Context: an optimization exercise on an open-source flow, tuned for small area. The choices shown serve that exercise and are no tape-out recipe. RTL that was checked went through simulation tests only; none was proved equivalent to the original. Some runs may be left out. An edit can pass the tests and still lose a function that they never use. The RTL of runs 5 and 6 was laid out without a check of its function.

### run.sh
#!/bin/bash
# synth_recipe.tcl (not shown) runs the flow's synth.tcl, then flattens the netlist and writes it again
# the make line also repeats each setting of config.mk as NAME=value (left out here)
make -C /OpenROAD-flow-scripts/flow DESIGN_CONFIG=/design/flow/config.mk WORK_HOME=/design/flow/orfs CLKGATE_MAP_FILE= SYNTH_SCRIPT=/design/flow/synth_recipe.tcl finish
### config.mk
export PLATFORM = sky130hd
export DESIGN_NAME = top_calc_accum_final
export DESIGN_NICKNAME = top_calc_accum_final
export VERILOG_FILES = /design/flow/design.v
export SDC_FILE = /design/flow/constraint.sdc
export NUM_CORES = 4
export LEC_CHECK = 0
export CAP_MARGIN = 20
export CORE_MARGIN = 2
export CORE_UTILIZATION = 40
export SLEW_MARGIN = 20
### constraint.sdc
create_clock -name core_clock -period 40.0 [get_ports {clk}]
set_input_delay 8.0000 -clock core_clock [delete_from_list [all_inputs] [get_ports {clk}]]
set_output_delay 8.0000 -clock core_clock [all_outputs]
set_load 0.01 [all_outputs]
### design.v
module synchronizer #(parameter WIDTH = 1) (
    input  wire clk,
    input  wire [WIDTH-1:0] async_in,
    output wire [WIDTH-1:0] sync_out
);
    genvar i;
    generate
        for (i = 0; i < WIDTH; i = i + 1) begin : GEN_SYNC
            reg d1, d2;
            always @(posedge clk) begin
                d1 <= async_in[i];
                d2 <= d1;
            end
            assign sync_out[i] = d2;
        end
    endgenerate
endmodule
module debounce_button_shift #(parameter SAMPLES = 8) (
    input  wire clk,
    input  wire rst,       
    input  wire btn_raw,   
    output reg  btn_pulse  
);
    reg d1, d2;
    always @(posedge clk) begin
        d1 <= btn_raw;
        d2 <= d1;
    end
    reg [SAMPLES-1:0] shift;
    reg stable;
    reg prev_stable;
    integer i;
    always @(posedge clk) begin
        if (rst) begin
            shift <= {SAMPLES{1'b0}};
            stable <= 1'b0;
            prev_stable <= 1'b0;
            btn_pulse <= 1'b0;
        end else begin
            shift <= {shift[SAMPLES-2:0], d2};
            prev_stable <= stable;
            if (&shift) stable <= 1'b1;
            else if (~|shift) stable <= 1'b0;
            btn_pulse <= (prev_stable == 1'b0) && (stable == 1'b1);
        end
    end
endmodule
module alu_add_sub (
    input  wire signed [7:0] a,
    input  wire signed [7:0] b,
    input  wire op_add,               
    output wire signed [7:0] result,
    output wire ovf                   
);
    wire signed [8:0] b_used_ext;
    wire signed [8:0] sum_ext;
    wire signed [7:0] b_used;
    assign b_used = op_add ? b : -b;
    assign sum_ext = $signed(a) + $signed(b_used);
    assign result = sum_ext[7:0];
    assign ovf = (~a[7] & ~b_used[7] & result[7]) |
                 ( a[7] &  b_used[7] & ~result[7]);
endmodule
module alu_shift_mul2_div2 (
    input  wire signed [7:0] a,       
    input  wire op_mul2,              
    output reg  signed [7:0] result,  
    output reg  err                   
);
    wire signed [8:0] a_ext    = {a[7], a};    
    wire signed [8:0] mul_tmp  = a_ext <<< 1;  
    integer abs_val;
    always @(*) begin
        err = 1'b0;
        result = 8'sd0;
        if (a == -8'sd128)
            abs_val = 128;
        else
            abs_val = a[7] ? -a : a;
        if (op_mul2) begin
            if (abs_val > 63) begin
                err = 1'b1;
                result = a;  
            end else begin
                result = (mul_tmp >>> 0);  
                result = result;           
                err = 1'b0;
            end
        end else begin
            if (a >= 0)
                result = a >>> 1;
            else if (a == -8'sd128)
                result = -8'sd64;
            else
                result = -((-a) >>> 1);
            err = 1'b0;
        end
    end
endmodule
module fraction_manager (
    input  wire        clk,
    input  wire        rst,
    input  wire        calc_pulse,      
    input  wire [1:0]  op_sel,          
    input  wire signed [7:0] acc_int,   
    input  wire signed [7:0] data_in,   
    output reg  [6:0]  frac_q,          
    output reg         frac_err         
);
    reg signed [31:0] combined;
    reg signed [31:0] combined2;
    reg signed [31:0] data_scaled;
    integer mag;
    integer tmp_frac;
    integer tmp_int;
    always @(posedge clk) begin
        if (rst) begin
            frac_q <= 7'd0;
            frac_err <= 1'b0;
        end else begin
            frac_err <= 1'b0;  
            if (calc_pulse) begin
                combined = acc_int * 100;
                if (acc_int < 0)
                    combined = combined - $signed(frac_q);
                else
                    combined = combined + $signed(frac_q);
                data_scaled = data_in * 100;
                case (op_sel)
                    2'b00: combined2 = combined + data_scaled;  
                    2'b01: combined2 = combined - data_scaled;  
                    2'b10: combined2 = combined <<< 1;          
                    2'b11: begin                               
                                combined2 = combined >>> 1;
                            end
                    default: combined2 = combined;
                endcase
                tmp_int = combined2 / 100;  
                if ((tmp_int > 127) || (tmp_int < -128)) begin
                    frac_err <= 1'b1;
                end else begin
                    mag = combined2;
                    if (mag < 0) mag = -mag;
                    tmp_frac = mag % 100;  
                    frac_q <= tmp_frac[6:0];
                end
            end
        end
    end
endmodule
module result_mux (
input wire [1:0] op_sel,
input wire signed [7:0] addsub_res,
input wire addsub_ovf,
input wire signed [7:0] muldiv_res,
input wire muldiv_err,
output reg signed [7:0] sel_res,
output reg ovf_flag,
output reg muldiv_err_flag
);
always @(*) begin
sel_res = 8'sd0;
ovf_flag = 1'b0;
muldiv_err_flag = 1'b0;
case (op_sel)
2'b00: begin sel_res = addsub_res; ovf_flag = addsub_ovf; end
2'b01: begin sel_res = addsub_res; ovf_flag = addsub_ovf; end
2'b10: begin sel_res = muldiv_res; muldiv_err_flag = muldiv_err; end
2'b11: begin sel_res = muldiv_res; muldiv_err_flag = muldiv_err; end
endcase
end
endmodule
module overflow_controller (
    input  wire clk,
    input  wire rst,
    input  wire calc_pulse,
    input  wire ovf_in,
    input  wire muldiv_err_in,
    output reg  accept_write,
    output reg  error_flag
);
    always @(posedge clk) begin
        if (rst) begin
            accept_write <= 1'b0;
            error_flag <= 1'b0;
        end else begin
            accept_write <= 1'b0;
            if (calc_pulse) begin
					 if (ovf_in || muldiv_err_in) begin
						  error_flag <= 1'b1;
						  accept_write <= 1'b0;  
								 end else begin
									  error_flag <= 1'b0;
									  accept_write <= 1'b1;  
								 end
							end
						else begin
                error_flag <= error_flag;
            end
        end
    end
endmodule
module accumulator (
    input  wire clk,
    input  wire rst,
    input  wire load_en,
    input  wire signed [7:0] d_in,
    output reg  signed [7:0] acc_out
);
    always @(posedge clk) begin
        if (rst) acc_out <= 8'sd0;
        else if (load_en) acc_out <= d_in;
        else acc_out <= acc_out;
    end
endmodule
module bin2decimal_fixed_combined (
    input  wire signed [7:0] acc_int,  
    input  wire [6:0]        frac,     
    output reg  [3:0] d4,  
    output reg  [3:0] d3,  
    output reg  [3:0] d2,  
    output reg  [3:0] d1,  
    output reg  [3:0] d0,  
    output reg         sign
);
    integer combined;
    integer mag;
    integer int_part;
    integer dec_part;
    always @(*) begin
        sign = acc_int[7];
        combined = acc_int * 100;
        if (acc_int < 0) combined = combined - frac;
        else combined = combined + frac;
        if (combined < 0) mag = -combined;
        else mag = combined;
        int_part = mag / 100;   
        dec_part = mag % 100;   
        d0 = dec_part % 10;            
        d1 = (dec_part / 10) % 10;     
        d2 = int_part % 10;            
        d3 = (int_part / 10) % 10;     
        d4 = (int_part / 100) % 10;    
    end
endmodule
module seven_seg_decoder #(parameter ACTIVE_LOW = 1) (
    input  wire [3:0] digit,  
    output reg  [6:0] seg_out  
);
    reg [6:0] seg_high;  
    always @(*) begin
        case (digit)
            4'd0: seg_high = 7'b1111110;
            4'd1: seg_high = 7'b0110000;
            4'd2: seg_high = 7'b1101101;
            4'd3: seg_high = 7'b1111001;
            4'd4: seg_high = 7'b0110011;
            4'd5: seg_high = 7'b1011011;
            4'd6: seg_high = 7'b1011111;
            4'd7: seg_high = 7'b1110000;
            4'd8: seg_high = 7'b1111111;
            4'd9: seg_high = 7'b1111011;
            4'd10: seg_high = 7'b0000001;  
            default: seg_high = 7'b0000000;  
        endcase
    end
    always @(*) begin
        if (ACTIVE_LOW)
            seg_out = ~seg_high;  
        else
            seg_out = seg_high;
    end
endmodule
module display_driver_top (
    input  wire [3:0] d4,
    input  wire [3:0] d3,
    input  wire [3:0] d2,
    input  wire [3:0] d1,
    input  wire [3:0] d0,
    output wire [6:0] disp4,
    output wire [6:0] disp3,
    output wire [6:0] disp2,
    output wire [6:0] disp1,
    output wire [6:0] disp0
);
    seven_seg_decoder #(.ACTIVE_LOW(1)) dec4(.digit(d4), .seg_out(disp4));
    seven_seg_decoder #(.ACTIVE_LOW(1)) dec3(.digit(d3), .seg_out(disp3));
    seven_seg_decoder #(.ACTIVE_LOW(1)) dec2(.digit(d2), .seg_out(disp2));
    seven_seg_decoder #(.ACTIVE_LOW(1)) dec1(.digit(d1), .seg_out(disp1));
    seven_seg_decoder #(.ACTIVE_LOW(1)) dec0(.digit(d0), .seg_out(disp0));
endmodule
module top_calc_accum_final (
    input  wire clk,
    input  wire reset,
    input  wire [1:0] op_sel_raw,
    input  wire [7:0] data_in_raw,
    input  wire calc_btn_raw,
    output wire [6:0] disp0,  
    output wire [6:0] disp1,  
    output wire [6:0] disp2,  
    output wire [6:0] disp3,  
    output wire [6:0] disp4,  
    output wire neg_flag,
    output wire error_flag,
    output wire [7:0] acc_out
);
    wire [1:0] op_sel;
    wire [7:0] data_in;
    wire calc_pulse;
	 wire [6:0] frac_q;
    wire frac_err;
    wire op_add, op_sub, op_mul2, op_div2;
    wire signed [7:0] addsub_res;
    wire addsub_ovf;
    wire signed [7:0] muldiv_res;
    wire muldiv_err;
    wire signed [7:0] sel_res;
    wire ovf_from_mux, muldiv_err_from_mux;
    wire acc_write_en;
    wire signed [7:0] acc_q;
    wire [3:0] D4, D3, D2, D1, D0;
    synchronizer #(.WIDTH(2)) sync_op(.clk(clk), .async_in(op_sel_raw), .sync_out(op_sel));
    synchronizer #(.WIDTH(8)) sync_data(.clk(clk), .async_in(data_in_raw), .sync_out(data_in));
    debounce_button_shift #(.SAMPLES(8)) db(
        .clk(clk),
        .rst(reset),
        .btn_raw(calc_btn_raw),
        .btn_pulse(calc_pulse)
    );
    wire op_add_local  = (op_sel == 2'b00);
    wire op_sub_local  = (op_sel == 2'b01);
    wire op_mul2_local = (op_sel == 2'b10);
    wire op_div2_local = (op_sel == 2'b11);
    alu_add_sub u_addsub(
        .a(acc_q),
        .b(data_in),
        .op_add(op_add_local),
        .result(addsub_res),
        .ovf(addsub_ovf)
    );
    alu_shift_mul2_div2 u_muldiv(
        .a(acc_q),
        .op_mul2(op_mul2_local),
        .result(muldiv_res),
        .err(muldiv_err)
    );
    fraction_manager u_frac (
        .clk(clk),
        .rst(reset),
        .calc_pulse(calc_pulse),
        .op_sel(op_sel),
        .acc_int(acc_q),
        .data_in(data_in),
        .frac_q(frac_q),
        .frac_err(frac_err)
    );
    result_mux u_mux(
        .op_sel(op_sel),
        .addsub_res(addsub_res),
        .addsub_ovf(addsub_ovf),
        .muldiv_res(muldiv_res),
        .muldiv_err(muldiv_err),
        .sel_res(sel_res),
        .ovf_flag(ovf_from_mux),
        .muldiv_err_flag(muldiv_err_from_mux)
    );
    wire muldiv_err_combined = muldiv_err_from_mux | frac_err;
    overflow_controller u_ovf(
        .clk(clk),
        .rst(reset),
        .calc_pulse(calc_pulse),
        .ovf_in(ovf_from_mux),
        .muldiv_err_in(muldiv_err_combined),
        .accept_write(acc_write_en),
        .error_flag(error_flag)
    );
    accumulator u_acc(
        .clk(clk),
        .rst(reset),
        .load_en(acc_write_en),
        .d_in(sel_res),
        .acc_out(acc_q)
    );
    assign acc_out = acc_q;
    assign neg_flag = ~acc_q[7];
    bin2decimal_fixed_combined u_b2d(
        .acc_int(acc_q),
        .frac(frac_q),
        .d4(D4), .d3(D3), .d2(D2), .d1(D1), .d0(D0),
        .sign()
    );
    display_driver_top u_displays(
        .d4(D4),
        .d3(D3),
        .d2(D2),
        .d1(D1),
        .d0(D0),
        .disp4(disp4),
        .disp3(disp3),
        .disp2(disp2),
        .disp1(disp1),
        .disp0(disp0)
    );
endmodule
run_1/wire_density.png
The bar under the picture is 100 µm long. 26 x 26 tiles, from dark blue (low) to red (high), scaled to the fullest tile. Values are wire area over tile area, all layers added.
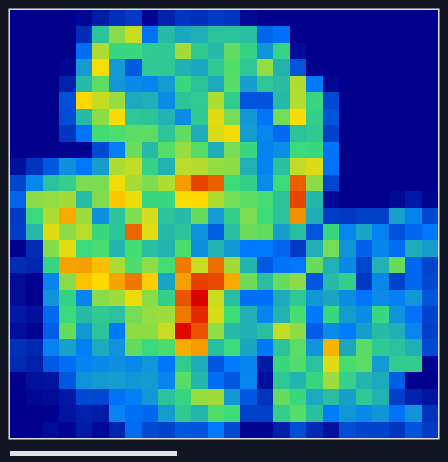
23% of the tiles are over half the peak. The emptiest ninth of the die: upper right. The mean over all tiles is 0.21. 20% of the tiles are nearly empty. The fullest tile reaches 0.65. The densest ninth of the die: centre.
Wirelength per Cell: 18.3 µm
drt total wl: 83900 µm
total global-route track usage: 0.242

run_1/cell_classes.png
The bar under the picture is 100 µm long.
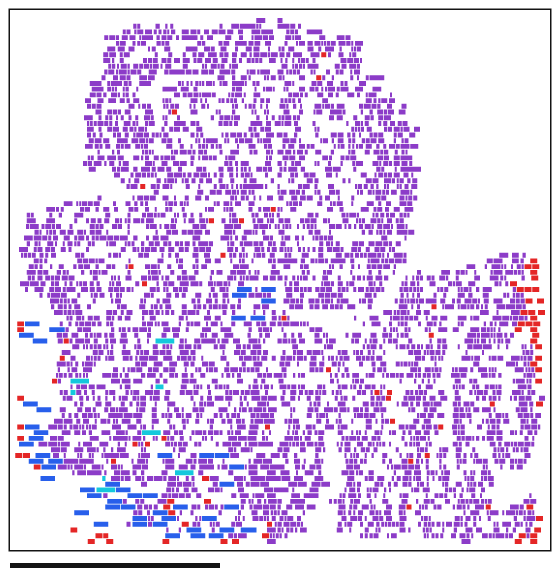
Blue stands for flip-flops, cells 51, share of their area 4.0%. Cyan stands for clock drivers and dummy loads, cells 8, share of their area 0.58%. Purple stands for all other logic, cells 3595, share of their area 92%. Red stands for other buffers and delay cells, cells 91, share of their area 3.2%.

run_1/zoom.png
The bar under the picture is 10 µm long. Region (52, 180) to (77, 205) µm. Cells in grey, sequential cells in the stronger grey; small squares are vias.
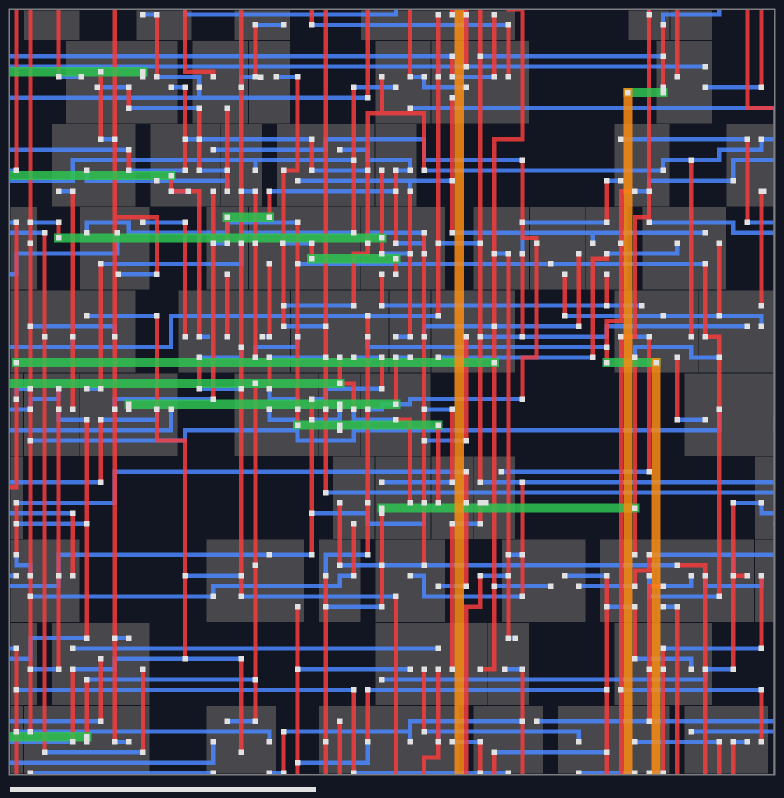
Red stands for met2. Blue stands for met1. Green stands for met3. Orange stands for met4.
Sequential cells in the window: 0. 56 logic cells have their middle in the window. Most frequent: nand2_1 (7), a211o_1 (4), a21oi_1 (4).

==> impl_metrics.env, run 1 <==
export IMPL_synth_top_cells_by_area="ha_1 (9.4%), xnor2_1 (6.6%), a21oi_1 (5.8%)"
export IMPL_ys_ff_latch=51
export IMPL_io_pins=58
export IMPL_cts_num_sinks=51
export IMPL_hold_viol_final=0
export IMPL_drv_slew=0
export IMPL_yosys_top_cells_count="nor2_1 (383), nand2_1 (356), a21oi_1 (296), o21ai_0 (206)"
export IMPL_dr_pass1_iters=6
export IMPL_core_area_um2=63100
export IMPL_synthSimpleGateAreaFrac=0.285
export IMPL_cts_setup_buffers=0
export IMPL_rows=92
export IMPL_path_class="reg -> out"
export IMPL_fin_crit_sh=0.926
export IMPL_postCtsHoldBufs=0
export IMPL_finalNonFillerCells=4591
export IMPL_synth_warnings=10
export IMPL_htree_levels=2
export IMPL_ctsLongestPathBuffers=2
export IMPL_fmax_mhz=27.0
export IMPL_grt_pass1_vias=26200
export IMPL_fp_dieH_um=257
export IMPL_synth_top_cell_area_share=0.0937
export IMPL_overflow=0
export IMPL_synth_edff_count=0
export IMPL_synth_top_area_cell="ha_1"
export IMPL_slowest_delay_ps=860
export IMPL_avgSynthCellArea_um2=6.70
export IMPL_drv_cap=0
export IMPL_start_kind="register"
export IMPL_status="complete, no violations"
export IMPL_place_inst=4582
export IMPL_cts_buffers=5
export IMPL_nFillCells=6807
export IMPL_area_delta_synth_final_pct=5.22
export IMPL_slew_headroom=0.305
export IMPL_hold_path_class="reg -> reg"
export IMPL_fp_dieW_um=257
export IMPL_dieArea_um2=65800
export IMPL_worstPathRequired_ps=32000
export IMPL_final_nets=3963
export IMPL_clock_root_buffer="clkbuf_16"
export IMPL_setup_viol=0
export IMPL_yosysSeqAreaShare=0.0400
export IMPL_cts_resized=0
export IMPL_grt_pass1_wl_um=137000
export IMPL_vias=29000
export IMPL_netlist_instances=3811
export IMPL_place_congestion=0.980
export IMPL_worst_pin_slew_ps=1040
export IMPL_cts_tree="built"
export IMPL_finalClockSkew_ps=12.0
export IMPL_clk_latency_ps=320
export IMPL_rsz0062_at_grt="no"
export IMPL_place_ws_ps=3690
export IMPL_yosysMostFrequentCell="nor2_1"
export IMPL_drive_gt1_frac=0.0577
export IMPL_start_util=0.405
export IMPL_end_kind="output pin"
export IMPL_async_reset_ff_frac=0
export IMPL_ant_nets=0
export IMPL_grt_max_degree=66
-- run 1: sequential cells by signal (all words and copies together), names as in the netlist --
register,cells
u_frac.frac_err,1
db.d1,1
u_frac.frac_q,7
db.btn_pulse,1
u_acc.acc_out,8
u_ovf.accept_write,1
sync_data.GEN_SYNC.d2,8
sync_data.GEN_SYNC.d1,8
db.stable,1
sync_op.GEN_SYNC.d2,2
u_ovf.error_flag,1
sync_op.GEN_SYNC.d1,2
db.prev_stable,1
db.shift,8
db.d2,1
-- run 1: final cells by class --
class	count	area, µm²	share of cell area
multi-input combinational	3418	23100	0.861
tap	846	1060	0.0394
sequential	51	1020	0.0381
timing repair buffer	91	826	0.0308
inverter	177	664	0.0247
clock buffer	5	125	0.00466
clock inverter	3	23.8	0.000885
-- run 1: worst max-delay path: cells and delay by family (launching register included) --
| family | cells | cell delay, ps |
|---|---|---|
| compound gates | 43 | 11500 |
| flops | 1 | 570 |
| simple gates | 24 | 5170 |
| xor+xnor | 8 | 2400 |
| buf+inv | 6 | 1540 |
| fa+ha+maj | 15 | 5160 |
| mux | 7 | 2360 |
-- run 1: cell families (layout without fill, tap and decap cells) --
family | count (synthesis) | count (layout)
simple gates | 1466 | 1466
buf+inv | 342 | 276
fa+ha+maj | 226 | 226
mux | 86 | 86
flops | 51 | 51
xor+xnor | 258 | 258
compound gates | 1382 | 1382
-- run 1: path summary, 6_finish.rpt --
| path | from | end | slack, ps | depth (start not counted) |
|---|---|---|---|---|
| worst min-delay path | sync_data.GEN_SYNC[1].d1$_DFF_P_ | sync_data.GEN_SYNC[1].d2$_DFF_P_ | 320 | 0 |
| worst min register to register | sync_data.GEN_SYNC[1].d1$_DFF_P_ | sync_data.GEN_SYNC[1].d2$_DFF_P_ | 320 | 0 |
| worst max register to register | u_acc.acc_out[1]$_SDFFE_PP0P_ | u_frac.frac_q[4]$_SDFFE_PP0P_ | 7210 | 100 |
| worst max-delay path | u_acc.acc_out[1]$_SDFFE_PP0P_ | disp3[1] | 2970 | 103 |
-- run 1: routing by layer --
metal  track usage  up-vias  wire length (µm)
met5             0        -                 0
met4        0.0662        0              2320
met3        0.0182      132              5150
met2         0.395     1107             37100
met1         0.340    13500             39400
li1              -    14300                 -
-- run 1: through the flow --
| stage | utilization | hold slack (ps) | instance area, µm² |
|---|---|---|---|
| 4_1_cts | 0.425 | 331 | 26800 |
| 3_3_place_gp | 0.423 | 311 | 26700 |
| 5_1_grt | 0.426 | 334 | 26800 |
| 3_5_place_dp | 0.423 | 314 | 26700 |
| 2_1_floorplan | - | 310 | 25500 |
| 6_report | 0.426 | 321 | 26800 |
-- run 1: cells in the final DEF (no fill, tap or decap), types with 17 or more instances in the layout --
cell / instances
dfxtp_1: 49
nand3_1: 126
o21ai_1: 55
o2111ai_1: 23
nand2_1: 356
nor2_1: 382
nand2b_1: 39
a211oi_1: 63
xnor2_1: 190
ha_1: 191
xor2_1: 62
mux2_2: 19
nor3_1: 130
a21oi_1: 296
o31ai_1: 57
or2_2: 30
a22oi_1: 18
nor2b_1: 53
o21bai_1: 17
nor4_1: 40
and3_1: 52
o211ai_1: 60
o21ai_0: 206
mux2i_1: 63
o21a_1: 57
clkdlybuf4s50_1: 57
a311oi_1: 19
or4_1: 24
maj3_1: 19
a211o_1: 22
buf_4: 34
or3_1: 48
o32ai_1: 18
nand4_1: 40
a21o_1: 70
a31oi_1: 65
inv_1: 172
and2_1: 54
o211a_1: 18
o22ai_1: 36
run_1/final_congestion.png
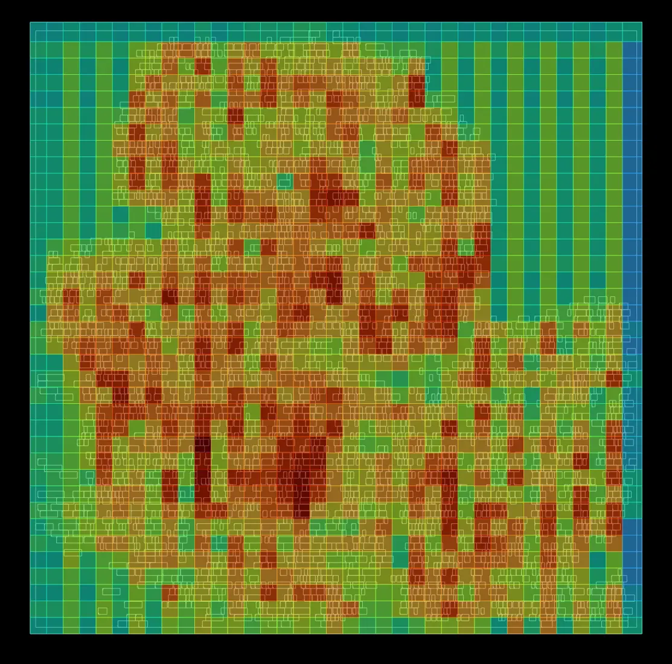

--- run 2 (changed files replaced; the others as in run 1) ---
==> design.v <==
module top_calc_accum_final (
    input  wire clk,
    input  wire reset,
    input  wire [1:0] op_sel_raw,
    input  wire [7:0] data_in_raw,
    input  wire calc_btn_raw,
    output wire [6:0] disp0,  
    output wire [6:0] disp1,  
    output wire [6:0] disp2,  
    output wire [6:0] disp3,  
    output wire [6:0] disp4,  
    output wire neg_flag,
    output wire error_flag,
    output wire [7:0] acc_out
);
    reg [1:0] op_s1, op;
    reg [7:0] d_s1, d;
    always @(posedge clk) begin
        op_s1 <= op_sel_raw;
        op    <= op_s1;
        d_s1  <= data_in_raw;
        d     <= d_s1;
    end
    reg       bv;         
    reg [2:0] brun;       
    reg [2:0] st;         
    localparam LOW = 3'd0, R0 = 3'd1, R1 = 3'd2, R2 = 3'd3,
               PULSE = 3'd4, ACC = 3'd5, HIGH = 3'd6;
    wire same = (calc_btn_raw == bv);
    wire full = (brun == 3'd7);
    always @(posedge clk) begin
        bv <= calc_btn_raw;
        if (reset)
            brun <= same ? (calc_btn_raw ? 3'd1 : 3'd7) : 3'd0;
        else
            brun <= same ? (full ? 3'd7 : brun + 3'd1) : 3'd0;
    end
    always @(posedge clk) begin
        if (reset) st <= LOW;
        else case (st)
            LOW:     st <= (full & bv) ? R0 : LOW;
            R0:      st <= R1;
            R1:      st <= R2;
            R2:      st <= PULSE;
            PULSE:   st <= ACC;
            ACC:     st <= HIGH;
            HIGH:    st <= (full & ~bv) ? LOW : HIGH;
            default: st <= LOW;
        endcase
    end
    wire calc_pulse = (st == PULSE);
    reg  signed [7:0] acc;
    reg         [6:0] frac;
    reg               err_q;
    wire sub = op[0];
    wire signed [8:0] a9 = {acc[7], acc};
    wire signed [8:0] d9 = {d[7], d};
    wire signed [8:0] n_as = sub ? (a9 - d9) : (a9 + d9);
    wire bu7 = sub ? (d[7] ^ (|d[6:0])) : d[7];
    wire ovf = (acc[7] == bu7) & (n_as[7] != acc[7]);
    wire merr = (acc[7] ^ acc[6]) | (acc[7] & ~|acc[5:0]);
    wire [7:0] mres = merr ? acc : {acc[6:0], 1'b0};
    wire [7:0] dsum = acc + {7'd0, acc[7]};
    wire [7:0] dres = {dsum[7], dsum[7:1]};
    wire [7:0] sel_res = op[1] ? (op[0] ? dres : mres) : n_as[7:0];
    wire       refuse  = op[1] ? (~op[0] & merr) : ovf;
    wire signed [7:0] F  = {frac[6], frac};
    wire signed [7:0] g  = acc[7] ? -F : F;            
    wire signed [9:0] g10 = {{2{g[7]}}, g};
    wire signed [9:0] n =
        op[1] ? (op[0] ? {{3{acc[7]}}, acc[7:1]} : {acc[7], acc, 1'b0})
              : {n_as[8], n_as};
    wire signed [9:0] h =
        op[1] ? (op[0] ? ((g10 >>> 1) + (acc[0] ? 10'sd50 : 10'sd0)) : (g10 <<< 1))
              : g10;
    reg signed [9:0] k;
    reg signed [9:0] r;
    always @(*) begin
        if (h < -10'sd100)      begin k = -10'sd2; r = h + 10'sd200; end
        else if (h < 10'sd0)    begin k = -10'sd1; r = h + 10'sd100; end
        else if (h < 10'sd100)  begin k =  10'sd0; r = h;            end
        else                    begin k =  10'sd1; r = h - 10'sd100; end
    end
    wire signed [9:0] q = n + k;
    wire neg = q[9] & (r != 10'sd0);
    wire [9:0] fnew = neg ? (10'sd100 - r) : r;
    wire signed [9:0] t = q + {9'd0, neg};
    wire ferr = (t > 10'sd127) | (t < -10'sd128);
    always @(posedge clk) begin
        if (reset) begin
            acc   <= 8'd0;
            frac  <= 7'd0;
            err_q <= 1'b0;
        end else begin
            if (calc_pulse) begin
                err_q <= refuse;
                if (!ferr) frac <= fnew[6:0];
            end
            if ((st == ACC) & ~err_q) acc <= sel_res;
        end
    end
    assign acc_out    = acc;
    assign neg_flag   = ~acc[7];
    assign error_flag = err_q;
    wire [7:0] mag = acc[7] ? -acc : acc;              
    wire [3:0] u2 = mag % 10;
    wire [3:0] u3 = (mag / 10) % 10;
    wire       u4 = (mag >= 8'd100);
    wire [3:0] u0 = frac % 10;
    wire [3:0] u1 = frac / 10;
    function [6:0] seg;     
        input [3:0] v;
        case (v)
            4'd0: seg = ~7'b1111110;
            4'd1: seg = ~7'b0110000;
            4'd2: seg = ~7'b1101101;
            4'd3: seg = ~7'b1111001;
            4'd4: seg = ~7'b0110011;
            4'd5: seg = ~7'b1011011;
            4'd6: seg = ~7'b1011111;
            4'd7: seg = ~7'b1110000;
            4'd8: seg = ~7'b1111111;
            4'd9: seg = ~7'b1111011;
            default: seg = 7'b1111111;
        endcase
    endfunction
    assign disp0 = seg(u0);
    assign disp1 = seg(u1);
    assign disp2 = seg(u2);
    assign disp3 = seg(u3);
    assign disp4 = {u4, 2'b00, u4, u4, u4, 1'b1};
endmodule
==> config.mk <==
export PLATFORM = sky130hd
export DESIGN_NAME = top_calc_accum_final
export DESIGN_NICKNAME = top_calc_accum_final
export VERILOG_FILES = /design/flow/design.v
export SDC_FILE = /design/flow/constraint.sdc
export NUM_CORES = 4
export LEC_CHECK = 0
export ABC_AREA = 1
export CAP_MARGIN = 20
export CORE_MARGIN = 2
export CORE_UTILIZATION = 40
export SLEW_MARGIN = 20
run_2/final_congestion.png
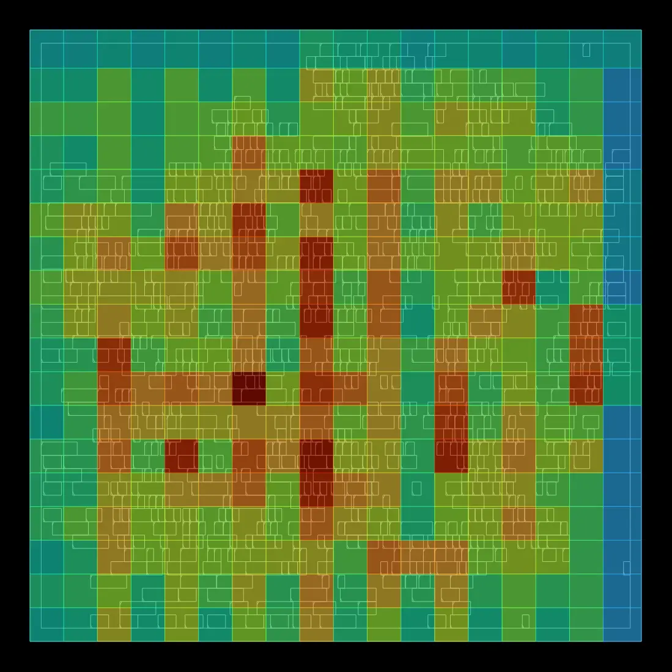
total global-route track usage: 0.170
GR Layer Usage met1: 0.231

run_2/cell_classes.png
The bar under the picture is 50 µm long.
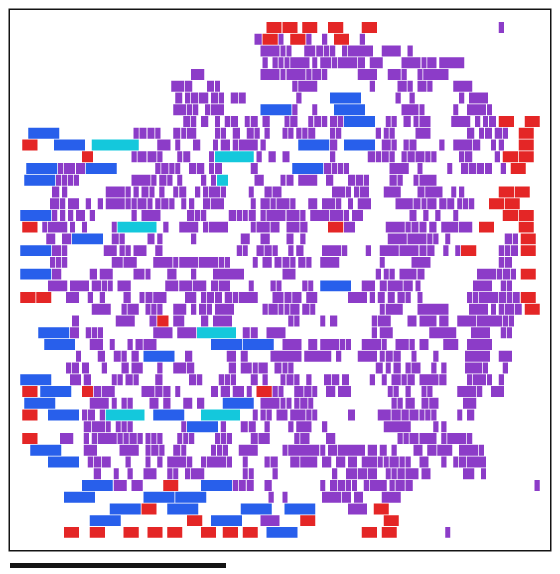
Red stands for other buffers and delay cells, cells 57, share of their area 8.7%. Cyan stands for clock drivers and dummy loads, cells 7, share of their area 2.5%. Blue stands for flip-flops, cells 43, share of their area 13%. Purple stands for all other logic, cells 840, share of their area 75%.
fraction of area in registers: 0.128
Rows: 44

==> impl_metrics.env, run 2 <==
export IMPL_rsz0062_at_grt="no"
export IMPL_cts_buffers=5
export IMPL_grt_max_degree=29
export IMPL_dr_pass1_iters=5
export IMPL_globalRouteMet2Util=0.284
export IMPL_dieArea_um2=15700
export IMPL_final_common_cell="nand2_1"
export IMPL_grt_pass1_vias=5159
export IMPL_clk_latency_ps=290
export IMPL_fp_dieW_um=125
export IMPL_cts_setup_buffers=0
export IMPL_fmax_mhz=69.3
export IMPL_avgSynthCellArea_um2=6.51
export IMPL_yosysMostFrequentCell="nand2_1"
export IMPL_overflow=0
export IMPL_ctsLongestPathBuffers=2
export IMPL_ff2ff_path_depth=39
export IMPL_hold_viol_final=0
export IMPL_drv_cap=0
export IMPL_path_class="reg -> out"
export IMPL_end_kind="output pin"
export IMPL_async_reset_ff_frac=0
export IMPL_nFillCells=1503
export IMPL_worstPathRequired_ps=32000
export IMPL_regToRegEndpoint="frac[6]$_SDFFE_PP0P_"
export IMPL_postCtsHoldBufs=0
export IMPL_hold_path_class="reg -> reg"
export IMPL_setup_viol=0
export IMPL_clock_root_buffer="clkbuf_16"
export IMPL_synth_top_cells_by_area="ha_1 (15%), dfxtp_1 (15%), nand2_1 (12%)"
export IMPL_start_util=0.407
export IMPL_start_kind="register"
export IMPL_worst_pin_slew_ps=695
export IMPL_finalClockSkew_ps=5.38
export IMPL_yosys_top_cells_count="nand2_1 (186), inv_1 (133), ha_1 (71), nor2_1 (63), o21ai_0 (57)"
export IMPL_use_met3=0.0214
export IMPL_reg2reg_slack_ps=32360
export IMPL_cts_tree="built"
export IMPL_r2r_start="acc[7]$_SDFFE_PP0P_"
export IMPL_slew_headroom=0.533
export IMPL_fin_area_um2=6710
export IMPL_ant_nets=0
export IMPL_synth_top_area_cell="ha_1"
export IMPL_min_from="d_s1[4]$_DFF_P_"
export IMPL_synth_top_cell_area_share=0.151
export IMPL_status="complete, no violations"
export IMPL_io_pins=58
export IMPL_drv_slew=0
export IMPL_final_nets=1033
run_2/wire_density.png
The bar under the picture is 50 µm long. 25 x 25 tiles, from dark blue (low) to red (high), scaled to the fullest tile. Values are wire area over tile area, all layers added.
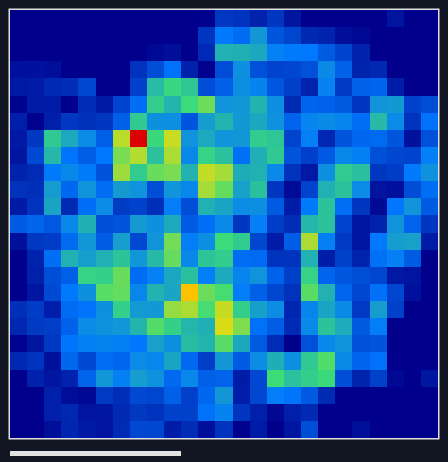
5.4% of the tiles are over half the peak. The densest ninth of the die: centre. 19% of the tiles are nearly empty.
Wirelength per Cell: 11.5 µm
drt total wl: 13000 µm
via count: 5575

-- run 2: cell count changes in the layout (fill, tap and decap cells not counted), sizes merged, moves of 57 or more --
cell / before / now
xnor2: 195 / 7
ha: 191 / 71
mux2i: 64 / 0
a211oi: 75 / 4
a21oi: 300 / 41
o211ai: 64 / 7
nand2: 358 / 215
a21o: 70 / 1
nor3: 135 / 6
nand3: 126 / 64
o21ai: 274 / 84
nor2: 388 / 76
-- run 2: cell families after synthesis --
kind of cell | Yosys count | synth area share
simple gates | 392 | 0.330
compound gates | 176 | 0.181
buf+inv | 176 | 0.121
fa+ha+maj | 73 | 0.158
flops | 43 | 0.147
xor+xnor | 39 | 0.0621
other cells | 2 | 0.00128
-- run 2: worst min-delay path by stage --
| stage | endpoint | slack [ps] |
|---|---|---|
| final | d[4]$_DFF_P_ | 330 |
| after global routing | d[3]$_DFF_P_ | 330 |
| after CTS | op[1]$_DFF_P_ | 330 |
| after detailed placement | op[1]$_DFF_P_ | 310 |
| after global placement | op[1]$_DFF_P_ | 310 |
| after floorplan | d[0]$_DFF_P_ | 310 |
-- run 2: layout make-up --
class | count | area, µm² | area share
multi-input cells | 683 | 4300 | 0.641
flip-flops and latches | 43 | 861 | 0.128
inverters | 157 | 589 | 0.0879
repair buffers | 57 | 563 | 0.0840
well taps | 184 | 230 | 0.0343
clock buffers | 5 | 125 | 0.0187
clock inverters | 2 | 37.5 | 0.00560
-- run 2: metal layers --
metal | vias to the layer above | part of all wire
met5 | - | 0
met4 | 0 | 0.015
met3 | 14 | 0.037
met2 | 107 | 0.45
met1 | 2428 | 0.50
li1 | 3026 | -
-- run 2: critical path: cells and delay by family, from the launching register on --
kind / cells / cell delay, ps
simple gates: 27 / 3090
buf+inv: 5 / 1050
compound gates: 1 / 250
flops: 1 / 480
fa+ha+maj: 5 / 1260
-- run 2: through the flow --
| stage | instances | hold slack [ps] | util |
|---|---|---|---|
| after floorplan | 902 | 310 | - |
| after global placement | 1124 | 310 | 0.454 |
| after detailed placement | 1124 | 314 | 0.454 |
| after CTS | 1131 | 328 | 0.465 |
| after global routing | 1131 | 331 | 0.465 |
| final | 1131 | 326 | 0.465 |
--- run 3 (changed files replaced; the others as in run 2) ---
==> design.v <==
module top_calc_accum_final (
    input  wire clk,
    input  wire reset,
    input  wire [1:0] op_sel_raw,
    input  wire [7:0] data_in_raw,
    input  wire calc_btn_raw,
    output wire [6:0] disp0,
    output wire [6:0] disp1,
    output wire [6:0] disp2,
    output wire [6:0] disp3,
    output wire [6:0] disp4,
    output wire neg_flag,
    output wire error_flag,
    output wire [7:0] acc_out
);
    reg [1:0] op_s1, op;
    reg [7:0] d_s1, d;
    reg [7:0] acc;
    reg [6:0] frac;
    reg       err_q;
    reg [2:0] mode, cnt;
    wire [7:0] acc_n;
    wire [6:0] frac_n;
    wire       err_n;
    wire [2:0] mode_n, cnt_n;
    wire       hund;
    calc_core u_core (
        .reset(reset), .btn(calc_btn_raw), .op(op), .d(d),
        .acc(acc), .frac(frac), .err_q(err_q), .mode(mode), .cnt(cnt),
        .acc_n(acc_n), .frac_n(frac_n), .err_n(err_n), .mode_n(mode_n), .cnt_n(cnt_n),
        .disp0(disp0), .disp1(disp1), .disp2(disp2), .disp3(disp3), .hund(hund)
    );
    always @(posedge clk) begin
        op_s1 <= op_sel_raw;
        op    <= op_s1;
        d_s1  <= data_in_raw;
        d     <= d_s1;
        acc   <= acc_n;
        frac  <= frac_n;
        err_q <= err_n;
        mode  <= mode_n;
        cnt   <= cnt_n;
    end
    assign disp4      = {hund, 2'b00, hund, hund, hund, 1'b1};
    assign acc_out    = acc;
    assign neg_flag   = ~acc[7];
    assign error_flag = err_q;
endmodule
module calc_core (
    input  wire       reset,
    input  wire       btn,
    input  wire [1:0] op,
    input  wire [7:0] d,
    input  wire [7:0] acc,
    input  wire [6:0] frac,
    input  wire       err_q,
    input  wire [2:0] mode,
    input  wire [2:0] cnt,
    output wire [7:0] acc_n,
    output wire [6:0] frac_n,
    output wire       err_n,
    output reg  [2:0] mode_n,
    output reg  [2:0] cnt_n,
    output wire [6:0] disp0, disp1, disp2, disp3,
    output wire       hund
);
    localparam LOW = 3'd0, RM1 = 3'd1, R0 = 3'd2, R1 = 3'd3, R2 = 3'd4,
               PULSE = 3'd5, ACC = 3'd6, HIGH = 3'd7;
    wire is_low = (mode == LOW);
    wire v = is_low ? (cnt != 3'd0) : (cnt == 3'd0);
    wire tgt = is_low ? btn : ~btn;
    wire cfull = (cnt == 3'd7);
    always @(*) begin
        cnt_n = tgt ? cnt + 3'd1 : 3'd0;
        case (mode)
            LOW:  mode_n = (tgt & cfull) ? RM1 : LOW;
            HIGH: mode_n = (tgt & cfull) ? LOW : HIGH;
            default: mode_n = mode + 3'd1;
        endcase
        if ((mode == LOW || mode == HIGH) && tgt && cfull) cnt_n = 3'd0;
        if (reset) begin
            mode_n = LOW;
            cnt_n = btn ? (v ? 3'd2 : 3'd1) : 3'd0;
        end
    end
    wire pulse = (mode == PULSE);
    wire acc_en = (mode == ACC) & ~err_q;
    wire [7:0] sel;
    wire refuse, rho, ferr;
    wire [6:0] fnew;
    alu2 u_alu (.op(op), .d(d), .acc(acc), .frac(frac), .sel(sel), .refuse(refuse), .rho(rho), .ferr(ferr));
    fr2  u_fr  (.op(op), .a7(acc[7]), .a0(acc[0]), .rho(rho), .frac(frac), .fnew(fnew));
    dispM u_dm (.acc(acc), .disp2(disp2), .disp3(disp3), .u4(hund));
    dispF u_df (.frac(frac), .disp0(disp0), .disp1(disp1));
    assign acc_n  = reset ? 8'd0 : (acc_en ? sel : acc);
    assign frac_n = reset ? 7'd0 : ((pulse & ~ferr) ? fnew : frac);
    assign err_n  = reset ? 1'b0 : (pulse ? refuse : err_q);
endmodule
module alu2 (
  input wire [1:0] op,
  input wire [7:0] d,
  input wire [7:0] acc,
  input wire [6:0] frac,
  output wire [7:0] sel,
  output wire refuse,
  output wire rho,
  output wire ferr
);
  wire new_n37, new_n38, new_n39, new_n40, new_n41, new_n42, new_n43, new_n44, new_n45, new_n46, new_n47, new_n48, new_n49, new_n50, new_n51, new_n52, new_n53, new_n54, new_n55, new_n56, new_n57, new_n58, new_n59, new_n60, new_n61, new_n62, new_n63, new_n64, new_n65, new_n66, new_n67, new_n69, new_n70, new_n71, new_n72, new_n73, new_n74, new_n75, new_n77, new_n78, new_n79, new_n80, new_n81, new_n82, new_n83, new_n84, new_n85, new_n86, new_n87, new_n88, new_n89, new_n90, new_n91, new_n92, new_n93, new_n94, new_n95, new_n96, new_n98, new_n99, new_n100, new_n101, new_n102, new_n103, new_n104, new_n105, new_n106, new_n107, new_n108, new_n109, new_n110, new_n112, new_n113, new_n114, new_n115, new_n116, new_n117, new_n118, new_n119, new_n120, new_n121, new_n122, new_n123, new_n124, new_n126, new_n127, new_n128, new_n129, new_n130, new_n131, new_n132, new_n133, new_n134, new_n135, new_n136, new_n137, new_n138, new_n139, new_n140, new_n141, new_n142, new_n143, new_n144, new_n145, new_n146, new_n148, new_n149, new_n150, new_n151, new_n152, new_n153, new_n154, new_n155, new_n156, new_n157, new_n158, new_n159, new_n160, new_n161, new_n163, new_n165, new_n166, new_n167, new_n168, new_n169, new_n170, new_n171, new_n172, new_n173, new_n174, new_n175, new_n176, new_n177, new_n178, new_n180, new_n181, new_n182, new_n183, new_n184, new_n185, new_n186, new_n187, new_n188, new_n189, new_n190, new_n191, new_n192, new_n193, new_n194, new_n195, new_n196, new_n197, new_n198, new_n199, new_n200, new_n202, new_n203, new_n204, new_n205, new_n206, new_n207, new_n208, new_n209, new_n210, new_n211, new_n212, new_n213, new_n214, new_n215, new_n216, new_n217, new_n218, new_n219, new_n220, new_n221, new_n222, new_n223;
  assign new_n37 = op[0] & op[1] ;
  assign new_n38 = ~op[1] & d[0] ;
  assign new_n39 = acc[0] & ~new_n38;
  assign new_n40 = ~acc[0] & new_n38;
  assign new_n41 = ~new_n39 & ~new_n40;
  assign new_n42 = ~new_n37 & new_n41;
  assign new_n43 = ~op[0] & op[1] ;
  assign new_n44 = ~acc[6] & ~acc[7] ;
  assign new_n45 = acc[6] & acc[7] ;
  assign new_n46 = ~new_n44 & ~new_n45;
  assign new_n47 = new_n43 & ~new_n46;
  assign new_n48 = ~new_n42 & ~new_n47;
  assign new_n49 = ~op[1] & ~d[0] ;
  assign new_n50 = acc[0] & acc[7] ;
  assign new_n51 = ~new_n49 & ~new_n50;
  assign new_n52 = op[0] & ~new_n51;
  assign new_n53 = acc[0] & ~new_n48;
  assign new_n54 = ~new_n52 & ~new_n53;
  assign new_n55 = op[0] & ~op[1] ;
  assign new_n56 = ~d[1] & ~new_n55;
  assign new_n57 = ~op[0] & ~op[1] ;
  assign new_n58 = d[1] & ~new_n57;
  assign new_n59 = ~new_n56 & ~new_n58;
  assign new_n60 = ~acc[1] & ~new_n59;
  assign new_n61 = ~new_n47 & ~new_n59;
  assign new_n62 = acc[1] & ~new_n61;
  assign new_n63 = ~new_n60 & ~new_n62;
  assign new_n64 = new_n54 & new_n63;
  assign new_n65 = ~new_n54 & ~new_n63;
  assign new_n66 = ~new_n64 & ~new_n65;
  assign new_n67 = new_n37 & new_n66;
  assign sel[0] = new_n48 & ~new_n67;
  assign new_n69 = ~new_n60 & ~new_n64;
  assign new_n70 = acc[2] & ~new_n47;
  assign new_n71 = ~new_n69 & new_n70;
  assign new_n72 = new_n69 & ~new_n70;
  assign new_n73 = ~new_n71 & ~new_n72;
  assign new_n74 = new_n37 & ~new_n73;
  assign new_n75 = ~new_n37 & ~new_n66;
  assign sel[1] = new_n74 | new_n75;
  assign new_n77 = ~d[2] & ~new_n55;
  assign new_n78 = d[2] & ~new_n57;
  assign new_n79 = ~new_n77 & ~new_n78;
  assign new_n80 = ~new_n73 & new_n79;
  assign new_n81 = acc[2] & ~new_n71;
  assign new_n82 = ~new_n80 & ~new_n81;
  assign new_n83 = ~d[3] & ~new_n55;
  assign new_n84 = d[3] & ~new_n57;
  assign new_n85 = ~new_n83 & ~new_n84;
  assign new_n86 = ~new_n47 & ~new_n85;
  assign new_n87 = acc[3] & ~new_n86;
  assign new_n88 = ~acc[3] & ~new_n85;
  assign new_n89 = ~new_n87 & ~new_n88;
  assign new_n90 = ~new_n82 & new_n89;
  assign new_n91 = new_n82 & ~new_n89;
  assign new_n92 = ~new_n90 & ~new_n91;
  assign new_n93 = new_n37 & ~new_n92;
  assign new_n94 = new_n73 & ~new_n79;
  assign new_n95 = ~new_n80 & ~new_n94;
  assign new_n96 = ~new_n37 & ~new_n95;
  assign sel[2] = ~new_n93 & ~new_n96;
  assign new_n98 = ~new_n87 & ~new_n90;
  assign new_n99 = ~d[4] & ~new_n55;
  assign new_n100 = d[4] & ~new_n57;
  assign new_n101 = ~new_n99 & ~new_n100;
  assign new_n102 = ~acc[4] & ~new_n101;
  assign new_n103 = ~new_n47 & ~new_n101;
  assign new_n104 = acc[4] & ~new_n103;
  assign new_n105 = ~new_n102 & ~new_n104;
  assign new_n106 = new_n98 & new_n105;
  assign new_n107 = ~new_n98 & ~new_n105;
  assign new_n108 = ~new_n106 & ~new_n107;
  assign new_n109 = new_n37 & ~new_n108;
  assign new_n110 = ~new_n37 & new_n92;
  assign sel[3] = new_n109 | new_n110;
  assign new_n112 = ~new_n102 & ~new_n106;
  assign new_n113 = ~d[5] & ~new_n55;
  assign new_n114 = d[5] & ~new_n57;
  assign new_n115 = ~new_n113 & ~new_n114;
  assign new_n116 = ~new_n47 & ~new_n115;
  assign new_n117 = acc[5] & ~new_n116;
  assign new_n118 = ~acc[5] & ~new_n115;
  assign new_n119 = ~new_n117 & ~new_n118;
  assign new_n120 = ~new_n112 & new_n119;
  assign new_n121 = new_n112 & ~new_n119;
  assign new_n122 = ~new_n120 & ~new_n121;
  assign new_n123 = new_n37 & ~new_n122;
  assign new_n124 = ~new_n37 & ~new_n108;
  assign sel[4] = new_n123 | new_n124;
  assign new_n126 = new_n112 & ~new_n118;
  assign new_n127 = ~new_n117 & ~new_n126;
  assign new_n128 = ~acc[4] & ~acc[5] ;
  assign new_n129 = acc[6] & new_n128;
  assign new_n130 = ~acc[0] & ~acc[1] ;
  assign new_n131 = ~acc[2] & ~acc[3] ;
  assign new_n132 = new_n130 & new_n131;
  assign new_n133 = new_n129 & new_n132;
  assign new_n134 = new_n47 & ~new_n133;
  assign new_n135 = ~d[6] & ~new_n55;
  assign new_n136 = d[6] & ~new_n57;
  assign new_n137 = ~new_n135 & ~new_n136;
  assign new_n138 = ~acc[6] & ~new_n137;
  assign new_n139 = acc[6] & new_n137;
  assign new_n140 = ~new_n138 & ~new_n139;
  assign new_n141 = ~new_n134 & new_n140;
  assign new_n142 = new_n127 & ~new_n141;
  assign new_n143 = ~new_n127 & new_n141;
  assign new_n144 = ~new_n142 & ~new_n143;
  assign new_n145 = new_n37 & ~new_n144;
  assign new_n146 = ~new_n37 & new_n122;
  assign sel[5] = ~new_n145 & ~new_n146;
  assign new_n148 = ~new_n37 & new_n144;
  assign new_n149 = ~op[0] & ~d[7] ;
  assign new_n150 = op[0] & d[7] ;
  assign new_n151 = ~new_n149 & ~new_n150;
  assign new_n152 = ~op[1] & new_n151;
  assign new_n153 = new_n127 & ~new_n139;
  assign new_n154 = ~new_n138 & ~new_n153;
  assign new_n155 = new_n152 & ~new_n154;
  assign new_n156 = ~new_n152 & new_n154;
  assign new_n157 = ~acc[7] & ~new_n156;
  assign new_n158 = ~new_n155 & new_n157;
  assign new_n159 = ~new_n43 & new_n156;
  assign new_n160 = ~new_n155 & ~new_n159;
  assign new_n161 = acc[7] & ~new_n160;
  assign sel[7] = ~new_n158 & ~new_n161;
  assign new_n163 = new_n37 & sel[7] ;
  assign sel[6] = new_n148 | new_n163;
  assign new_n165 = ~new_n151 & new_n154;
  assign new_n166 = ~d[3] & ~d[4] ;
  assign new_n167 = ~d[5] & ~d[6] ;
  assign new_n168 = new_n166 & new_n167;
  assign new_n169 = ~d[1] & ~d[2] ;
  assign new_n170 = new_n49 & new_n169;
  assign new_n171 = new_n168 & new_n170;
  assign new_n172 = acc[7] & ~new_n171;
  assign new_n173 = ~acc[7] & new_n171;
  assign new_n174 = ~new_n172 & ~new_n173;
  assign new_n175 = new_n165 & new_n174;
  assign new_n176 = acc[7] & new_n155;
  assign new_n177 = new_n43 & ~new_n134;
  assign new_n178 = ~new_n176 & ~new_n177;
  assign refuse = new_n175 | ~new_n178;
  assign new_n180 = ~frac[1] & ~frac[2] ;
  assign new_n181 = ~frac[3] & new_n180;
  assign new_n182 = ~frac[4] & ~frac[5] ;
  assign new_n183 = ~frac[0] & new_n182;
  assign new_n184 = new_n181 & new_n183;
  assign new_n185 = ~frac[6] & ~new_n184;
  assign new_n186 = acc[7] & ~new_n185;
  assign new_n187 = ~acc[7] & ~frac[6] ;
  assign new_n188 = new_n41 & ~new_n187;
  assign new_n189 = ~new_n186 & new_n188;
  assign new_n190 = new_n66 & new_n189;
  assign new_n191 = ~new_n95 & new_n190;
  assign new_n192 = ~new_n92 & new_n191;
  assign new_n193 = new_n108 & new_n192;
  assign new_n194 = new_n122 & new_n193;
  assign new_n195 = ~new_n144 & new_n194;
  assign new_n196 = ~new_n155 & ~new_n195;
  assign new_n197 = new_n157 & ~new_n196;
  assign new_n198 = new_n165 & ~new_n195;
  assign new_n199 = ~op[1] & acc[7] ;
  assign new_n200 = new_n198 & new_n199;
  assign rho = new_n197 | new_n200;
  assign new_n202 = frac[6] & ~new_n41;
  assign new_n203 = ~new_n66 & new_n202;
  assign new_n204 = new_n95 & new_n203;
  assign new_n205 = new_n92 & new_n204;
  assign new_n206 = ~new_n108 & new_n205;
  assign new_n207 = ~new_n122 & new_n206;
  assign new_n208 = new_n144 & new_n207;
  assign new_n209 = new_n176 & ~new_n208;
  assign new_n210 = frac[1] & frac[2] ;
  assign new_n211 = frac[3] & new_n210;
  assign new_n212 = acc[7] & new_n182;
  assign new_n213 = ~new_n211 & new_n212;
  assign new_n214 = new_n207 & new_n213;
  assign new_n215 = frac[4] & frac[5] ;
  assign new_n216 = ~new_n181 & new_n215;
  assign new_n217 = acc[7] & ~new_n216;
  assign new_n218 = ~frac[6] & ~new_n217;
  assign new_n219 = new_n133 & ~new_n218;
  assign new_n220 = new_n177 & ~new_n219;
  assign new_n221 = ~new_n214 & new_n220;
  assign new_n222 = ~acc[7] & new_n198;
  assign new_n223 = ~new_n221 & ~new_n222;
  assign ferr = new_n209 | ~new_n223;
endmodule
module fr2 (
  input wire [1:0] op,
  input wire a7,
  input wire a0,
  input wire rho,
  input wire [6:0] frac,
  output wire [6:0] fnew
);
  wire new_n20, new_n21, new_n22, new_n23, new_n24, new_n25, new_n26, new_n27, new_n28, new_n30, new_n31, new_n32, new_n33, new_n34, new_n35, new_n36, new_n37, new_n38, new_n39, new_n40, new_n41, new_n42, new_n43, new_n44, new_n45, new_n46, new_n47, new_n49, new_n50, new_n51, new_n52, new_n53, new_n54, new_n55, new_n56, new_n57, new_n58, new_n59, new_n60, new_n61, new_n62, new_n63, new_n64, new_n65, new_n66, new_n67, new_n68, new_n69, new_n70, new_n71, new_n72, new_n73, new_n74, new_n75, new_n76, new_n77, new_n78, new_n79, new_n80, new_n81, new_n82, new_n83, new_n84, new_n85, new_n86, new_n87, new_n88, new_n89, new_n90, new_n91, new_n92, new_n93, new_n94, new_n95, new_n96, new_n97, new_n98, new_n99, new_n100, new_n101, new_n102, new_n103, new_n104, new_n105, new_n106, new_n107, new_n108, new_n109, new_n110, new_n111, new_n112, new_n113, new_n114, new_n115, new_n116, new_n117, new_n118, new_n119, new_n120, new_n121, new_n122, new_n123, new_n124, new_n125, new_n126, new_n127, new_n128, new_n129, new_n130, new_n131, new_n132, new_n133, new_n134, new_n135, new_n136, new_n137, new_n138, new_n140, new_n141, new_n142, new_n143, new_n144, new_n145, new_n146, new_n148, new_n149, new_n150, new_n151, new_n152, new_n154, new_n155, new_n156, new_n157, new_n158, new_n159, new_n160, new_n162, new_n163, new_n164;
  assign new_n20 = a7 & ~rho;
  assign new_n21 = op[0] & ~frac[1] ;
  assign new_n22 = new_n20 & new_n21;
  assign new_n23 = op[1] & ~new_n22;
  assign new_n24 = frac[0] & ~new_n23;
  assign new_n25 = frac[0] & new_n20;
  assign new_n26 = op[0] & op[1] ;
  assign new_n27 = frac[1] & new_n26;
  assign new_n28 = ~new_n25 & new_n27;
  assign fnew[0] = new_n24 | new_n28;
  assign new_n30 = ~rho & ~new_n25;
  assign new_n31 = frac[1] & ~new_n30;
  assign new_n32 = frac[2] & ~new_n31;
  assign new_n33 = ~frac[2] & new_n31;
  assign new_n34 = ~new_n32 & ~new_n33;
  assign new_n35 = a0 & new_n26;
  assign new_n36 = ~new_n34 & new_n35;
  assign new_n37 = ~a0 & new_n26;
  assign new_n38 = new_n34 & new_n37;
  assign new_n39 = rho & frac[0] ;
  assign new_n40 = frac[1] & ~new_n39;
  assign new_n41 = ~frac[1] & new_n39;
  assign new_n42 = ~new_n40 & ~new_n41;
  assign new_n43 = ~op[1] & new_n42;
  assign new_n44 = ~op[0] & op[1] ;
  assign new_n45 = ~frac[0] & new_n44;
  assign new_n46 = ~new_n43 & ~new_n45;
  assign new_n47 = ~new_n38 & new_n46;
  assign fnew[1] = ~new_n36 & new_n47;
  assign new_n49 = ~frac[0] & ~frac[1] ;
  assign new_n50 = ~frac[2] & new_n49;
  assign new_n51 = rho & ~new_n50;
  assign new_n52 = frac[3] & new_n51;
  assign new_n53 = ~frac[3] & ~new_n51;
  assign new_n54 = ~new_n52 & ~new_n53;
  assign new_n55 = new_n26 & new_n54;
  assign new_n56 = rho & ~new_n49;
  assign new_n57 = frac[2] & ~new_n56;
  assign new_n58 = ~frac[2] & new_n56;
  assign new_n59 = ~new_n57 & ~new_n58;
  assign new_n60 = new_n34 & ~new_n59;
  assign new_n61 = ~new_n42 & new_n44;
  assign new_n62 = ~op[1] & ~new_n59;
  assign new_n63 = ~new_n61 & ~new_n62;
  assign new_n64 = ~new_n36 & new_n63;
  assign new_n65 = ~new_n60 & new_n64;
  assign new_n66 = new_n55 & ~new_n65;
  assign new_n67 = ~new_n55 & new_n65;
  assign new_n68 = ~new_n66 & ~new_n67;
  assign new_n69 = rho & ~new_n53;
  assign new_n70 = ~frac[4] & ~new_n69;
  assign new_n71 = rho & ~new_n70;
  assign new_n72 = frac[5] & ~new_n71;
  assign new_n73 = ~frac[5] & new_n71;
  assign new_n74 = ~new_n72 & ~new_n73;
  assign new_n75 = new_n44 & new_n74;
  assign new_n76 = frac[4] & new_n69;
  assign new_n77 = ~new_n70 & ~new_n76;
  assign new_n78 = new_n54 & new_n77;
  assign new_n79 = new_n60 & new_n78;
  assign new_n80 = new_n74 & new_n79;
  assign new_n81 = ~new_n74 & ~new_n79;
  assign new_n82 = ~new_n80 & ~new_n81;
  assign new_n83 = new_n35 & new_n82;
  assign new_n84 = ~new_n34 & new_n78;
  assign new_n85 = new_n83 & ~new_n84;
  assign new_n86 = ~rho & ~frac[6] ;
  assign new_n87 = rho & frac[6] ;
  assign new_n88 = ~new_n86 & ~new_n87;
  assign new_n89 = ~new_n82 & new_n88;
  assign new_n90 = ~frac[5] & ~frac[6] ;
  assign new_n91 = frac[5] & frac[6] ;
  assign new_n92 = ~new_n90 & ~new_n91;
  assign new_n93 = new_n82 & new_n92;
  assign new_n94 = ~new_n89 & ~new_n93;
  assign new_n95 = new_n26 & new_n94;
  assign new_n96 = ~new_n85 & new_n95;
  assign new_n97 = new_n85 & ~new_n94;
  assign new_n98 = ~op[1] & new_n74;
  assign new_n99 = new_n44 & ~new_n77;
  assign new_n100 = ~new_n98 & ~new_n99;
  assign new_n101 = ~new_n97 & new_n100;
  assign new_n102 = ~new_n96 & new_n101;
  assign new_n103 = new_n37 & ~new_n82;
  assign new_n104 = ~op[1] & new_n77;
  assign new_n105 = new_n44 & new_n54;
  assign new_n106 = ~new_n104 & ~new_n105;
  assign new_n107 = ~new_n83 & new_n106;
  assign new_n108 = ~new_n103 & new_n107;
  assign new_n109 = new_n26 & new_n77;
  assign new_n110 = ~new_n79 & new_n109;
  assign new_n111 = new_n44 & ~new_n59;
  assign new_n112 = new_n60 & ~new_n77;
  assign new_n113 = op[1] & ~new_n112;
  assign new_n114 = new_n54 & ~new_n113;
  assign new_n115 = ~new_n111 & ~new_n114;
  assign new_n116 = ~new_n110 & new_n115;
  assign new_n117 = ~new_n68 & new_n116;
  assign new_n118 = new_n108 & new_n117;
  assign new_n119 = new_n102 & ~new_n118;
  assign new_n120 = ~new_n75 & ~new_n119;
  assign new_n121 = ~new_n108 & ~new_n116;
  assign new_n122 = new_n68 & new_n121;
  assign new_n123 = ~new_n102 & ~new_n122;
  assign new_n124 = new_n88 & new_n123;
  assign new_n125 = ~new_n35 & new_n88;
  assign new_n126 = ~new_n44 & ~new_n125;
  assign new_n127 = ~new_n123 & new_n126;
  assign new_n128 = ~new_n26 & ~new_n74;
  assign new_n129 = ~new_n35 & ~new_n128;
  assign new_n130 = new_n94 & new_n129;
  assign new_n131 = ~new_n127 & ~new_n130;
  assign new_n132 = ~new_n124 & new_n131;
  assign new_n133 = ~new_n120 & new_n132;
  assign new_n134 = new_n125 & ~new_n130;
  assign new_n135 = new_n120 & new_n134;
  assign new_n136 = ~new_n133 & ~new_n135;
  assign new_n137 = ~new_n68 & ~new_n136;
  assign new_n138 = new_n68 & new_n136;
  assign fnew[2] = new_n137 | new_n138;
  assign new_n140 = new_n36 & new_n54;
  assign new_n141 = ~new_n134 & ~new_n140;
  assign new_n142 = new_n116 & new_n141;
  assign new_n143 = ~new_n116 & ~new_n141;
  assign new_n144 = ~new_n142 & ~new_n143;
  assign new_n145 = ~new_n137 & new_n144;
  assign new_n146 = new_n137 & ~new_n144;
  assign fnew[3] = new_n145 | new_n146;
  assign new_n148 = new_n137 & ~new_n142;
  assign new_n149 = ~new_n137 & ~new_n143;
  assign new_n150 = ~new_n148 & ~new_n149;
  assign new_n151 = new_n108 & ~new_n150;
  assign new_n152 = ~new_n108 & new_n150;
  assign fnew[4] = ~new_n151 & ~new_n152;
  assign new_n154 = ~new_n122 & new_n134;
  assign new_n155 = ~new_n120 & ~new_n134;
  assign new_n156 = ~new_n154 & ~new_n155;
  assign new_n157 = new_n132 & ~new_n156;
  assign new_n158 = ~new_n120 & ~new_n121;
  assign new_n159 = new_n154 & ~new_n158;
  assign new_n160 = ~new_n102 & ~new_n159;
  assign fnew[5] = ~new_n157 & ~new_n160;
  assign new_n162 = ~new_n75 & ~new_n132;
  assign new_n163 = new_n75 & new_n132;
  assign new_n164 = ~new_n155 & ~new_n163;
  assign fnew[6] = ~new_n162 & new_n164;
endmodule
module dispM (
  input wire [7:0] acc,
  output wire [6:0] disp2,
  output wire [6:0] disp3,
  output wire u4
);
  wire new_n24, new_n25, new_n26, new_n27, new_n28, new_n29, new_n30, new_n31, new_n32, new_n33, new_n34, new_n35, new_n36, new_n37, new_n38, new_n39, new_n40, new_n41, new_n42, new_n43, new_n44, new_n45, new_n46, new_n47, new_n48, new_n49, new_n50, new_n51, new_n52, new_n53, new_n54, new_n55, new_n56, new_n57, new_n58, new_n59, new_n60, new_n61, new_n62, new_n63, new_n64, new_n65, new_n66, new_n67, new_n68, new_n69, new_n70, new_n71, new_n72, new_n73, new_n74, new_n75, new_n77, new_n78, new_n79, new_n82, new_n85, new_n86, new_n87, new_n89, new_n91, new_n92, new_n93, new_n94, new_n95, new_n96, new_n97, new_n98, new_n99, new_n100, new_n101, new_n102, new_n103, new_n104, new_n105, new_n106, new_n107, new_n109, new_n110, new_n111, new_n113, new_n114, new_n115, new_n116, new_n117, new_n118, new_n122, new_n123, new_n124, new_n126, new_n128, new_n129;
  assign new_n24 = acc[4] & ~acc[6] ;
  assign new_n25 = ~acc[2] & new_n24;
  assign new_n26 = ~acc[4] & acc[6] ;
  assign new_n27 = acc[2] & new_n26;
  assign new_n28 = ~new_n25 & ~new_n27;
  assign new_n29 = acc[3] & ~acc[5] ;
  assign new_n30 = ~acc[3] & acc[5] ;
  assign new_n31 = ~new_n29 & ~new_n30;
  assign new_n32 = acc[3] & ~acc[4] ;
  assign new_n33 = ~acc[3] & acc[4] ;
  assign new_n34 = ~new_n32 & ~new_n33;
  assign new_n35 = ~new_n31 & new_n34;
  assign new_n36 = ~new_n28 & new_n35;
  assign new_n37 = new_n28 & new_n31;
  assign new_n38 = ~new_n36 & ~new_n37;
  assign new_n39 = acc[1] & new_n38;
  assign new_n40 = new_n28 & new_n30;
  assign new_n41 = ~acc[2] & ~new_n26;
  assign new_n42 = ~new_n24 & ~new_n41;
  assign new_n43 = new_n29 & new_n42;
  assign new_n44 = new_n25 & new_n31;
  assign new_n45 = ~acc[1] & ~new_n44;
  assign new_n46 = ~new_n43 & new_n45;
  assign new_n47 = ~new_n40 & new_n46;
  assign new_n48 = ~new_n39 & ~new_n47;
  assign new_n49 = ~new_n36 & ~new_n40;
  assign new_n50 = ~new_n27 & new_n42;
  assign new_n51 = new_n49 & ~new_n50;
  assign new_n52 = new_n42 & ~new_n49;
  assign new_n53 = ~new_n51 & ~new_n52;
  assign new_n54 = ~new_n48 & new_n53;
  assign new_n55 = acc[7] & ~new_n54;
  assign new_n56 = ~new_n48 & ~new_n55;
  assign new_n57 = ~acc[0] & ~new_n56;
  assign new_n58 = new_n28 & new_n29;
  assign new_n59 = ~acc[1] & new_n31;
  assign new_n60 = acc[1] & new_n29;
  assign new_n61 = ~new_n59 & ~new_n60;
  assign new_n62 = acc[1] & new_n30;
  assign new_n63 = new_n42 & ~new_n62;
  assign new_n64 = new_n61 & new_n63;
  assign new_n65 = ~new_n58 & new_n64;
  assign new_n66 = ~new_n42 & ~new_n61;
  assign new_n67 = new_n25 & new_n62;
  assign new_n68 = ~new_n66 & ~new_n67;
  assign new_n69 = ~new_n65 & new_n68;
  assign new_n70 = ~new_n57 & ~new_n69;
  assign new_n71 = new_n55 & new_n69;
  assign new_n72 = ~new_n55 & ~new_n69;
  assign new_n73 = new_n48 & ~new_n72;
  assign new_n74 = ~acc[0] & ~new_n73;
  assign new_n75 = new_n71 & new_n74;
  assign disp2[0] = new_n70 | new_n75;
  assign new_n77 = ~new_n71 & ~new_n74;
  assign new_n78 = ~acc[7] & ~new_n48;
  assign new_n79 = new_n69 & new_n78;
  assign disp2[1] = new_n77 & ~new_n79;
  assign disp2[2] = acc[0] | new_n54;
  assign new_n82 = acc[0] & new_n69;
  assign disp2[3] = disp2[2] & ~new_n82;
  assign disp2[4] = ~acc[0] & disp2[1] ;
  assign new_n85 = new_n48 & ~new_n77;
  assign new_n86 = acc[0] & ~acc[7] ;
  assign new_n87 = new_n54 & new_n86;
  assign disp2[5] = new_n85 | new_n87;
  assign new_n89 = ~new_n56 & ~new_n73;
  assign disp2[6] = disp2[3] & ~new_n89;
  assign new_n91 = new_n55 & new_n82;
  assign new_n92 = new_n47 & ~new_n91;
  assign new_n93 = new_n38 & ~new_n91;
  assign new_n94 = acc[1] & ~new_n93;
  assign new_n95 = ~new_n92 & ~new_n94;
  assign new_n96 = ~acc[5] & ~acc[6] ;
  assign new_n97 = acc[5] & acc[6] ;
  assign new_n98 = ~new_n96 & ~new_n97;
  assign new_n99 = ~new_n95 & new_n98;
  assign new_n100 = acc[4] & ~acc[7] ;
  assign new_n101 = ~acc[4] & acc[7] ;
  assign new_n102 = ~new_n100 & ~new_n101;
  assign new_n103 = ~new_n95 & ~new_n102;
  assign new_n104 = new_n98 & ~new_n102;
  assign new_n105 = ~new_n35 & ~new_n104;
  assign new_n106 = new_n95 & ~new_n105;
  assign new_n107 = ~new_n103 & ~new_n106;
  assign disp3[0] = ~new_n99 & new_n107;
  assign new_n109 = new_n34 & ~new_n98;
  assign new_n110 = new_n95 & ~new_n109;
  assign new_n111 = new_n102 & ~new_n110;
  assign disp3[1] = ~new_n104 & ~new_n111;
  assign new_n113 = new_n31 & new_n34;
  assign new_n114 = acc[6] & ~acc[7] ;
  assign new_n115 = ~acc[6] & acc[7] ;
  assign new_n116 = ~new_n114 & ~new_n115;
  assign new_n117 = new_n98 & new_n116;
  assign new_n118 = ~new_n113 & new_n117;
  assign disp3[2] = new_n95 | new_n118;
  assign disp3[3] = ~new_n106 & disp3[2] ;
  assign disp3[4] = ~new_n98 & new_n103;
  assign new_n122 = ~new_n95 & ~new_n113;
  assign new_n123 = new_n104 & new_n116;
  assign new_n124 = ~new_n99 & ~new_n123;
  assign disp3[5] = ~new_n122 & ~new_n124;
  assign new_n126 = new_n98 & ~new_n116;
  assign disp3[6] = disp3[3] & ~new_n126;
  assign new_n128 = new_n34 & new_n95;
  assign new_n129 = ~new_n98 & ~new_n116;
  assign u4 = ~new_n128 & new_n129;
endmodule
module dispF (
  input wire [6:0] frac,
  output wire [6:0] disp0,
  output wire [6:0] disp1
);
  wire new_n22, new_n23, new_n24, new_n25, new_n26, new_n27, new_n28, new_n29, new_n30, new_n31, new_n32, new_n33, new_n34, new_n35, new_n36, new_n37, new_n38, new_n39, new_n40, new_n41, new_n42, new_n43, new_n44, new_n45, new_n46, new_n47, new_n48, new_n49, new_n50, new_n51, new_n52, new_n53, new_n54, new_n55, new_n56, new_n57, new_n58, new_n59, new_n60, new_n62, new_n63, new_n64, new_n65, new_n66, new_n67, new_n68, new_n70, new_n71, new_n72, new_n73, new_n74, new_n76, new_n80, new_n82, new_n83, new_n84, new_n85, new_n86, new_n87, new_n88, new_n89, new_n91, new_n92, new_n93, new_n94, new_n96, new_n98, new_n99, new_n100, new_n102, new_n103, new_n104, new_n105, new_n108;
  assign new_n22 = ~frac[2] & ~frac[3] ;
  assign new_n23 = ~frac[4] & new_n22;
  assign new_n24 = frac[6] & ~new_n23;
  assign new_n25 = frac[5] & ~new_n24;
  assign new_n26 = frac[2] & ~frac[4] ;
  assign new_n27 = frac[1] & ~frac[3] ;
  assign new_n28 = ~new_n26 & ~new_n27;
  assign new_n29 = ~frac[1] & frac[3] ;
  assign new_n30 = ~frac[2] & frac[4] ;
  assign new_n31 = ~new_n29 & ~new_n30;
  assign new_n32 = new_n28 & new_n31;
  assign new_n33 = frac[6] & new_n32;
  assign new_n34 = ~new_n26 & ~new_n30;
  assign new_n35 = ~new_n29 & ~new_n34;
  assign new_n36 = ~new_n28 & ~new_n35;
  assign new_n37 = ~frac[6] & ~new_n36;
  assign new_n38 = frac[2] & new_n27;
  assign new_n39 = ~frac[2] & ~new_n27;
  assign new_n40 = ~new_n38 & ~new_n39;
  assign new_n41 = new_n35 & ~new_n40;
  assign new_n42 = ~new_n27 & ~new_n34;
  assign new_n43 = ~new_n41 & new_n42;
  assign new_n44 = new_n37 & new_n43;
  assign new_n45 = ~new_n33 & ~new_n44;
  assign new_n46 = new_n25 & ~new_n45;
  assign new_n47 = frac[6] & ~new_n36;
  assign new_n48 = ~frac[6] & ~new_n41;
  assign new_n49 = ~frac[5] & ~new_n48;
  assign new_n50 = ~new_n47 & new_n49;
  assign new_n51 = ~new_n46 & ~new_n50;
  assign new_n52 = frac[0] & ~new_n51;
  assign new_n53 = ~frac[6] & ~new_n32;
  assign new_n54 = ~frac[5] & ~new_n53;
  assign new_n55 = frac[6] & ~new_n41;
  assign new_n56 = new_n54 & ~new_n55;
  assign new_n57 = ~new_n31 & ~new_n42;
  assign new_n58 = frac[5] & ~frac[6] ;
  assign new_n59 = new_n57 & new_n58;
  assign new_n60 = ~new_n56 & ~new_n59;
  assign disp0[0] = new_n52 | ~new_n60;
  assign new_n62 = frac[0] & ~new_n60;
  assign new_n63 = new_n32 & new_n58;
  assign new_n64 = frac[6] & ~new_n57;
  assign new_n65 = ~frac[5] & ~new_n37;
  assign new_n66 = ~new_n64 & new_n65;
  assign new_n67 = ~new_n63 & ~new_n66;
  assign new_n68 = ~new_n62 & new_n67;
  assign disp0[1] = new_n52 | ~new_n68;
  assign new_n70 = new_n36 & new_n58;
  assign new_n71 = ~frac[5] & ~new_n45;
  assign new_n72 = ~new_n70 & ~new_n71;
  assign new_n73 = frac[5] & new_n24;
  assign new_n74 = frac[0] & ~new_n73;
  assign disp0[2] = ~new_n72 | new_n74;
  assign new_n76 = ~frac[0] & ~new_n72;
  assign disp0[6] = new_n62 | new_n76;
  assign disp0[3] = new_n52 | disp0[6] ;
  assign disp0[4] = ~frac[0] & ~new_n67;
  assign new_n80 = new_n51 & new_n72;
  assign disp0[5] = ~disp0[3] & ~new_n80;
  assign new_n82 = ~frac[4] & ~frac[6] ;
  assign new_n83 = ~frac[1] & ~frac[2] ;
  assign new_n84 = frac[3] & ~new_n83;
  assign new_n85 = ~new_n59 & ~new_n84;
  assign new_n86 = new_n82 & ~new_n85;
  assign new_n87 = frac[4] & ~frac[6] ;
  assign new_n88 = new_n22 & new_n87;
  assign new_n89 = ~new_n59 & new_n88;
  assign disp1[6] = new_n86 | new_n89;
  assign new_n91 = ~frac[3] & ~new_n38;
  assign new_n92 = ~frac[4] & ~frac[5] ;
  assign new_n93 = frac[6] & new_n92;
  assign new_n94 = ~new_n91 & new_n93;
  assign disp1[3] = disp1[6] | new_n94;
  assign new_n96 = ~new_n82 & ~disp1[3] ;
  assign disp1[0] = ~frac[5] & ~new_n96;
  assign new_n98 = ~new_n87 & ~disp1[3] ;
  assign new_n99 = new_n58 & ~new_n98;
  assign new_n100 = ~new_n58 & new_n98;
  assign disp1[1] = ~new_n99 & ~new_n100;
  assign new_n102 = frac[2] & frac[3] ;
  assign new_n103 = new_n25 & ~new_n102;
  assign new_n104 = new_n54 & new_n84;
  assign new_n105 = ~new_n103 & ~new_n104;
  assign disp1[2] = disp1[3] | ~new_n105;
  assign disp1[4] = disp1[1] & ~disp1[2] ;
  assign new_n108 = ~new_n58 & ~new_n92;
  assign disp1[5] = new_n96 & ~new_n108;
endmodule
==> impl_metrics.env, run 3 <==
export IMPL_drive_gt1_frac=0.111
export IMPL_grt_pass1_vias=3643
export IMPL_ctsLongestPathBuffers=2
export IMPL_synthSimpleGateAreaFrac=0.361
export IMPL_hold_ws_ps=322
export IMPL_clock_root_buffer="clkbuf_8"
export IMPL_status="complete, no violations"
export IMPL_rsz0062_at_grt="no"
export IMPL_arrival_ps=3550
export IMPL_min_from="d_s1[4]$_DFF_P_"
export IMPL_fin_crit_sh=0.289
export IMPL_hold_path_class="reg -> reg"
export IMPL_io_buffers=54
export IMPL_synth_edff_count=0
export IMPL_synth_top_cells_by_area="dfxtp_1 (22%), nand2_1 (12%), inv_1 (8.6%)"
export IMPL_synth_ff_type="dfxtp_1"
export IMPL_grtUsageTotal=0.190
export IMPL_yosys_top_cells_count="nand2_1 (123), inv_1 (89), nor2_1 (50), dfxtp_1 (42), a21oi_1 (41)"
export IMPL_slew_headroom=0.501
export IMPL_synth_mux_area_frac=0.00257
export IMPL_yosysMostFrequentCell="nand2_1"
export IMPL_grt_pass1_wl_um=16400
export IMPL_drv_cap=0
export IMPL_netlist_instances=595
export IMPL_path_class="reg -> out"
export IMPL_reg_top3="acc: 8 flops, d: 8 flops, d_s1: 8 flops"
export IMPL_cts_buffers=5
export IMPL_avgRoutedWirePerCell_um=12.8
export IMPL_num_antenna_cells=0
export IMPL_fin_util=0.476
export IMPL_final_cell_mix="nand2_1 (123), inv_1 (89), clkdlybuf4s50_1 (54)"
export IMPL_antenna_found_initial=0
export IMPL_start_util=0.406
export IMPL_synth_fa_ha_area_frac=0.0834
export IMPL_yosysSeqAreaShare=0.216
export IMPL_clk_pin_slew_worst_paths_ps=100
export IMPL_cts_resized=0
export IMPL_core_area_um2=9590
export IMPL_drc=0
export IMPL_ant_nets=0
export IMPL_async_reset_ff_frac=0
export IMPL_cts_setup_buffers=0
export IMPL_synth_top_family_by_area="simple AND/OR/NAND/NOR gates"
export IMPL_ys_types=56
export IMPL_overflow=0
export IMPL_routed_wl_um=9870
export IMPL_vias=3965
export IMPL_finalSetupTns_ps=0
export IMPL_avgViaCountPerCell=5.15
export IMPL_drv_slew=0
export IMPL_avgSynthCellArea_um2=6.55
export IMPL_clk_latency_ps=310
export IMPL_fmax_mhz=86.6
export IMPL_end_kind="output pin"
export IMPL_postCtsHoldBufs=0
export IMPL_r2r_start="op[1]$_DFF_P_"
export IMPL_placed_area_um2=4470
export IMPL_io_pins=58
export IMPL_synth_top_cell_area_share=0.216
export IMPL_htree_levels=2
export IMPL_dieArea_um2=10600
export IMPL_dr_pass1_iters=6
export IMPL_fp_dieW_um=103
export IMPL_startpoint="acc[4]$_SDFFE_PP0P_"
export IMPL_synth_xor_area_share=0.0247
export IMPL_rows=36
export IMPL_fp_dieH_um=103
export IMPL_grt_max_degree=18
export IMPL_start_kind="register"
export IMPL_place_congestion=0.855
export IMPL_hold_viol_final=0
export IMPL_finalClockSkew_ps=11.8
export IMPL_dp_hpwl_um=7920
export IMPL_final_nets=675
export IMPL_synth_compound_area_frac=0.175
export IMPL_final_common_cell="nand2_1"
export IMPL_cts_tree="built"
export IMPL_setup_viol=0
export IMPL_worst_pin_slew_ps=746
export IMPL_synth_top_area_cell="dfxtp_1"
export IMPL_period_minus_slack_ps=11550
export IMPL_cp_max_fo=7
export IMPL_worstPathRequired_ps=32000
[run 3: final cells by class]
cell class,count,area (µm²)
inverter,102,385
clock inverter,3,27.5
timing repair buffer,54,541
fill,1027,5030
sequential,42,841
tap,133,166
multi-input combinational,431,2530
clock buffer,5,68.8
[run 3: layer usage]
layer	global-route usage	wire length, µm
met1	0.256	4710
met2	0.331	4580
met3	0.0210	461
met4	0.0318	112
met5	0	0
[run 3: worst paths after layout]
check / endpoint / slack [ps] / cells past startpoint
hold reg to reg: d[4]$_DFF_P_ / 320 / 0
setup reg to reg: frac[4]$_SDFFE_PP0P_ / 32730 / 42
hold / removal: d[4]$_DFF_P_ / 320 / 0
setup / recovery: disp3[6] / 28460 / 23
[run 3: per-stage QoR]
stage                     setup slack [ps]  cells
after floorplan                      29390    596
after global placement               28950    762
after detailed placement             28830    762
after CTS                            28480    770
after global routing                 27940    770
final                                28460    770
[run 3: kinds of logic after synthesis]
| group | after synthesis |
|---|---|
| AND/OR/NAND/NOR | 276 |
| XOR/XNOR | 11 |
| buffers and inverters | 123 |
| multiplexers | 1 |
| AO/OA/AOI/OAI | 114 |
| adder cells (fa/ha/maj) | 26 |
| other | 2 |
| flip-flops | 42 |
[run 3: critical path, cell delays in order, from the launching register on]
cell and delay, ps:
dfxtp_1 490, inv_1 130, nor2_1 110, inv_1 60, nor2_1 80, inv_1 70, nand2_1 110, inv_1 60
nand2_1 70, o211ai_1 80, nor2_1 130, inv_1 50, nand2_1 130, nand2_1 110, nand2_1 100, nor2_1 50
inv_1 100, o21ai_0 80, nand2_1 60, nand2_1 130, inv_1 150, o211ai_1 140, a22oi_1 170, clkdlybuf4s50_1 560
run_3/drive_strength.png
The bar under the picture is 20 µm long.
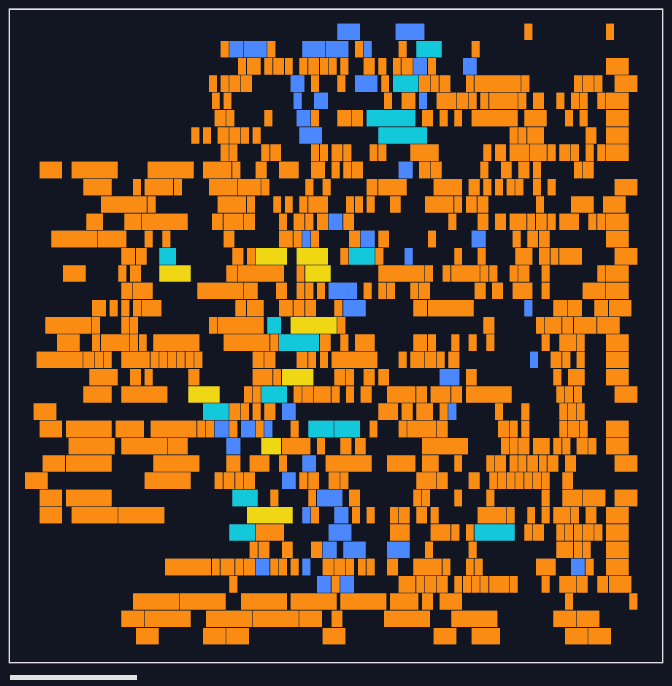
Yellow stands for drive 6 and up, cells 9, share 1.4%. Orange stands for drive 1 or less, cells 566, share 89%. Cyan stands for drive 3 to 4, cells 15, share 2.4%. Blue stands for drive 2, cells 47, share 7.4%.
final instance area: 4560 µm²
nonclk buf count: 54
area growth from synthesis to layout: 17.0%
final setup margin: 28460 ps

run_3/zoom.png
The bar under the picture is 10 µm long. Region (13, 65) to (38, 90) µm. Cells in grey, sequential cells in the stronger grey; small squares are vias.
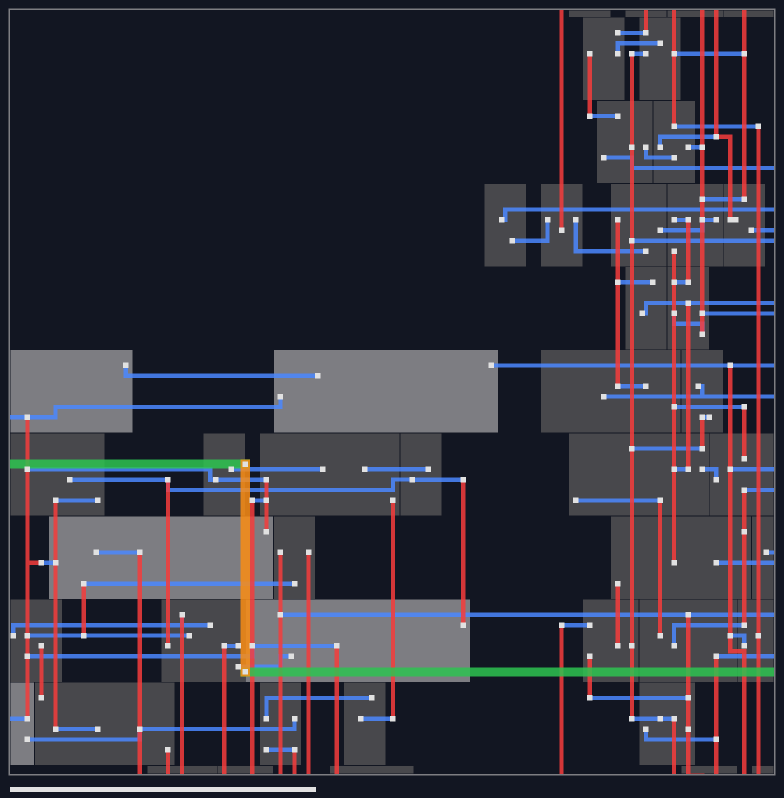
Red stands for met2. Orange stands for met4. Blue stands for met1. Green stands for met3.
Sequential cells in the window: 4. Netlist names of flops here include cnt (2). Most frequent: inv_1 (8), ha_1 (6), nand2_1 (5). 35 logic cells have their middle in the window.

run_3/final_congestion.png
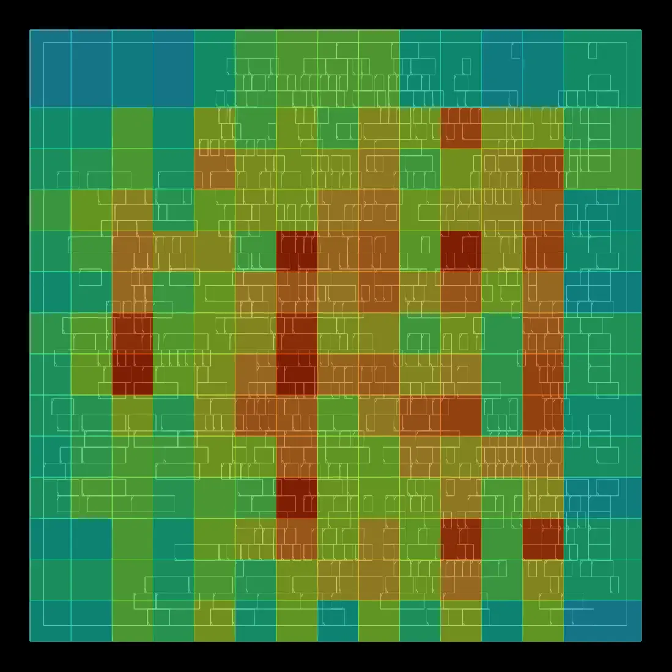
met3 Track Usage GR: 0.0210
GR peak layer: met2

==> run 3 -> run 4 <==
==> flow/run.sh (new file) <==
#!/bin/bash
# Own layout flow: the standard synthesis, then an area-oriented re-mapping of the
# combinational logic (registers untouched), then the standard layout steps with
# minimum-size port buffers.  Each tool's output goes to a log of its own here.
set -euo pipefail
W=$PWD
R=$W/orfs/results/$FLOW_PLATFORM/top_calc_accum_final/base
LIB=$FLOW_HOME/platforms/$FLOW_PLATFORM/lib/sky130_fd_sc_hd__tt_025C_1v80.lib

bash standard.sh synth > $W/log_1_synth.txt 2>&1
cp $R/1_2_yosys.v $W/std_1_2_yosys.v

DONT=""
for c in $(grep -oE 'cell *\( *"?sky130_fd_sc_hd__(lpflow_[a-z0-9_]+|probe[a-z0-9_]*)' $LIB | sed -E 's/.*(sky130_fd_sc_hd__[a-z0-9_]+)/\1/' | sort -u); do
  DONT="$DONT -dont_use $c"
done
LIB=$LIB IN=$W/std_1_2_yosys.v OUT=$W/remap_1_2_yosys.v ABCSCR=$W/flow/remap.abc DONT="$DONT" \
  yosys -c $W/flow/remap.tcl > $W/log_2_remap.txt 2>&1
# refuse to go on if the re-mapping lost logic
python3 - "$W/std_1_2_yosys.v" "$W/remap_1_2_yosys.v" <<'PY'
import re, sys
a, b = (open(f).read() for f in sys.argv[1:3])
ff = lambda s: sorted(re.findall(r'sky130_fd_sc_hd__(dfxtp_\d|edfxtp_\d|dfrtp_\d)\s+(\S+)', s))
assert ff(a) == ff(b), "registers differ"
assert len(re.findall(r'sky130_fd_sc_hd__', b)) > len(ff(b)) + 20, "logic missing"
PY
cp $W/remap_1_2_yosys.v $R/1_2_yosys.v
rm -f $R/1_synth.odb $R/1_synth.sdc
bash standard.sh "BUFFER_PORTS_ARGS=-buffer_cell sky130_fd_sc_hd__buf_1" finish > $W/log_3_layout.txt 2>&1
==> flow/remap.abc (new file) <==
strash
&get -n
&dch -f
&nf -R 2000 -F 10 -A 10
&put
topo
==> flow/remap.tcl (new file) <==
# Re-map the combinational cells of the standard synthesis for area.
# Registers (and their instance names) are kept as they are.
yosys read_liberty -ignore_miss_func $::env(LIB)
yosys read_verilog $::env(IN)
yosys hierarchy -top top_calc_accum_final
foreach m {sky130_fd_sc_hd__dfxtp_1 sky130_fd_sc_hd__dfxtp_2 sky130_fd_sc_hd__dfxtp_4 sky130_fd_sc_hd__edfxtp_1 sky130_fd_sc_hd__dfrtp_1} {
  if {[llength [yosys tee -q -s result.string select -list $m]]} { }
  catch { yosys setattr -mod -set keep_hierarchy 1 $m }
}
yosys flatten
yosys opt -purge
yosys tee -o remap_stat_before.txt stat
yosys abc -liberty $::env(LIB) {*}$::env(DONT) -script $::env(ABCSCR)
yosys opt_clean -purge
yosys hilomap -singleton -hicell sky130_fd_sc_hd__conb_1 HI -locell sky130_fd_sc_hd__conb_1 LO
yosys cd top_calc_accum_final
yosys select w:* i:* o:* %u %d
yosys rename -hide
yosys select -clear
yosys cd
yosys opt_clean -purge
yosys rename -enumerate -pattern n%_ w:*
yosys tee -o remap_stat.txt stat -liberty $::env(LIB)
yosys select top_calc_accum_final
yosys write_verilog -noattr -noexpr -selected $::env(OUT)
==> standard.sh (new file) <==
#!/bin/bash
# synth_recipe.tcl (not shown) runs the flow's synth.tcl, then flattens the netlist and writes it again
# the make line also repeats each setting of config.mk as NAME=value (left out here)
make -C /OpenROAD-flow-scripts/flow DESIGN_CONFIG=/design/flow/config.mk WORK_HOME=/design/flow/orfs CLKGATE_MAP_FILE= SYNTH_SCRIPT=/design/flow/synth_recipe.tcl "${@:-finish}"
--- a/config.mk
+++ b/config.mk
@@ -9,4 +9,5 @@
 export CAP_MARGIN = 20
 export CORE_MARGIN = 2
 export CORE_UTILIZATION = 40
+export CTS_BUF_LIST = sky130_fd_sc_hd__clkbuf_8
 export SLEW_MARGIN = 20
removed: run.sh
run_4/drive_strength.png
The bar under the picture is 20 µm long.
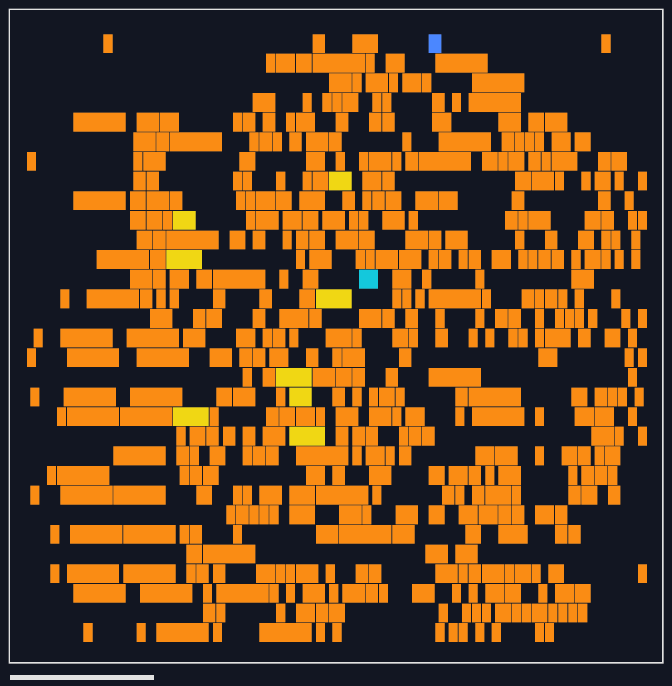
Blue stands for drive 2, cells 1, share 0.20%. Orange stands for drive 1 or less, cells 478, share 98%. Cyan stands for drive 3 to 4, cells 1, share 0.20%. Yellow stands for drive 6 and up, cells 8, share 1.6%.

run_4/wire_density.png
The bar under the picture is 20 µm long. 18 x 18 tiles, from dark blue (low) to red (high), scaled to the fullest tile. Values are wire area over tile area, all layers added.
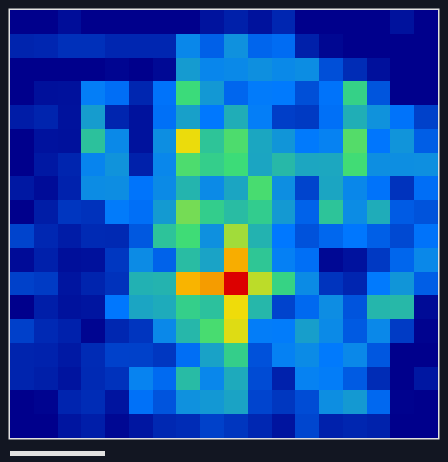
5.2% of the tiles are over half the peak. The emptiest ninth of the die: upper left. The mean over all tiles is 0.15. The densest ninth of the die: centre.
via count: 3161
Wirelength per Cell: 13.2 µm

==> impl_metrics.env, run 4 <==
export IMPL_status="complete, no violations"
export IMPL_hold_depth=0
export IMPL_start_kind="register"
export IMPL_reg2reg_slack_ps=32020
export IMPL_num_antenna_cells=0
export IMPL_fmax_mhz=85.1
export IMPL_slew_headroom=0.472
export IMPL_grt_pass1_wl_um=13300
export IMPL_use_met1=0.274
export IMPL_fin_crit_sh=0.294
export IMPL_hold_path_class="reg -> reg"
export IMPL_place_inst=579
export IMPL_ff2ff_path_depth=32
export IMPL_cts_resized=0
export IMPL_core_area_um2=7250
export IMPL_min_from="d_s1[1]$_DFF_P_"
export IMPL_multi_input_area_um2=2100
export IMPL_nFillCells=782
export IMPL_drv_cap=0
export IMPL_cts_tree="built"
export IMPL_clock_root_buffer="clkbuf_8"
export IMPL_use_met3=0.0317
export IMPL_antenna_found_initial=0
export IMPL_hold_path_end="d[1]$_DFF_P_"
export IMPL_final_cell_mix="nor2_1 (72), buf_1 (53), nand2_1 (49)"
export IMPL_cp_max_fo=10
export IMPL_regArea_um2=841
export IMPL_finalClockSkew_ps=15.8
export IMPL_fp_dieH_um=90.3
export IMPL_avgViaCountPerCell=5.39
export IMPL_busiest_layer="met2"
export IMPL_io_pins=58
export IMPL_routed_wl_um=7760
export IMPL_hold_viol_final=0
export IMPL_place_congestion=0.916
export IMPL_final_nets=500
export IMPL_reg_top3="acc: 8 flops, d: 8 flops, d_s1: 8 flops"
export IMPL_end_kind="output pin"
export IMPL_avgSynthCellArea_um2=7.03
export IMPL_area_delta_synth_final_pct=14.6
export IMPL_worstPathRequired_ps=32000
export IMPL_finalNonFillerCells=587
export IMPL_clk_latency_ps=300
export IMPL_grtUsageTotal=0.194
export IMPL_drc=0
export IMPL_overflow=0
export IMPL_start_util=0.411
export IMPL_postCtsHoldBufs=0
export IMPL_ctsLongestPathBuffers=2
export IMPL_r2r_start="op[1]$_DFF_P_"
export IMPL_arrival_ps=3740
export IMPL_io_buffers=54
export IMPL_dr_pass1_iters=4
export IMPL_period_minus_slack_ps=11740
export IMPL_clk_pin_slew_worst_paths_ps=100
export IMPL_path_class="reg -> out"
export IMPL_rows=31
run_4/final_congestion.png
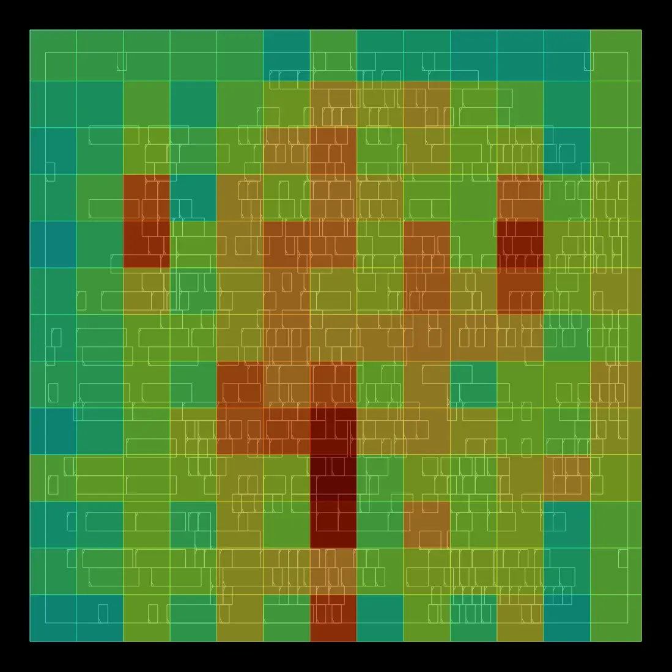
Core Util, Final: 0.471
M2 GR Usage: 0.304

run 4: per-layer routing:
layer	share of wire	wire (µm)
met1	0.49	3820
met2	0.43	3370
met3	0.063	489
met4	0.011	85
met5	0	0
run 4: worst max-delay path by stage:
stage / end / start / slack (ps)
global route: disp3[6] / acc[4]$_SDFFE_PP0P_ / 27700
floorplan: disp4[1] / acc[4]$_SDFFE_PP0P_ / 28890
global placement: disp3[6] / acc[4]$_SDFFE_PP0P_ / 28730
finish: disp3[6] / acc[4]$_SDFFE_PP0P_ / 28260
detailed placement: disp3[6] / acc[4]$_SDFFE_PP0P_ / 28540
CTS: disp3[6] / acc[4]$_SDFFE_PP0P_ / 28220
run 4: area by class of cell:
class / count / area share
repair buffers: 55 / 0.0619
clock buffers: 5 / 0.0201
clock inverters: 3 / 0.00769
inverters: 12 / 0.0132
multi-input cells: 371 / 0.615
well taps: 99 / 0.0363
flip-flops and latches: 42 / 0.246
run 4: worst max-delay path, stage by stage (launching register included):
cell      delay (ps)
dfxtp_1          550
nand2b_1         110
nor2_1           190
a21o_1           180
nor3b_1           80
a211oi_1         200
o21ai_0          160
o21a_1           180
o21ai_0          280
nor2b_1          140
and2_0           190
o21ai_0          560
and2_0           240
nand2_1           80
a22oi_1          140
buf_1            170
run 4: stage by stage:
stage / worst slack (ps) / instance area (µm²) / hold slack [ps]
final: 28260 / 3420 / 329
after global routing: 27700 / 3420 / 339
after CTS: 28220 / 3410 / 335
after detailed placement: 28540 / 3320 / 312
after global placement: 28730 / 3320 / 310
after floorplan: 28890 / 2990 / 310
--- run 5: outline of the changes from run 4 ---
design.v: 664 -> 623 lines; modules unchanged: 1
  calc_core: edited, 50 -> 49 lines
  dp2: new, 341 lines
  dispM: edited, 115 -> 104 lines
  dispF: edited, 95 -> 81 lines
  removed: alu2, fr2
==> module dispF as of run 5 <==
module dispF (
  input wire [6:0] frac,
  output wire [6:0] disp0,
  output wire [6:0] disp1
);
  wire new_n22, new_n23, new_n24, new_n25, new_n26, new_n27, new_n28, new_n29, new_n30, new_n31, new_n32, new_n33, new_n34, new_n35, new_n36, new_n37, new_n38, new_n39, new_n40, new_n41, new_n42, new_n43, new_n44, new_n45, new_n46, new_n47, new_n48, new_n49, new_n50, new_n51, new_n52, new_n54, new_n55, new_n56, new_n57, new_n59, new_n60, new_n61, new_n63, new_n66, new_n67, new_n68, new_n71, new_n72, new_n73, new_n74, new_n75, new_n76, new_n77, new_n78, new_n79, new_n80, new_n81, new_n82, new_n83, new_n86, new_n87, new_n88, new_n89, new_n91;
  assign new_n22 = ~frac[3] & frac[5] ;
  assign new_n23 = frac[4] & ~frac[6] ;
  assign new_n24 = ~frac[2] & new_n23;
  assign new_n25 = ~new_n22 & ~new_n24;
  assign new_n26 = ~frac[4] & frac[6] ;
  assign new_n27 = ~new_n23 & ~new_n26;
  assign new_n28 = frac[2] & ~frac[6] ;
  assign new_n29 = new_n22 & ~new_n28;
  assign new_n30 = ~new_n27 & new_n29;
  assign new_n31 = ~new_n25 & ~new_n30;
  assign new_n32 = ~frac[2] & new_n26;
  assign new_n33 = frac[2] & new_n27;
  assign new_n34 = ~new_n32 & ~new_n33;
  assign new_n35 = frac[3] & ~frac[5] ;
  assign new_n36 = new_n26 & new_n35;
  assign new_n37 = new_n34 & ~new_n36;
  assign new_n38 = ~new_n31 & new_n37;
  assign new_n39 = ~frac[0] & ~new_n38;
  assign new_n40 = ~new_n26 & ~new_n33;
  assign new_n41 = ~new_n30 & ~new_n35;
  assign new_n42 = new_n40 & ~new_n41;
  assign new_n43 = ~new_n22 & ~new_n35;
  assign new_n44 = ~new_n40 & new_n43;
  assign new_n45 = ~new_n42 & ~new_n44;
  assign new_n46 = ~frac[1] & ~new_n45;
  assign new_n47 = ~new_n22 & new_n34;
  assign new_n48 = new_n22 & ~new_n40;
  assign new_n49 = ~new_n47 & ~new_n48;
  assign new_n50 = ~frac[1] & ~new_n49;
  assign new_n51 = new_n45 & ~new_n50;
  assign new_n52 = ~new_n46 & ~new_n51;
  assign disp0[0] = ~new_n39 & new_n52;
  assign new_n54 = ~new_n38 & new_n45;
  assign new_n55 = frac[1] & new_n54;
  assign new_n56 = frac[0] & ~new_n46;
  assign new_n57 = ~new_n51 & ~new_n56;
  assign disp0[1] = ~new_n55 & ~new_n57;
  assign new_n59 = new_n49 & new_n55;
  assign new_n60 = ~new_n46 & ~new_n59;
  assign new_n61 = ~new_n38 & ~new_n60;
  assign disp0[2] = frac[0] | new_n61;
  assign new_n63 = frac[0] & ~new_n52;
  assign disp0[3] = disp0[2] & ~new_n63;
  assign disp0[4] = disp0[1] & ~disp0[2] ;
  assign new_n66 = new_n39 & new_n52;
  assign new_n67 = frac[0] & ~new_n38;
  assign new_n68 = ~new_n60 & new_n67;
  assign disp0[5] = new_n66 | new_n68;
  assign disp0[6] = disp0[3] & ~new_n67;
  assign new_n71 = frac[5] & ~frac[6] ;
  assign new_n72 = new_n38 & ~new_n45;
  assign new_n73 = ~new_n54 & ~new_n72;
  assign new_n74 = ~new_n46 & ~new_n73;
  assign new_n75 = new_n71 & new_n74;
  assign new_n76 = ~frac[3] & ~new_n28;
  assign new_n77 = frac[4] & ~new_n76;
  assign new_n78 = ~frac[3] & new_n32;
  assign new_n79 = ~new_n77 & ~new_n78;
  assign new_n80 = ~new_n75 & new_n79;
  assign new_n81 = ~frac[5] & frac[6] ;
  assign new_n82 = ~new_n71 & ~new_n81;
  assign new_n83 = ~new_n71 & ~new_n74;
  assign disp1[3] = new_n80 & ~new_n83;
  assign disp1[6] = ~new_n81 & disp1[3] ;
  assign new_n86 = ~frac[4] & ~disp1[6] ;
  assign new_n87 = ~new_n27 & ~disp1[3] ;
  assign new_n88 = new_n86 & ~new_n87;
  assign new_n89 = ~new_n82 & ~new_n88;
  assign disp1[0] = new_n80 & ~new_n89;
  assign new_n91 = new_n82 & new_n86;
  assign disp1[1] = ~new_n89 & ~new_n91;
  assign disp1[2] = new_n74 | disp1[6] ;
  assign disp1[4] = disp1[1] & ~disp1[2] ;
  assign disp1[5] = ~new_n82 & new_n87;
endmodule
==> module calc_core as of run 5 <==
module calc_core (
    input  wire       reset,
    input  wire       btn,
    input  wire [1:0] op,
    input  wire [7:0] d,
    input  wire [7:0] acc,
    input  wire [6:0] frac,
    input  wire       err_q,
    input  wire [2:0] mode,
    input  wire [2:0] cnt,
    output wire [7:0] acc_n,
    output wire [6:0] frac_n,
    output wire       err_n,
    output reg  [2:0] mode_n,
    output reg  [2:0] cnt_n,
    output wire [6:0] disp0, disp1, disp2, disp3,
    output wire       hund
);
    localparam LOW = 3'd0, RM1 = 3'd1, R0 = 3'd2, R1 = 3'd3, R2 = 3'd4,
               PULSE = 3'd5, ACC = 3'd6, HIGH = 3'd7;
    wire is_low = (mode == LOW);
    wire v = is_low ? (cnt != 3'd0) : (cnt == 3'd0);
    wire tgt = is_low ? btn : ~btn;
    wire cfull = (cnt == 3'd7);
    always @(*) begin
        cnt_n = tgt ? cnt + 3'd1 : 3'd0;
        case (mode)
            LOW:  mode_n = (tgt & cfull) ? RM1 : LOW;
            HIGH: mode_n = (tgt & cfull) ? LOW : HIGH;
            default: mode_n = mode + 3'd1;
        endcase
        if ((mode == LOW || mode == HIGH) && tgt && cfull) cnt_n = 3'd0;
        if (reset) begin
            mode_n = LOW;
            cnt_n = btn ? (v ? 3'd2 : 3'd1) : 3'd0;
        end
    end
    wire pulse = (mode == PULSE);
    wire acc_en = (mode == ACC) & ~err_q;
    wire [7:0] sel;
    wire refuse, ferr;
    wire [6:0] fnew;
    dp2 u_dp (.op(op), .d(d), .acc(acc), .frac(frac), .sel(sel), .refuse(refuse), .fnew(fnew), .ferr(ferr));
    dispM u_dm (.acc(acc), .disp2(disp2), .disp3(disp3), .u4(hund));
    dispF u_df (.frac(frac), .disp0(disp0), .disp1(disp1));
    assign acc_n  = reset ? 8'd0 : (acc_en ? sel : acc);
    assign frac_n = reset ? 7'd0 : ((pulse & ~ferr) ? fnew : frac);
    assign err_n  = reset ? 1'b0 : (pulse ? refuse : err_q);
endmodule
--- a/flow/run.sh
+++ b/flow/run.sh
@@ -27,3 +27,3 @@
 cp $W/remap_1_2_yosys.v $R/1_2_yosys.v
 rm -f $R/1_synth.odb $R/1_synth.sdc
-bash standard.sh "BUFFER_PORTS_ARGS=-buffer_cell sky130_fd_sc_hd__buf_1" finish > $W/log_3_layout.txt 2>&1
+bash standard.sh "BUFFER_PORTS_ARGS=-buffer_cell sky130_fd_sc_hd__buf_1" "CTS_ARGS=-sink_clustering_enable -sink_clustering_size 50 -sink_clustering_max_diameter 500 -repair_clock_nets -buf_list sky130_fd_sc_hd__clkbuf_16 -dont_use_dummy_load" finish > $W/log_3_layout.txt 2>&1
==> impl_metrics.env, run 5 <==
export IMPL_place_inst=570
export IMPL_regToRegEndpoint="frac[4]$_SDFFE_PP0P_"
export IMPL_dr_pass1_iters=6
export IMPL_path_class="reg -> out"
export IMPL_final_cell_mix="nor2_1 (57), buf_1 (54), dfxtp_1 (42)"
export IMPL_setup_viol=0
export IMPL_grt_pass1_vias=2644
export IMPL_slowest_stage="o21ai_0"
export IMPL_area_delta_synth_final_pct=16.3
export IMPL_finalClockSkew_ps=18.3
export IMPL_postCtsHoldBufs=0
export IMPL_fin_area_um2=3390
export IMPL_finalSetupTns_ps=0
export IMPL_finalNonFillerCells=576
export IMPL_arrival_ps=4040
export IMPL_clk_latency_ps=280
export IMPL_drive_gt1_frac=0.0147
export IMPL_hold_depth=0
export IMPL_avgViaCountPerCell=5.40
export IMPL_r2r_start="op[1]$_DFF_P_"
export IMPL_antenna_found_initial=0
export IMPL_grt_max_degree=23
export IMPL_ctsLongestPathBuffers=2
export IMPL_final_nets=492
export IMPL_nFillCells=756
export IMPL_end_kind="output pin"
export IMPL_avgSynthCellArea_um2=7.02
export IMPL_drt_iter0_markers=210
export IMPL_synth_warnings=2
export IMPL_netlist_area_um2=2910
export IMPL_rows=31
export IMPL_dieArea_um2=7980
export IMPL_cts_buffers=5
export IMPL_critPathMostFrequentCell="o21ai_0"
export IMPL_reg2reg_slack_ps=31550
export IMPL_status="complete, no violations"
export IMPL_hold_ws_ps=327
export IMPL_placed_area_um2=3250
export IMPL_dp_hpwl_um=5550
export IMPL_ant_nets=0
export IMPL_hold_viol_final=0
export IMPL_htree_levels=2
export IMPL_path_buf_inv=1
export IMPL_cts_setup_buffers=0
export IMPL_start_util=0.408
export IMPL_hold_path_end="d[3]$_DFF_P_"
export IMPL_slowest_delay_ps=530
export IMPL_fin_crit_sh=0.301
export IMPL_start_kind="register"
export IMPL_cts_resized=0
export IMPL_fin_util=0.475
export IMPL_clk_pin_slew_worst_paths_ps=60
export IMPL_drc=0
export IMPL_netlist_instances=415
export IMPL_place_congestion=0.817
export IMPL_grt_pass1_wl_um=12000
export IMPL_worstPathRequired_ps=32000
export IMPL_hold_path_class="reg -> reg"
export IMPL_fp_dieW_um=89.4
export IMPL_fmax_mhz=83.1
export IMPL_place_ws_ps=28330
export IMPL_overflow=0
export IMPL_cts_tree="built"
export IMPL_period_minus_slack_ps=12040
export IMPL_io_pins=58
export IMPL_reg_top3="acc: 8 flops, d: 8 flops, d_s1: 8 flops"
export IMPL_num_antenna_cells=0
export IMPL_ff2ff_path_depth=32
export IMPL_final_common_cell="nor2_1"
export IMPL_setup_slack_ps=27960
export IMPL_clock_root_buffer="clkbuf_16"
export IMPL_cp_max_fo=10
export IMPL_worst_pin_slew_ps=992
export IMPL_crit_family="compound AO/OA/AOI/OAI gates"
export IMPL_core_area_um2=7140
export IMPL_cts_num_sinks=42
export IMPL_min_from="d_s1[3]$_DFF_P_"
export IMPL_drv_slew=0
export IMPL_fp_dieH_um=89.4
export IMPL_crit_chain="nor2b_1, nor2b_1, o21ai_0, xor2_1, a21oi_1, a21oi_1, nor2_1, o21ai_0, o21ai_0, nand3_1, o21ai_0, o21ai_0, nor2b_1, a21boi_0, buf_1"
export IMPL_rsz0062_at_grt="no"
export IMPL_slew_headroom=0.339
export IMPL_drv_cap=0
export IMPL_io_buffers=54
[run 5: cell types whose count changed in the layout (fill, tap and decap cells not counted), moves of 6 or more]
cell      previous run  this run
nor2_1              72        57
o21ai_0             34        40
nand3_1              7        15
clkinv_1            12        19
nor2b_1             18        11
nand2_1             49        41
[run 5: layer usage]
metal	GRT usage	share of wire	vias to the layer above
li1	-	-	1619
met1	0.244	0.48	1374
met2	0.311	0.45	114
met3	0.0342	0.063	2
met4	0.0583	0.0055	0
met5	0	0	-
[run 5: area by class of cell]
type | count | area, µm² | share of cell area
tap | 99 | 124 | 0.0366
multi-input combinational | 355 | 2010 | 0.592
timing repair buffer | 56 | 221 | 0.0654
inverter | 19 | 71.3 | 0.0210
clock buffer | 5 | 125 | 0.0369
sequential | 42 | 841 | 0.248
[run 5: how the worst max path moves through the flow]
stage                         from       end  slack [ps]  depth (start not counted)
2_1_floorplan  acc[4]$_SDFFE_PP0P_  disp3[6]       28390                         16
3_3_place_gp   acc[5]$_SDFFE_PP0P_  disp3[6]       28530                         15
3_5_place_dp   acc[5]$_SDFFE_PP0P_  disp3[6]       28330                         15
4_1_cts        acc[5]$_SDFFE_PP0P_  disp3[6]       28020                         15
5_1_grt        acc[5]$_SDFFE_PP0P_  disp3[6]       27670                         15
6_report       acc[5]$_SDFFE_PP0P_  disp3[6]       27960                         15
run_5/wire_density.png
The bar under the picture is 20 µm long. 18 x 18 tiles, from dark blue (low) to red (high), scaled to the fullest tile. Values are wire area over tile area, all layers added.
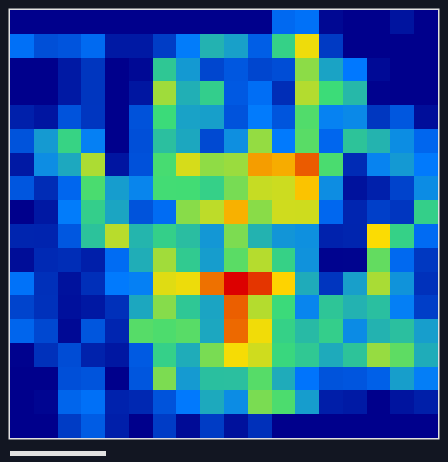
The fullest tile reaches 0.54. 17% of the tiles are nearly empty. The mean over all tiles is 0.15.
via count: 3109
drt total wl: 7460 µm
Wirelength per Cell: 12.9 µm
total global-route track usage: 0.187

run_5/zoom.png
The bar under the picture is 10 µm long. Region (10, 55) to (35, 80) µm. Cells in grey, sequential cells in the stronger grey; small squares are vias.
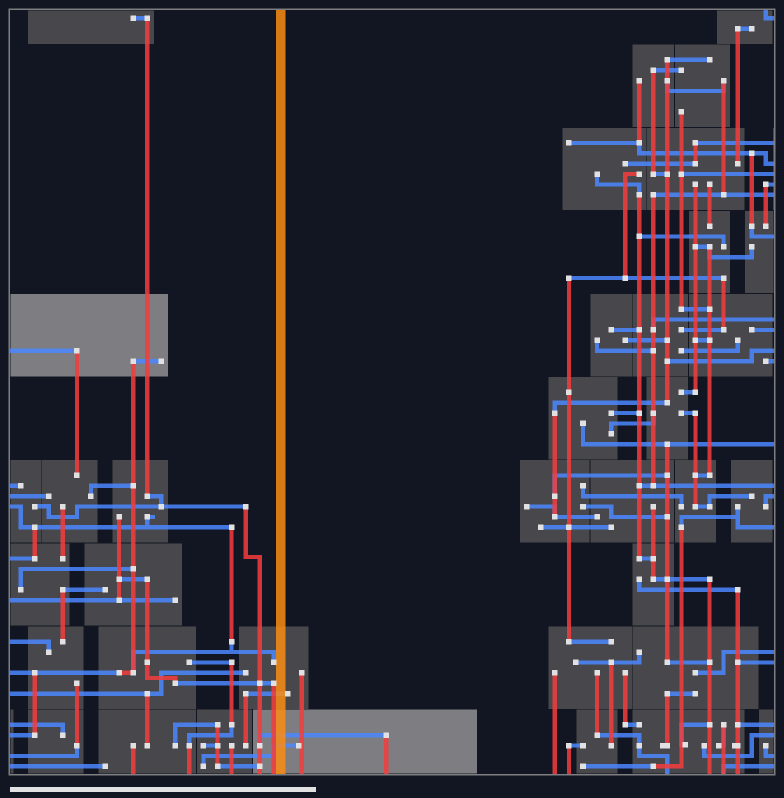
Blue stands for met1. Orange stands for met4. Red stands for met2.
Most frequent: nand2_1 (7), nor2_1 (3), a31oi_1 (3). Sequential cells in the window: 2. Netlist names of flops here include cnt (1), mode (1). 33 logic cells have their middle in the window.

run_5/cell_classes.png
The bar under the picture is 20 µm long.
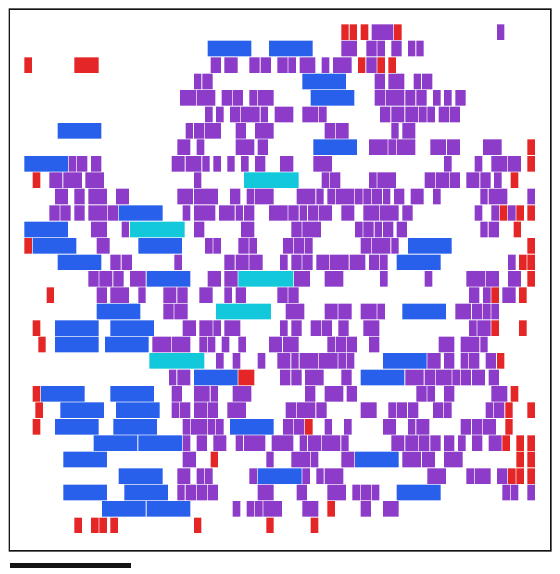
Red stands for other buffers and delay cells, cells 56, share of their area 6.8%. Purple stands for all other logic, cells 374, share of their area 64%. Blue stands for flip-flops, cells 42, share of their area 26%. Cyan stands for cells driving clock nets, cells 5, share of their area 3.8%.

run_5/final_congestion.png
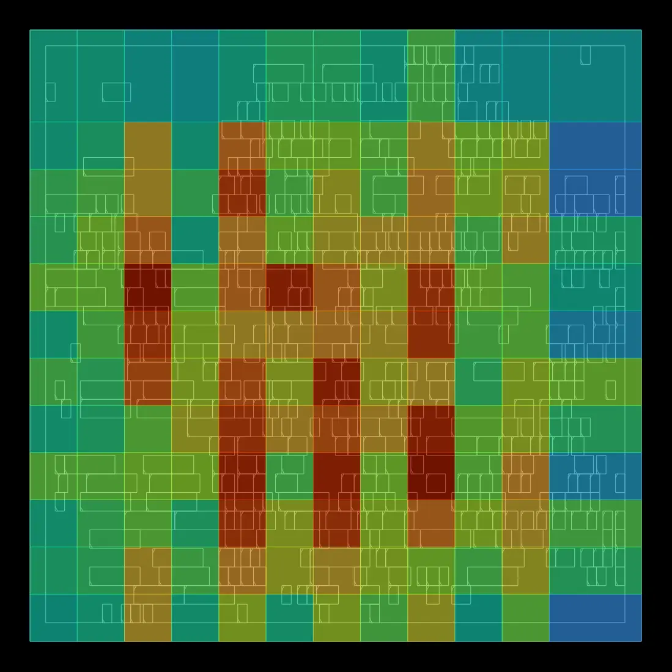

==> run 5 -> run 6 <==
--- a/flow/run.sh
+++ b/flow/run.sh
@@ -26,4 +26,4 @@
 PY
 cp $W/remap_1_2_yosys.v $R/1_2_yosys.v
 rm -f $R/1_synth.odb $R/1_synth.sdc
-bash standard.sh "BUFFER_PORTS_ARGS=-buffer_cell sky130_fd_sc_hd__buf_1" "CTS_ARGS=-sink_clustering_enable -sink_clustering_size 50 -sink_clustering_max_diameter 500 -repair_clock_nets -buf_list sky130_fd_sc_hd__clkbuf_16 -dont_use_dummy_load" finish > $W/log_3_layout.txt 2>&1
+bash standard.sh "BUFFER_PORTS_ARGS=-buffer_cell sky130_fd_sc_hd__buf_1" "CTS_ARGS=-sink_clustering_enable -repair_clock_nets -buf_list sky130_fd_sc_hd__clkbuf_8 -dont_use_dummy_load" finish > $W/log_3_layout.txt 2>&1
run_6/final_congestion.png
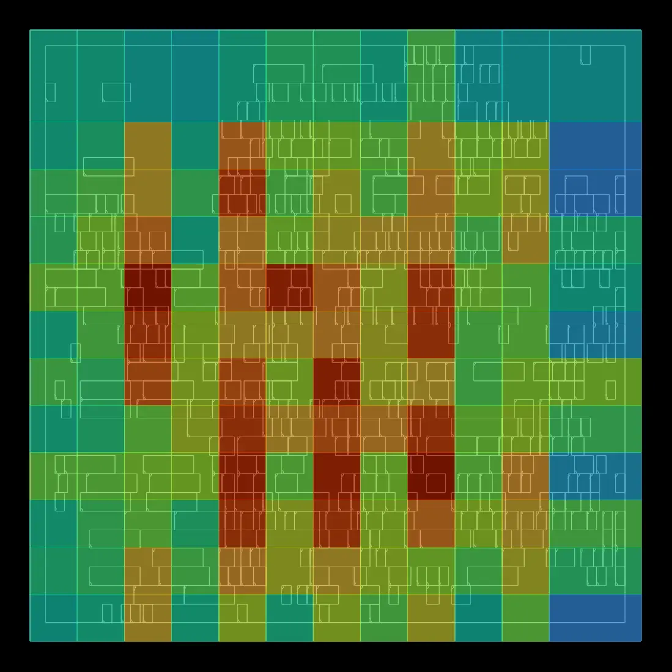
M2 GR Usage: 0.310
Core Util, Final: 0.467
met3 Track Usage GR: 0.0332
GR Layer Usage met1: 0.244
total global-route track usage: 0.186

run_6/cell_classes.png
The bar under the picture is 20 µm long.
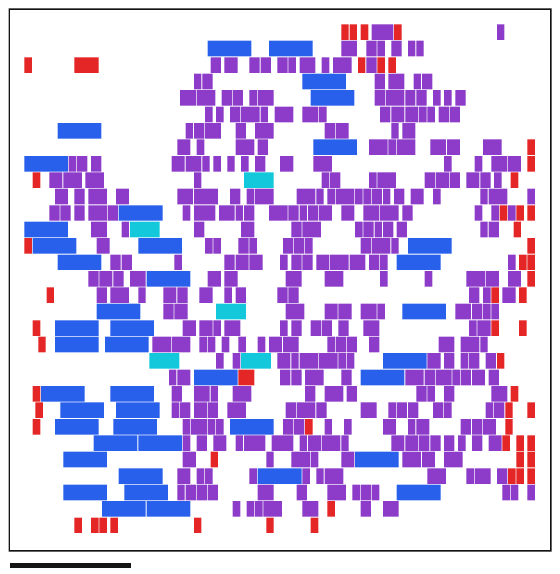
Purple stands for all other logic, cells 374, share of their area 65%. Red stands for other buffers and delay cells, cells 56, share of their area 6.9%. Cyan stands for cells driving clock nets, cells 5, share of their area 2.1%. Blue stands for flip-flops, cells 42, share of their area 26%.
CORE AREA: 7140 µm²
Rows: 31
final instance area: 3330 µm²

==> impl_metrics.env, run 6 <==
export IMPL_overflow=0
export IMPL_clk_pin_slew_worst_paths_ps=90
export IMPL_path_buf_inv=1
export IMPL_setup_slack_ps=27950
export IMPL_avgSynthCellArea_um2=7.02
export IMPL_grt_max_degree=23
export IMPL_slowest_stage="o21ai_0"
export IMPL_postCtsHoldBufs=0
export IMPL_drc=0
export IMPL_area_delta_synth_final_pct=14.3
export IMPL_cp_max_fo=10
export IMPL_slew_headroom=0.342
export IMPL_hold_ws_ps=333
export IMPL_finalNonFillerCells=576
export IMPL_drive_gt1_frac=0.0147
export IMPL_io_buffers=54
export IMPL_slowest_delay_ps=530
export IMPL_dp_hpwl_um=5550
export IMPL_grt_pass1_wl_um=11900
export IMPL_nFillCells=761
export IMPL_num_antenna_cells=0
export IMPL_final_nets=492
export IMPL_ant_nets=0
export IMPL_synth_warnings=2
export IMPL_drt_iter0_markers=223
export IMPL_crit_chain="nor2b_1, nor2b_1, o21ai_0, xor2_1, a21oi_1, a21oi_1, nor2_1, o21ai_0, o21ai_0, nand3_1, o21ai_0, o21ai_0, nor2b_1, a21boi_0, buf_1"
export IMPL_clk_latency_ps=290
export IMPL_cts_num_sinks=42
export IMPL_cts_resized=0
export IMPL_hold_path_class="reg -> reg"
export IMPL_worst_pin_slew_ps=987
export IMPL_cts_buffers=5
export IMPL_finalSetupTns_ps=0
export IMPL_cts_setup_buffers=0
export IMPL_ctsLongestPathBuffers=2
export IMPL_placed_area_um2=3250
export IMPL_grt_pass1_vias=2652
export IMPL_clock_root_buffer="clkbuf_8"
export IMPL_place_inst=570
export IMPL_netlist_area_um2=2910
export IMPL_drv_slew=0
export IMPL_path_class="reg -> out"
export IMPL_antenna_found_initial=0
export IMPL_final_common_cell="nor2_1"
export IMPL_reg_top3="acc: 8 flops, d: 8 flops, d_s1: 8 flops"
export IMPL_fp_dieH_um=89.4
export IMPL_hold_viol_final=0
export IMPL_r2r_start="op[1]$_DFF_P_"
export IMPL_cts_tree="built"
export IMPL_finalClockSkew_ps=23.6
export IMPL_critPathMostFrequentCell="o21ai_0"
export IMPL_worstPathRequired_ps=32000
export IMPL_start_kind="register"
export IMPL_startpoint="acc[5]$_SDFFE_PP0P_"
export IMPL_fmax_mhz=83.0
export IMPL_io_pins=58
export IMPL_crit_family="compound AO/OA/AOI/OAI gates"
export IMPL_fin_crit_sh=0.301
export IMPL_setup_viol=0
export IMPL_dr_pass1_iters=7
export IMPL_place_ws_ps=28330
export IMPL_avgRoutedWirePerCell_um=12.9
export IMPL_final_cell_mix="nor2_1 (57), buf_1 (54), dfxtp_1 (42)"
export IMPL_htree_levels=2
export IMPL_drv_cap=0
export IMPL_multi_input_area_um2=2010
export IMPL_avgViaCountPerCell=5.40
export IMPL_dieArea_um2=7980
export IMPL_start_util=0.408
export IMPL_min_from="d_s1[3]$_DFF_P_"
export IMPL_routed_wl_um=7460
export IMPL_status="complete, no violations"
export IMPL_end_kind="output pin"
export IMPL_place_congestion=0.817
export IMPL_netlist_instances=415
export IMPL_arrival_ps=4050
export IMPL_period_minus_slack_ps=12050
export IMPL_rsz0062_at_grt="no"
export IMPL_regArea_um2=841
export IMPL_fp_dieW_um=89.4
run_6/wire_density.png
The bar under the picture is 20 µm long. 18 x 18 tiles, from dark blue (low) to red (high), scaled to the fullest tile. Values are wire area over tile area, all layers added.
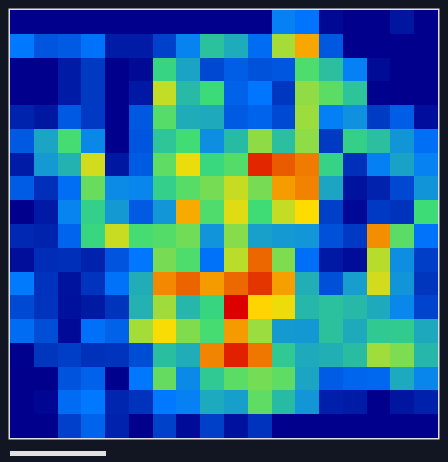
The mean over all tiles is 0.15. The emptiest ninth of the die: upper left. The fullest tile reaches 0.50. 23% of the tiles are over half the peak. 16% of the tiles are nearly empty. The densest ninth of the die: centre.
via count: 3112

run 6: area by class of cell:
cell class                 count  share of cell area
sequential                    42               0.252
tap                           99              0.0372
inverter                      19              0.0214
timing repair buffer          56              0.0665
clock buffer                   5              0.0207
multi-input combinational    355               0.602
run 6: worst paths after layout:
path | to | slack, ps | cells past startpoint
hold reg to reg | d[3]$_DFF_P_ | 330 | 0
hold / removal | d[3]$_DFF_P_ | 330 | 0
setup / recovery | disp3[6] | 27950 | 15
setup reg to reg | frac[4]$_SDFFE_PP0P_ | 31560 | 32
run 6: worst reg2reg max path: cells and delay by family (launching register included):
| kind | cells | cell delay [ps] |
|---|---|---|
| AOI/OAI and AO/OA | 14 | 3450 |
| xor gates and xnor gates | 5 | 1030 |
| DFF | 1 | 680 |
| muxes | 1 | 380 |
| and+or+nand+nor | 12 | 2810 |
run 6: layer usage:
metal | vias to the layer above | global-route usage | share of wire
met5 | - | 0 | 0
met4 | 0 | 0.0570 | 0.0076
met3 | 5 | 0.0332 | 0.060
met2 | 113 | 0.310 | 0.45
met1 | 1375 | 0.244 | 0.49
li1 | 1619 | - | -

==> gallery <==
Cells by drive strength.
shot_01.png
The bar under the picture is 20 µm long.
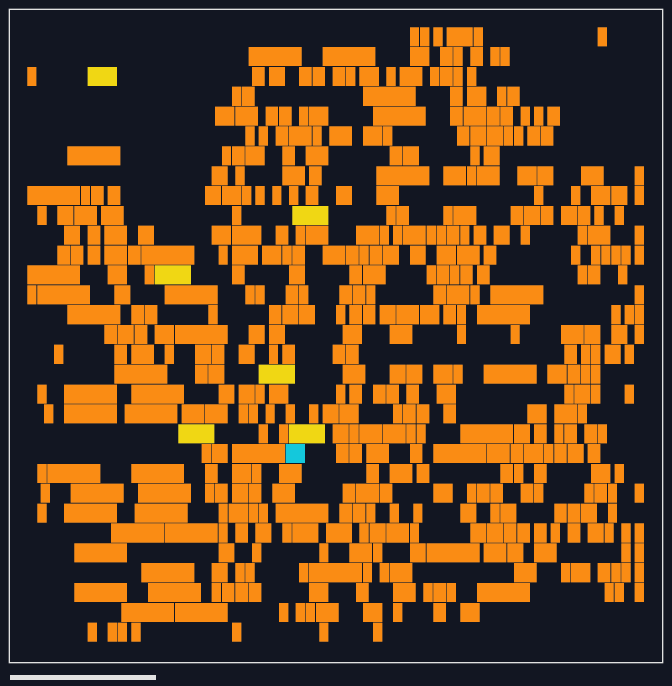
shot_02.png
The bar under the picture is 100 µm long.
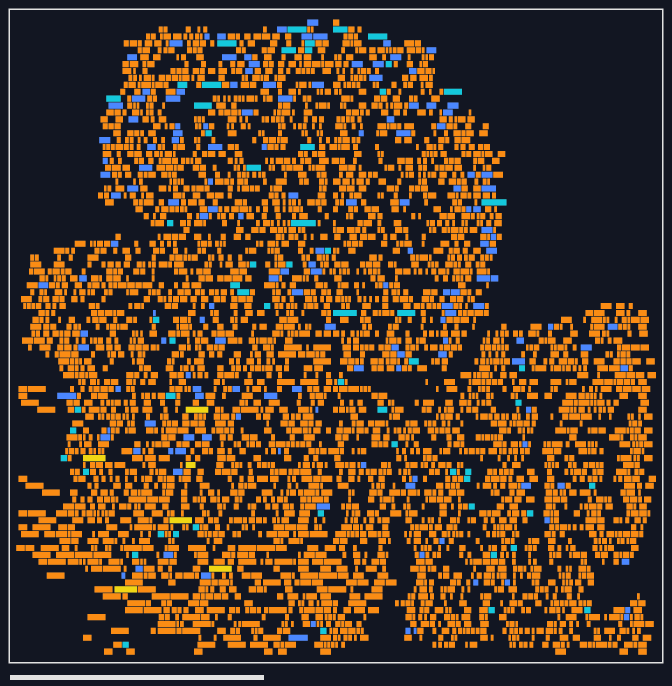
shot_03.png
The bar under the picture is 50 µm long.
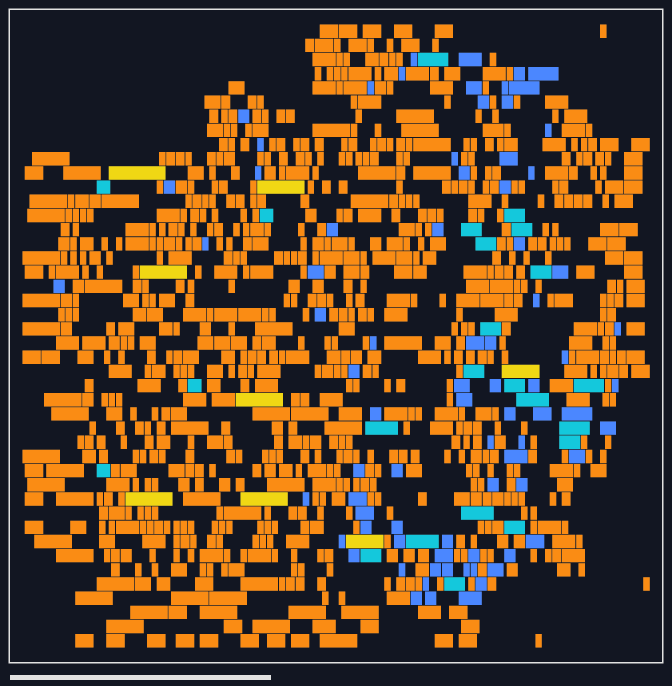
shot_03.png: run 2
shot_01.png: run 6
shot_02.png: run 1

static timing again, ports no longer ideal:
The flow's constraints put no driver on any port. The routed layouts listed below were extracted and timed again, unchanged, in two steps.
Step 1: set_driving_cell puts a clkbuf_16 on clk and a buf_2 on each other input, an assumption about the parent block.
Step 2 moves the port delays by t, midway between the first and last clock arrival at a register: inputs arrive t later, outputs are due t later. That takes back most of the time a late clock gives input paths.
Three values: ideal, step 1, step 2; two values: the first two.
run	t, ns	setup slack, ns	worst data-port slew with drivers (ns)
run 1	0.358	2.970 / 2.923 / 3.281	0.03
run 2	0.325	25.573 / 25.536 / 25.861	0.03
run 3	0.325	28.455 / 28.430 / 28.754	0.03
run 4	0.326	28.255 / 28.224 / 28.550	0.03
run 5	0.308	27.961 / 27.926 / 28.235	0.03
run 6	0.312	27.955 / 27.925 / 28.237	0.03
After both steps every run listed still meets setup and hold.
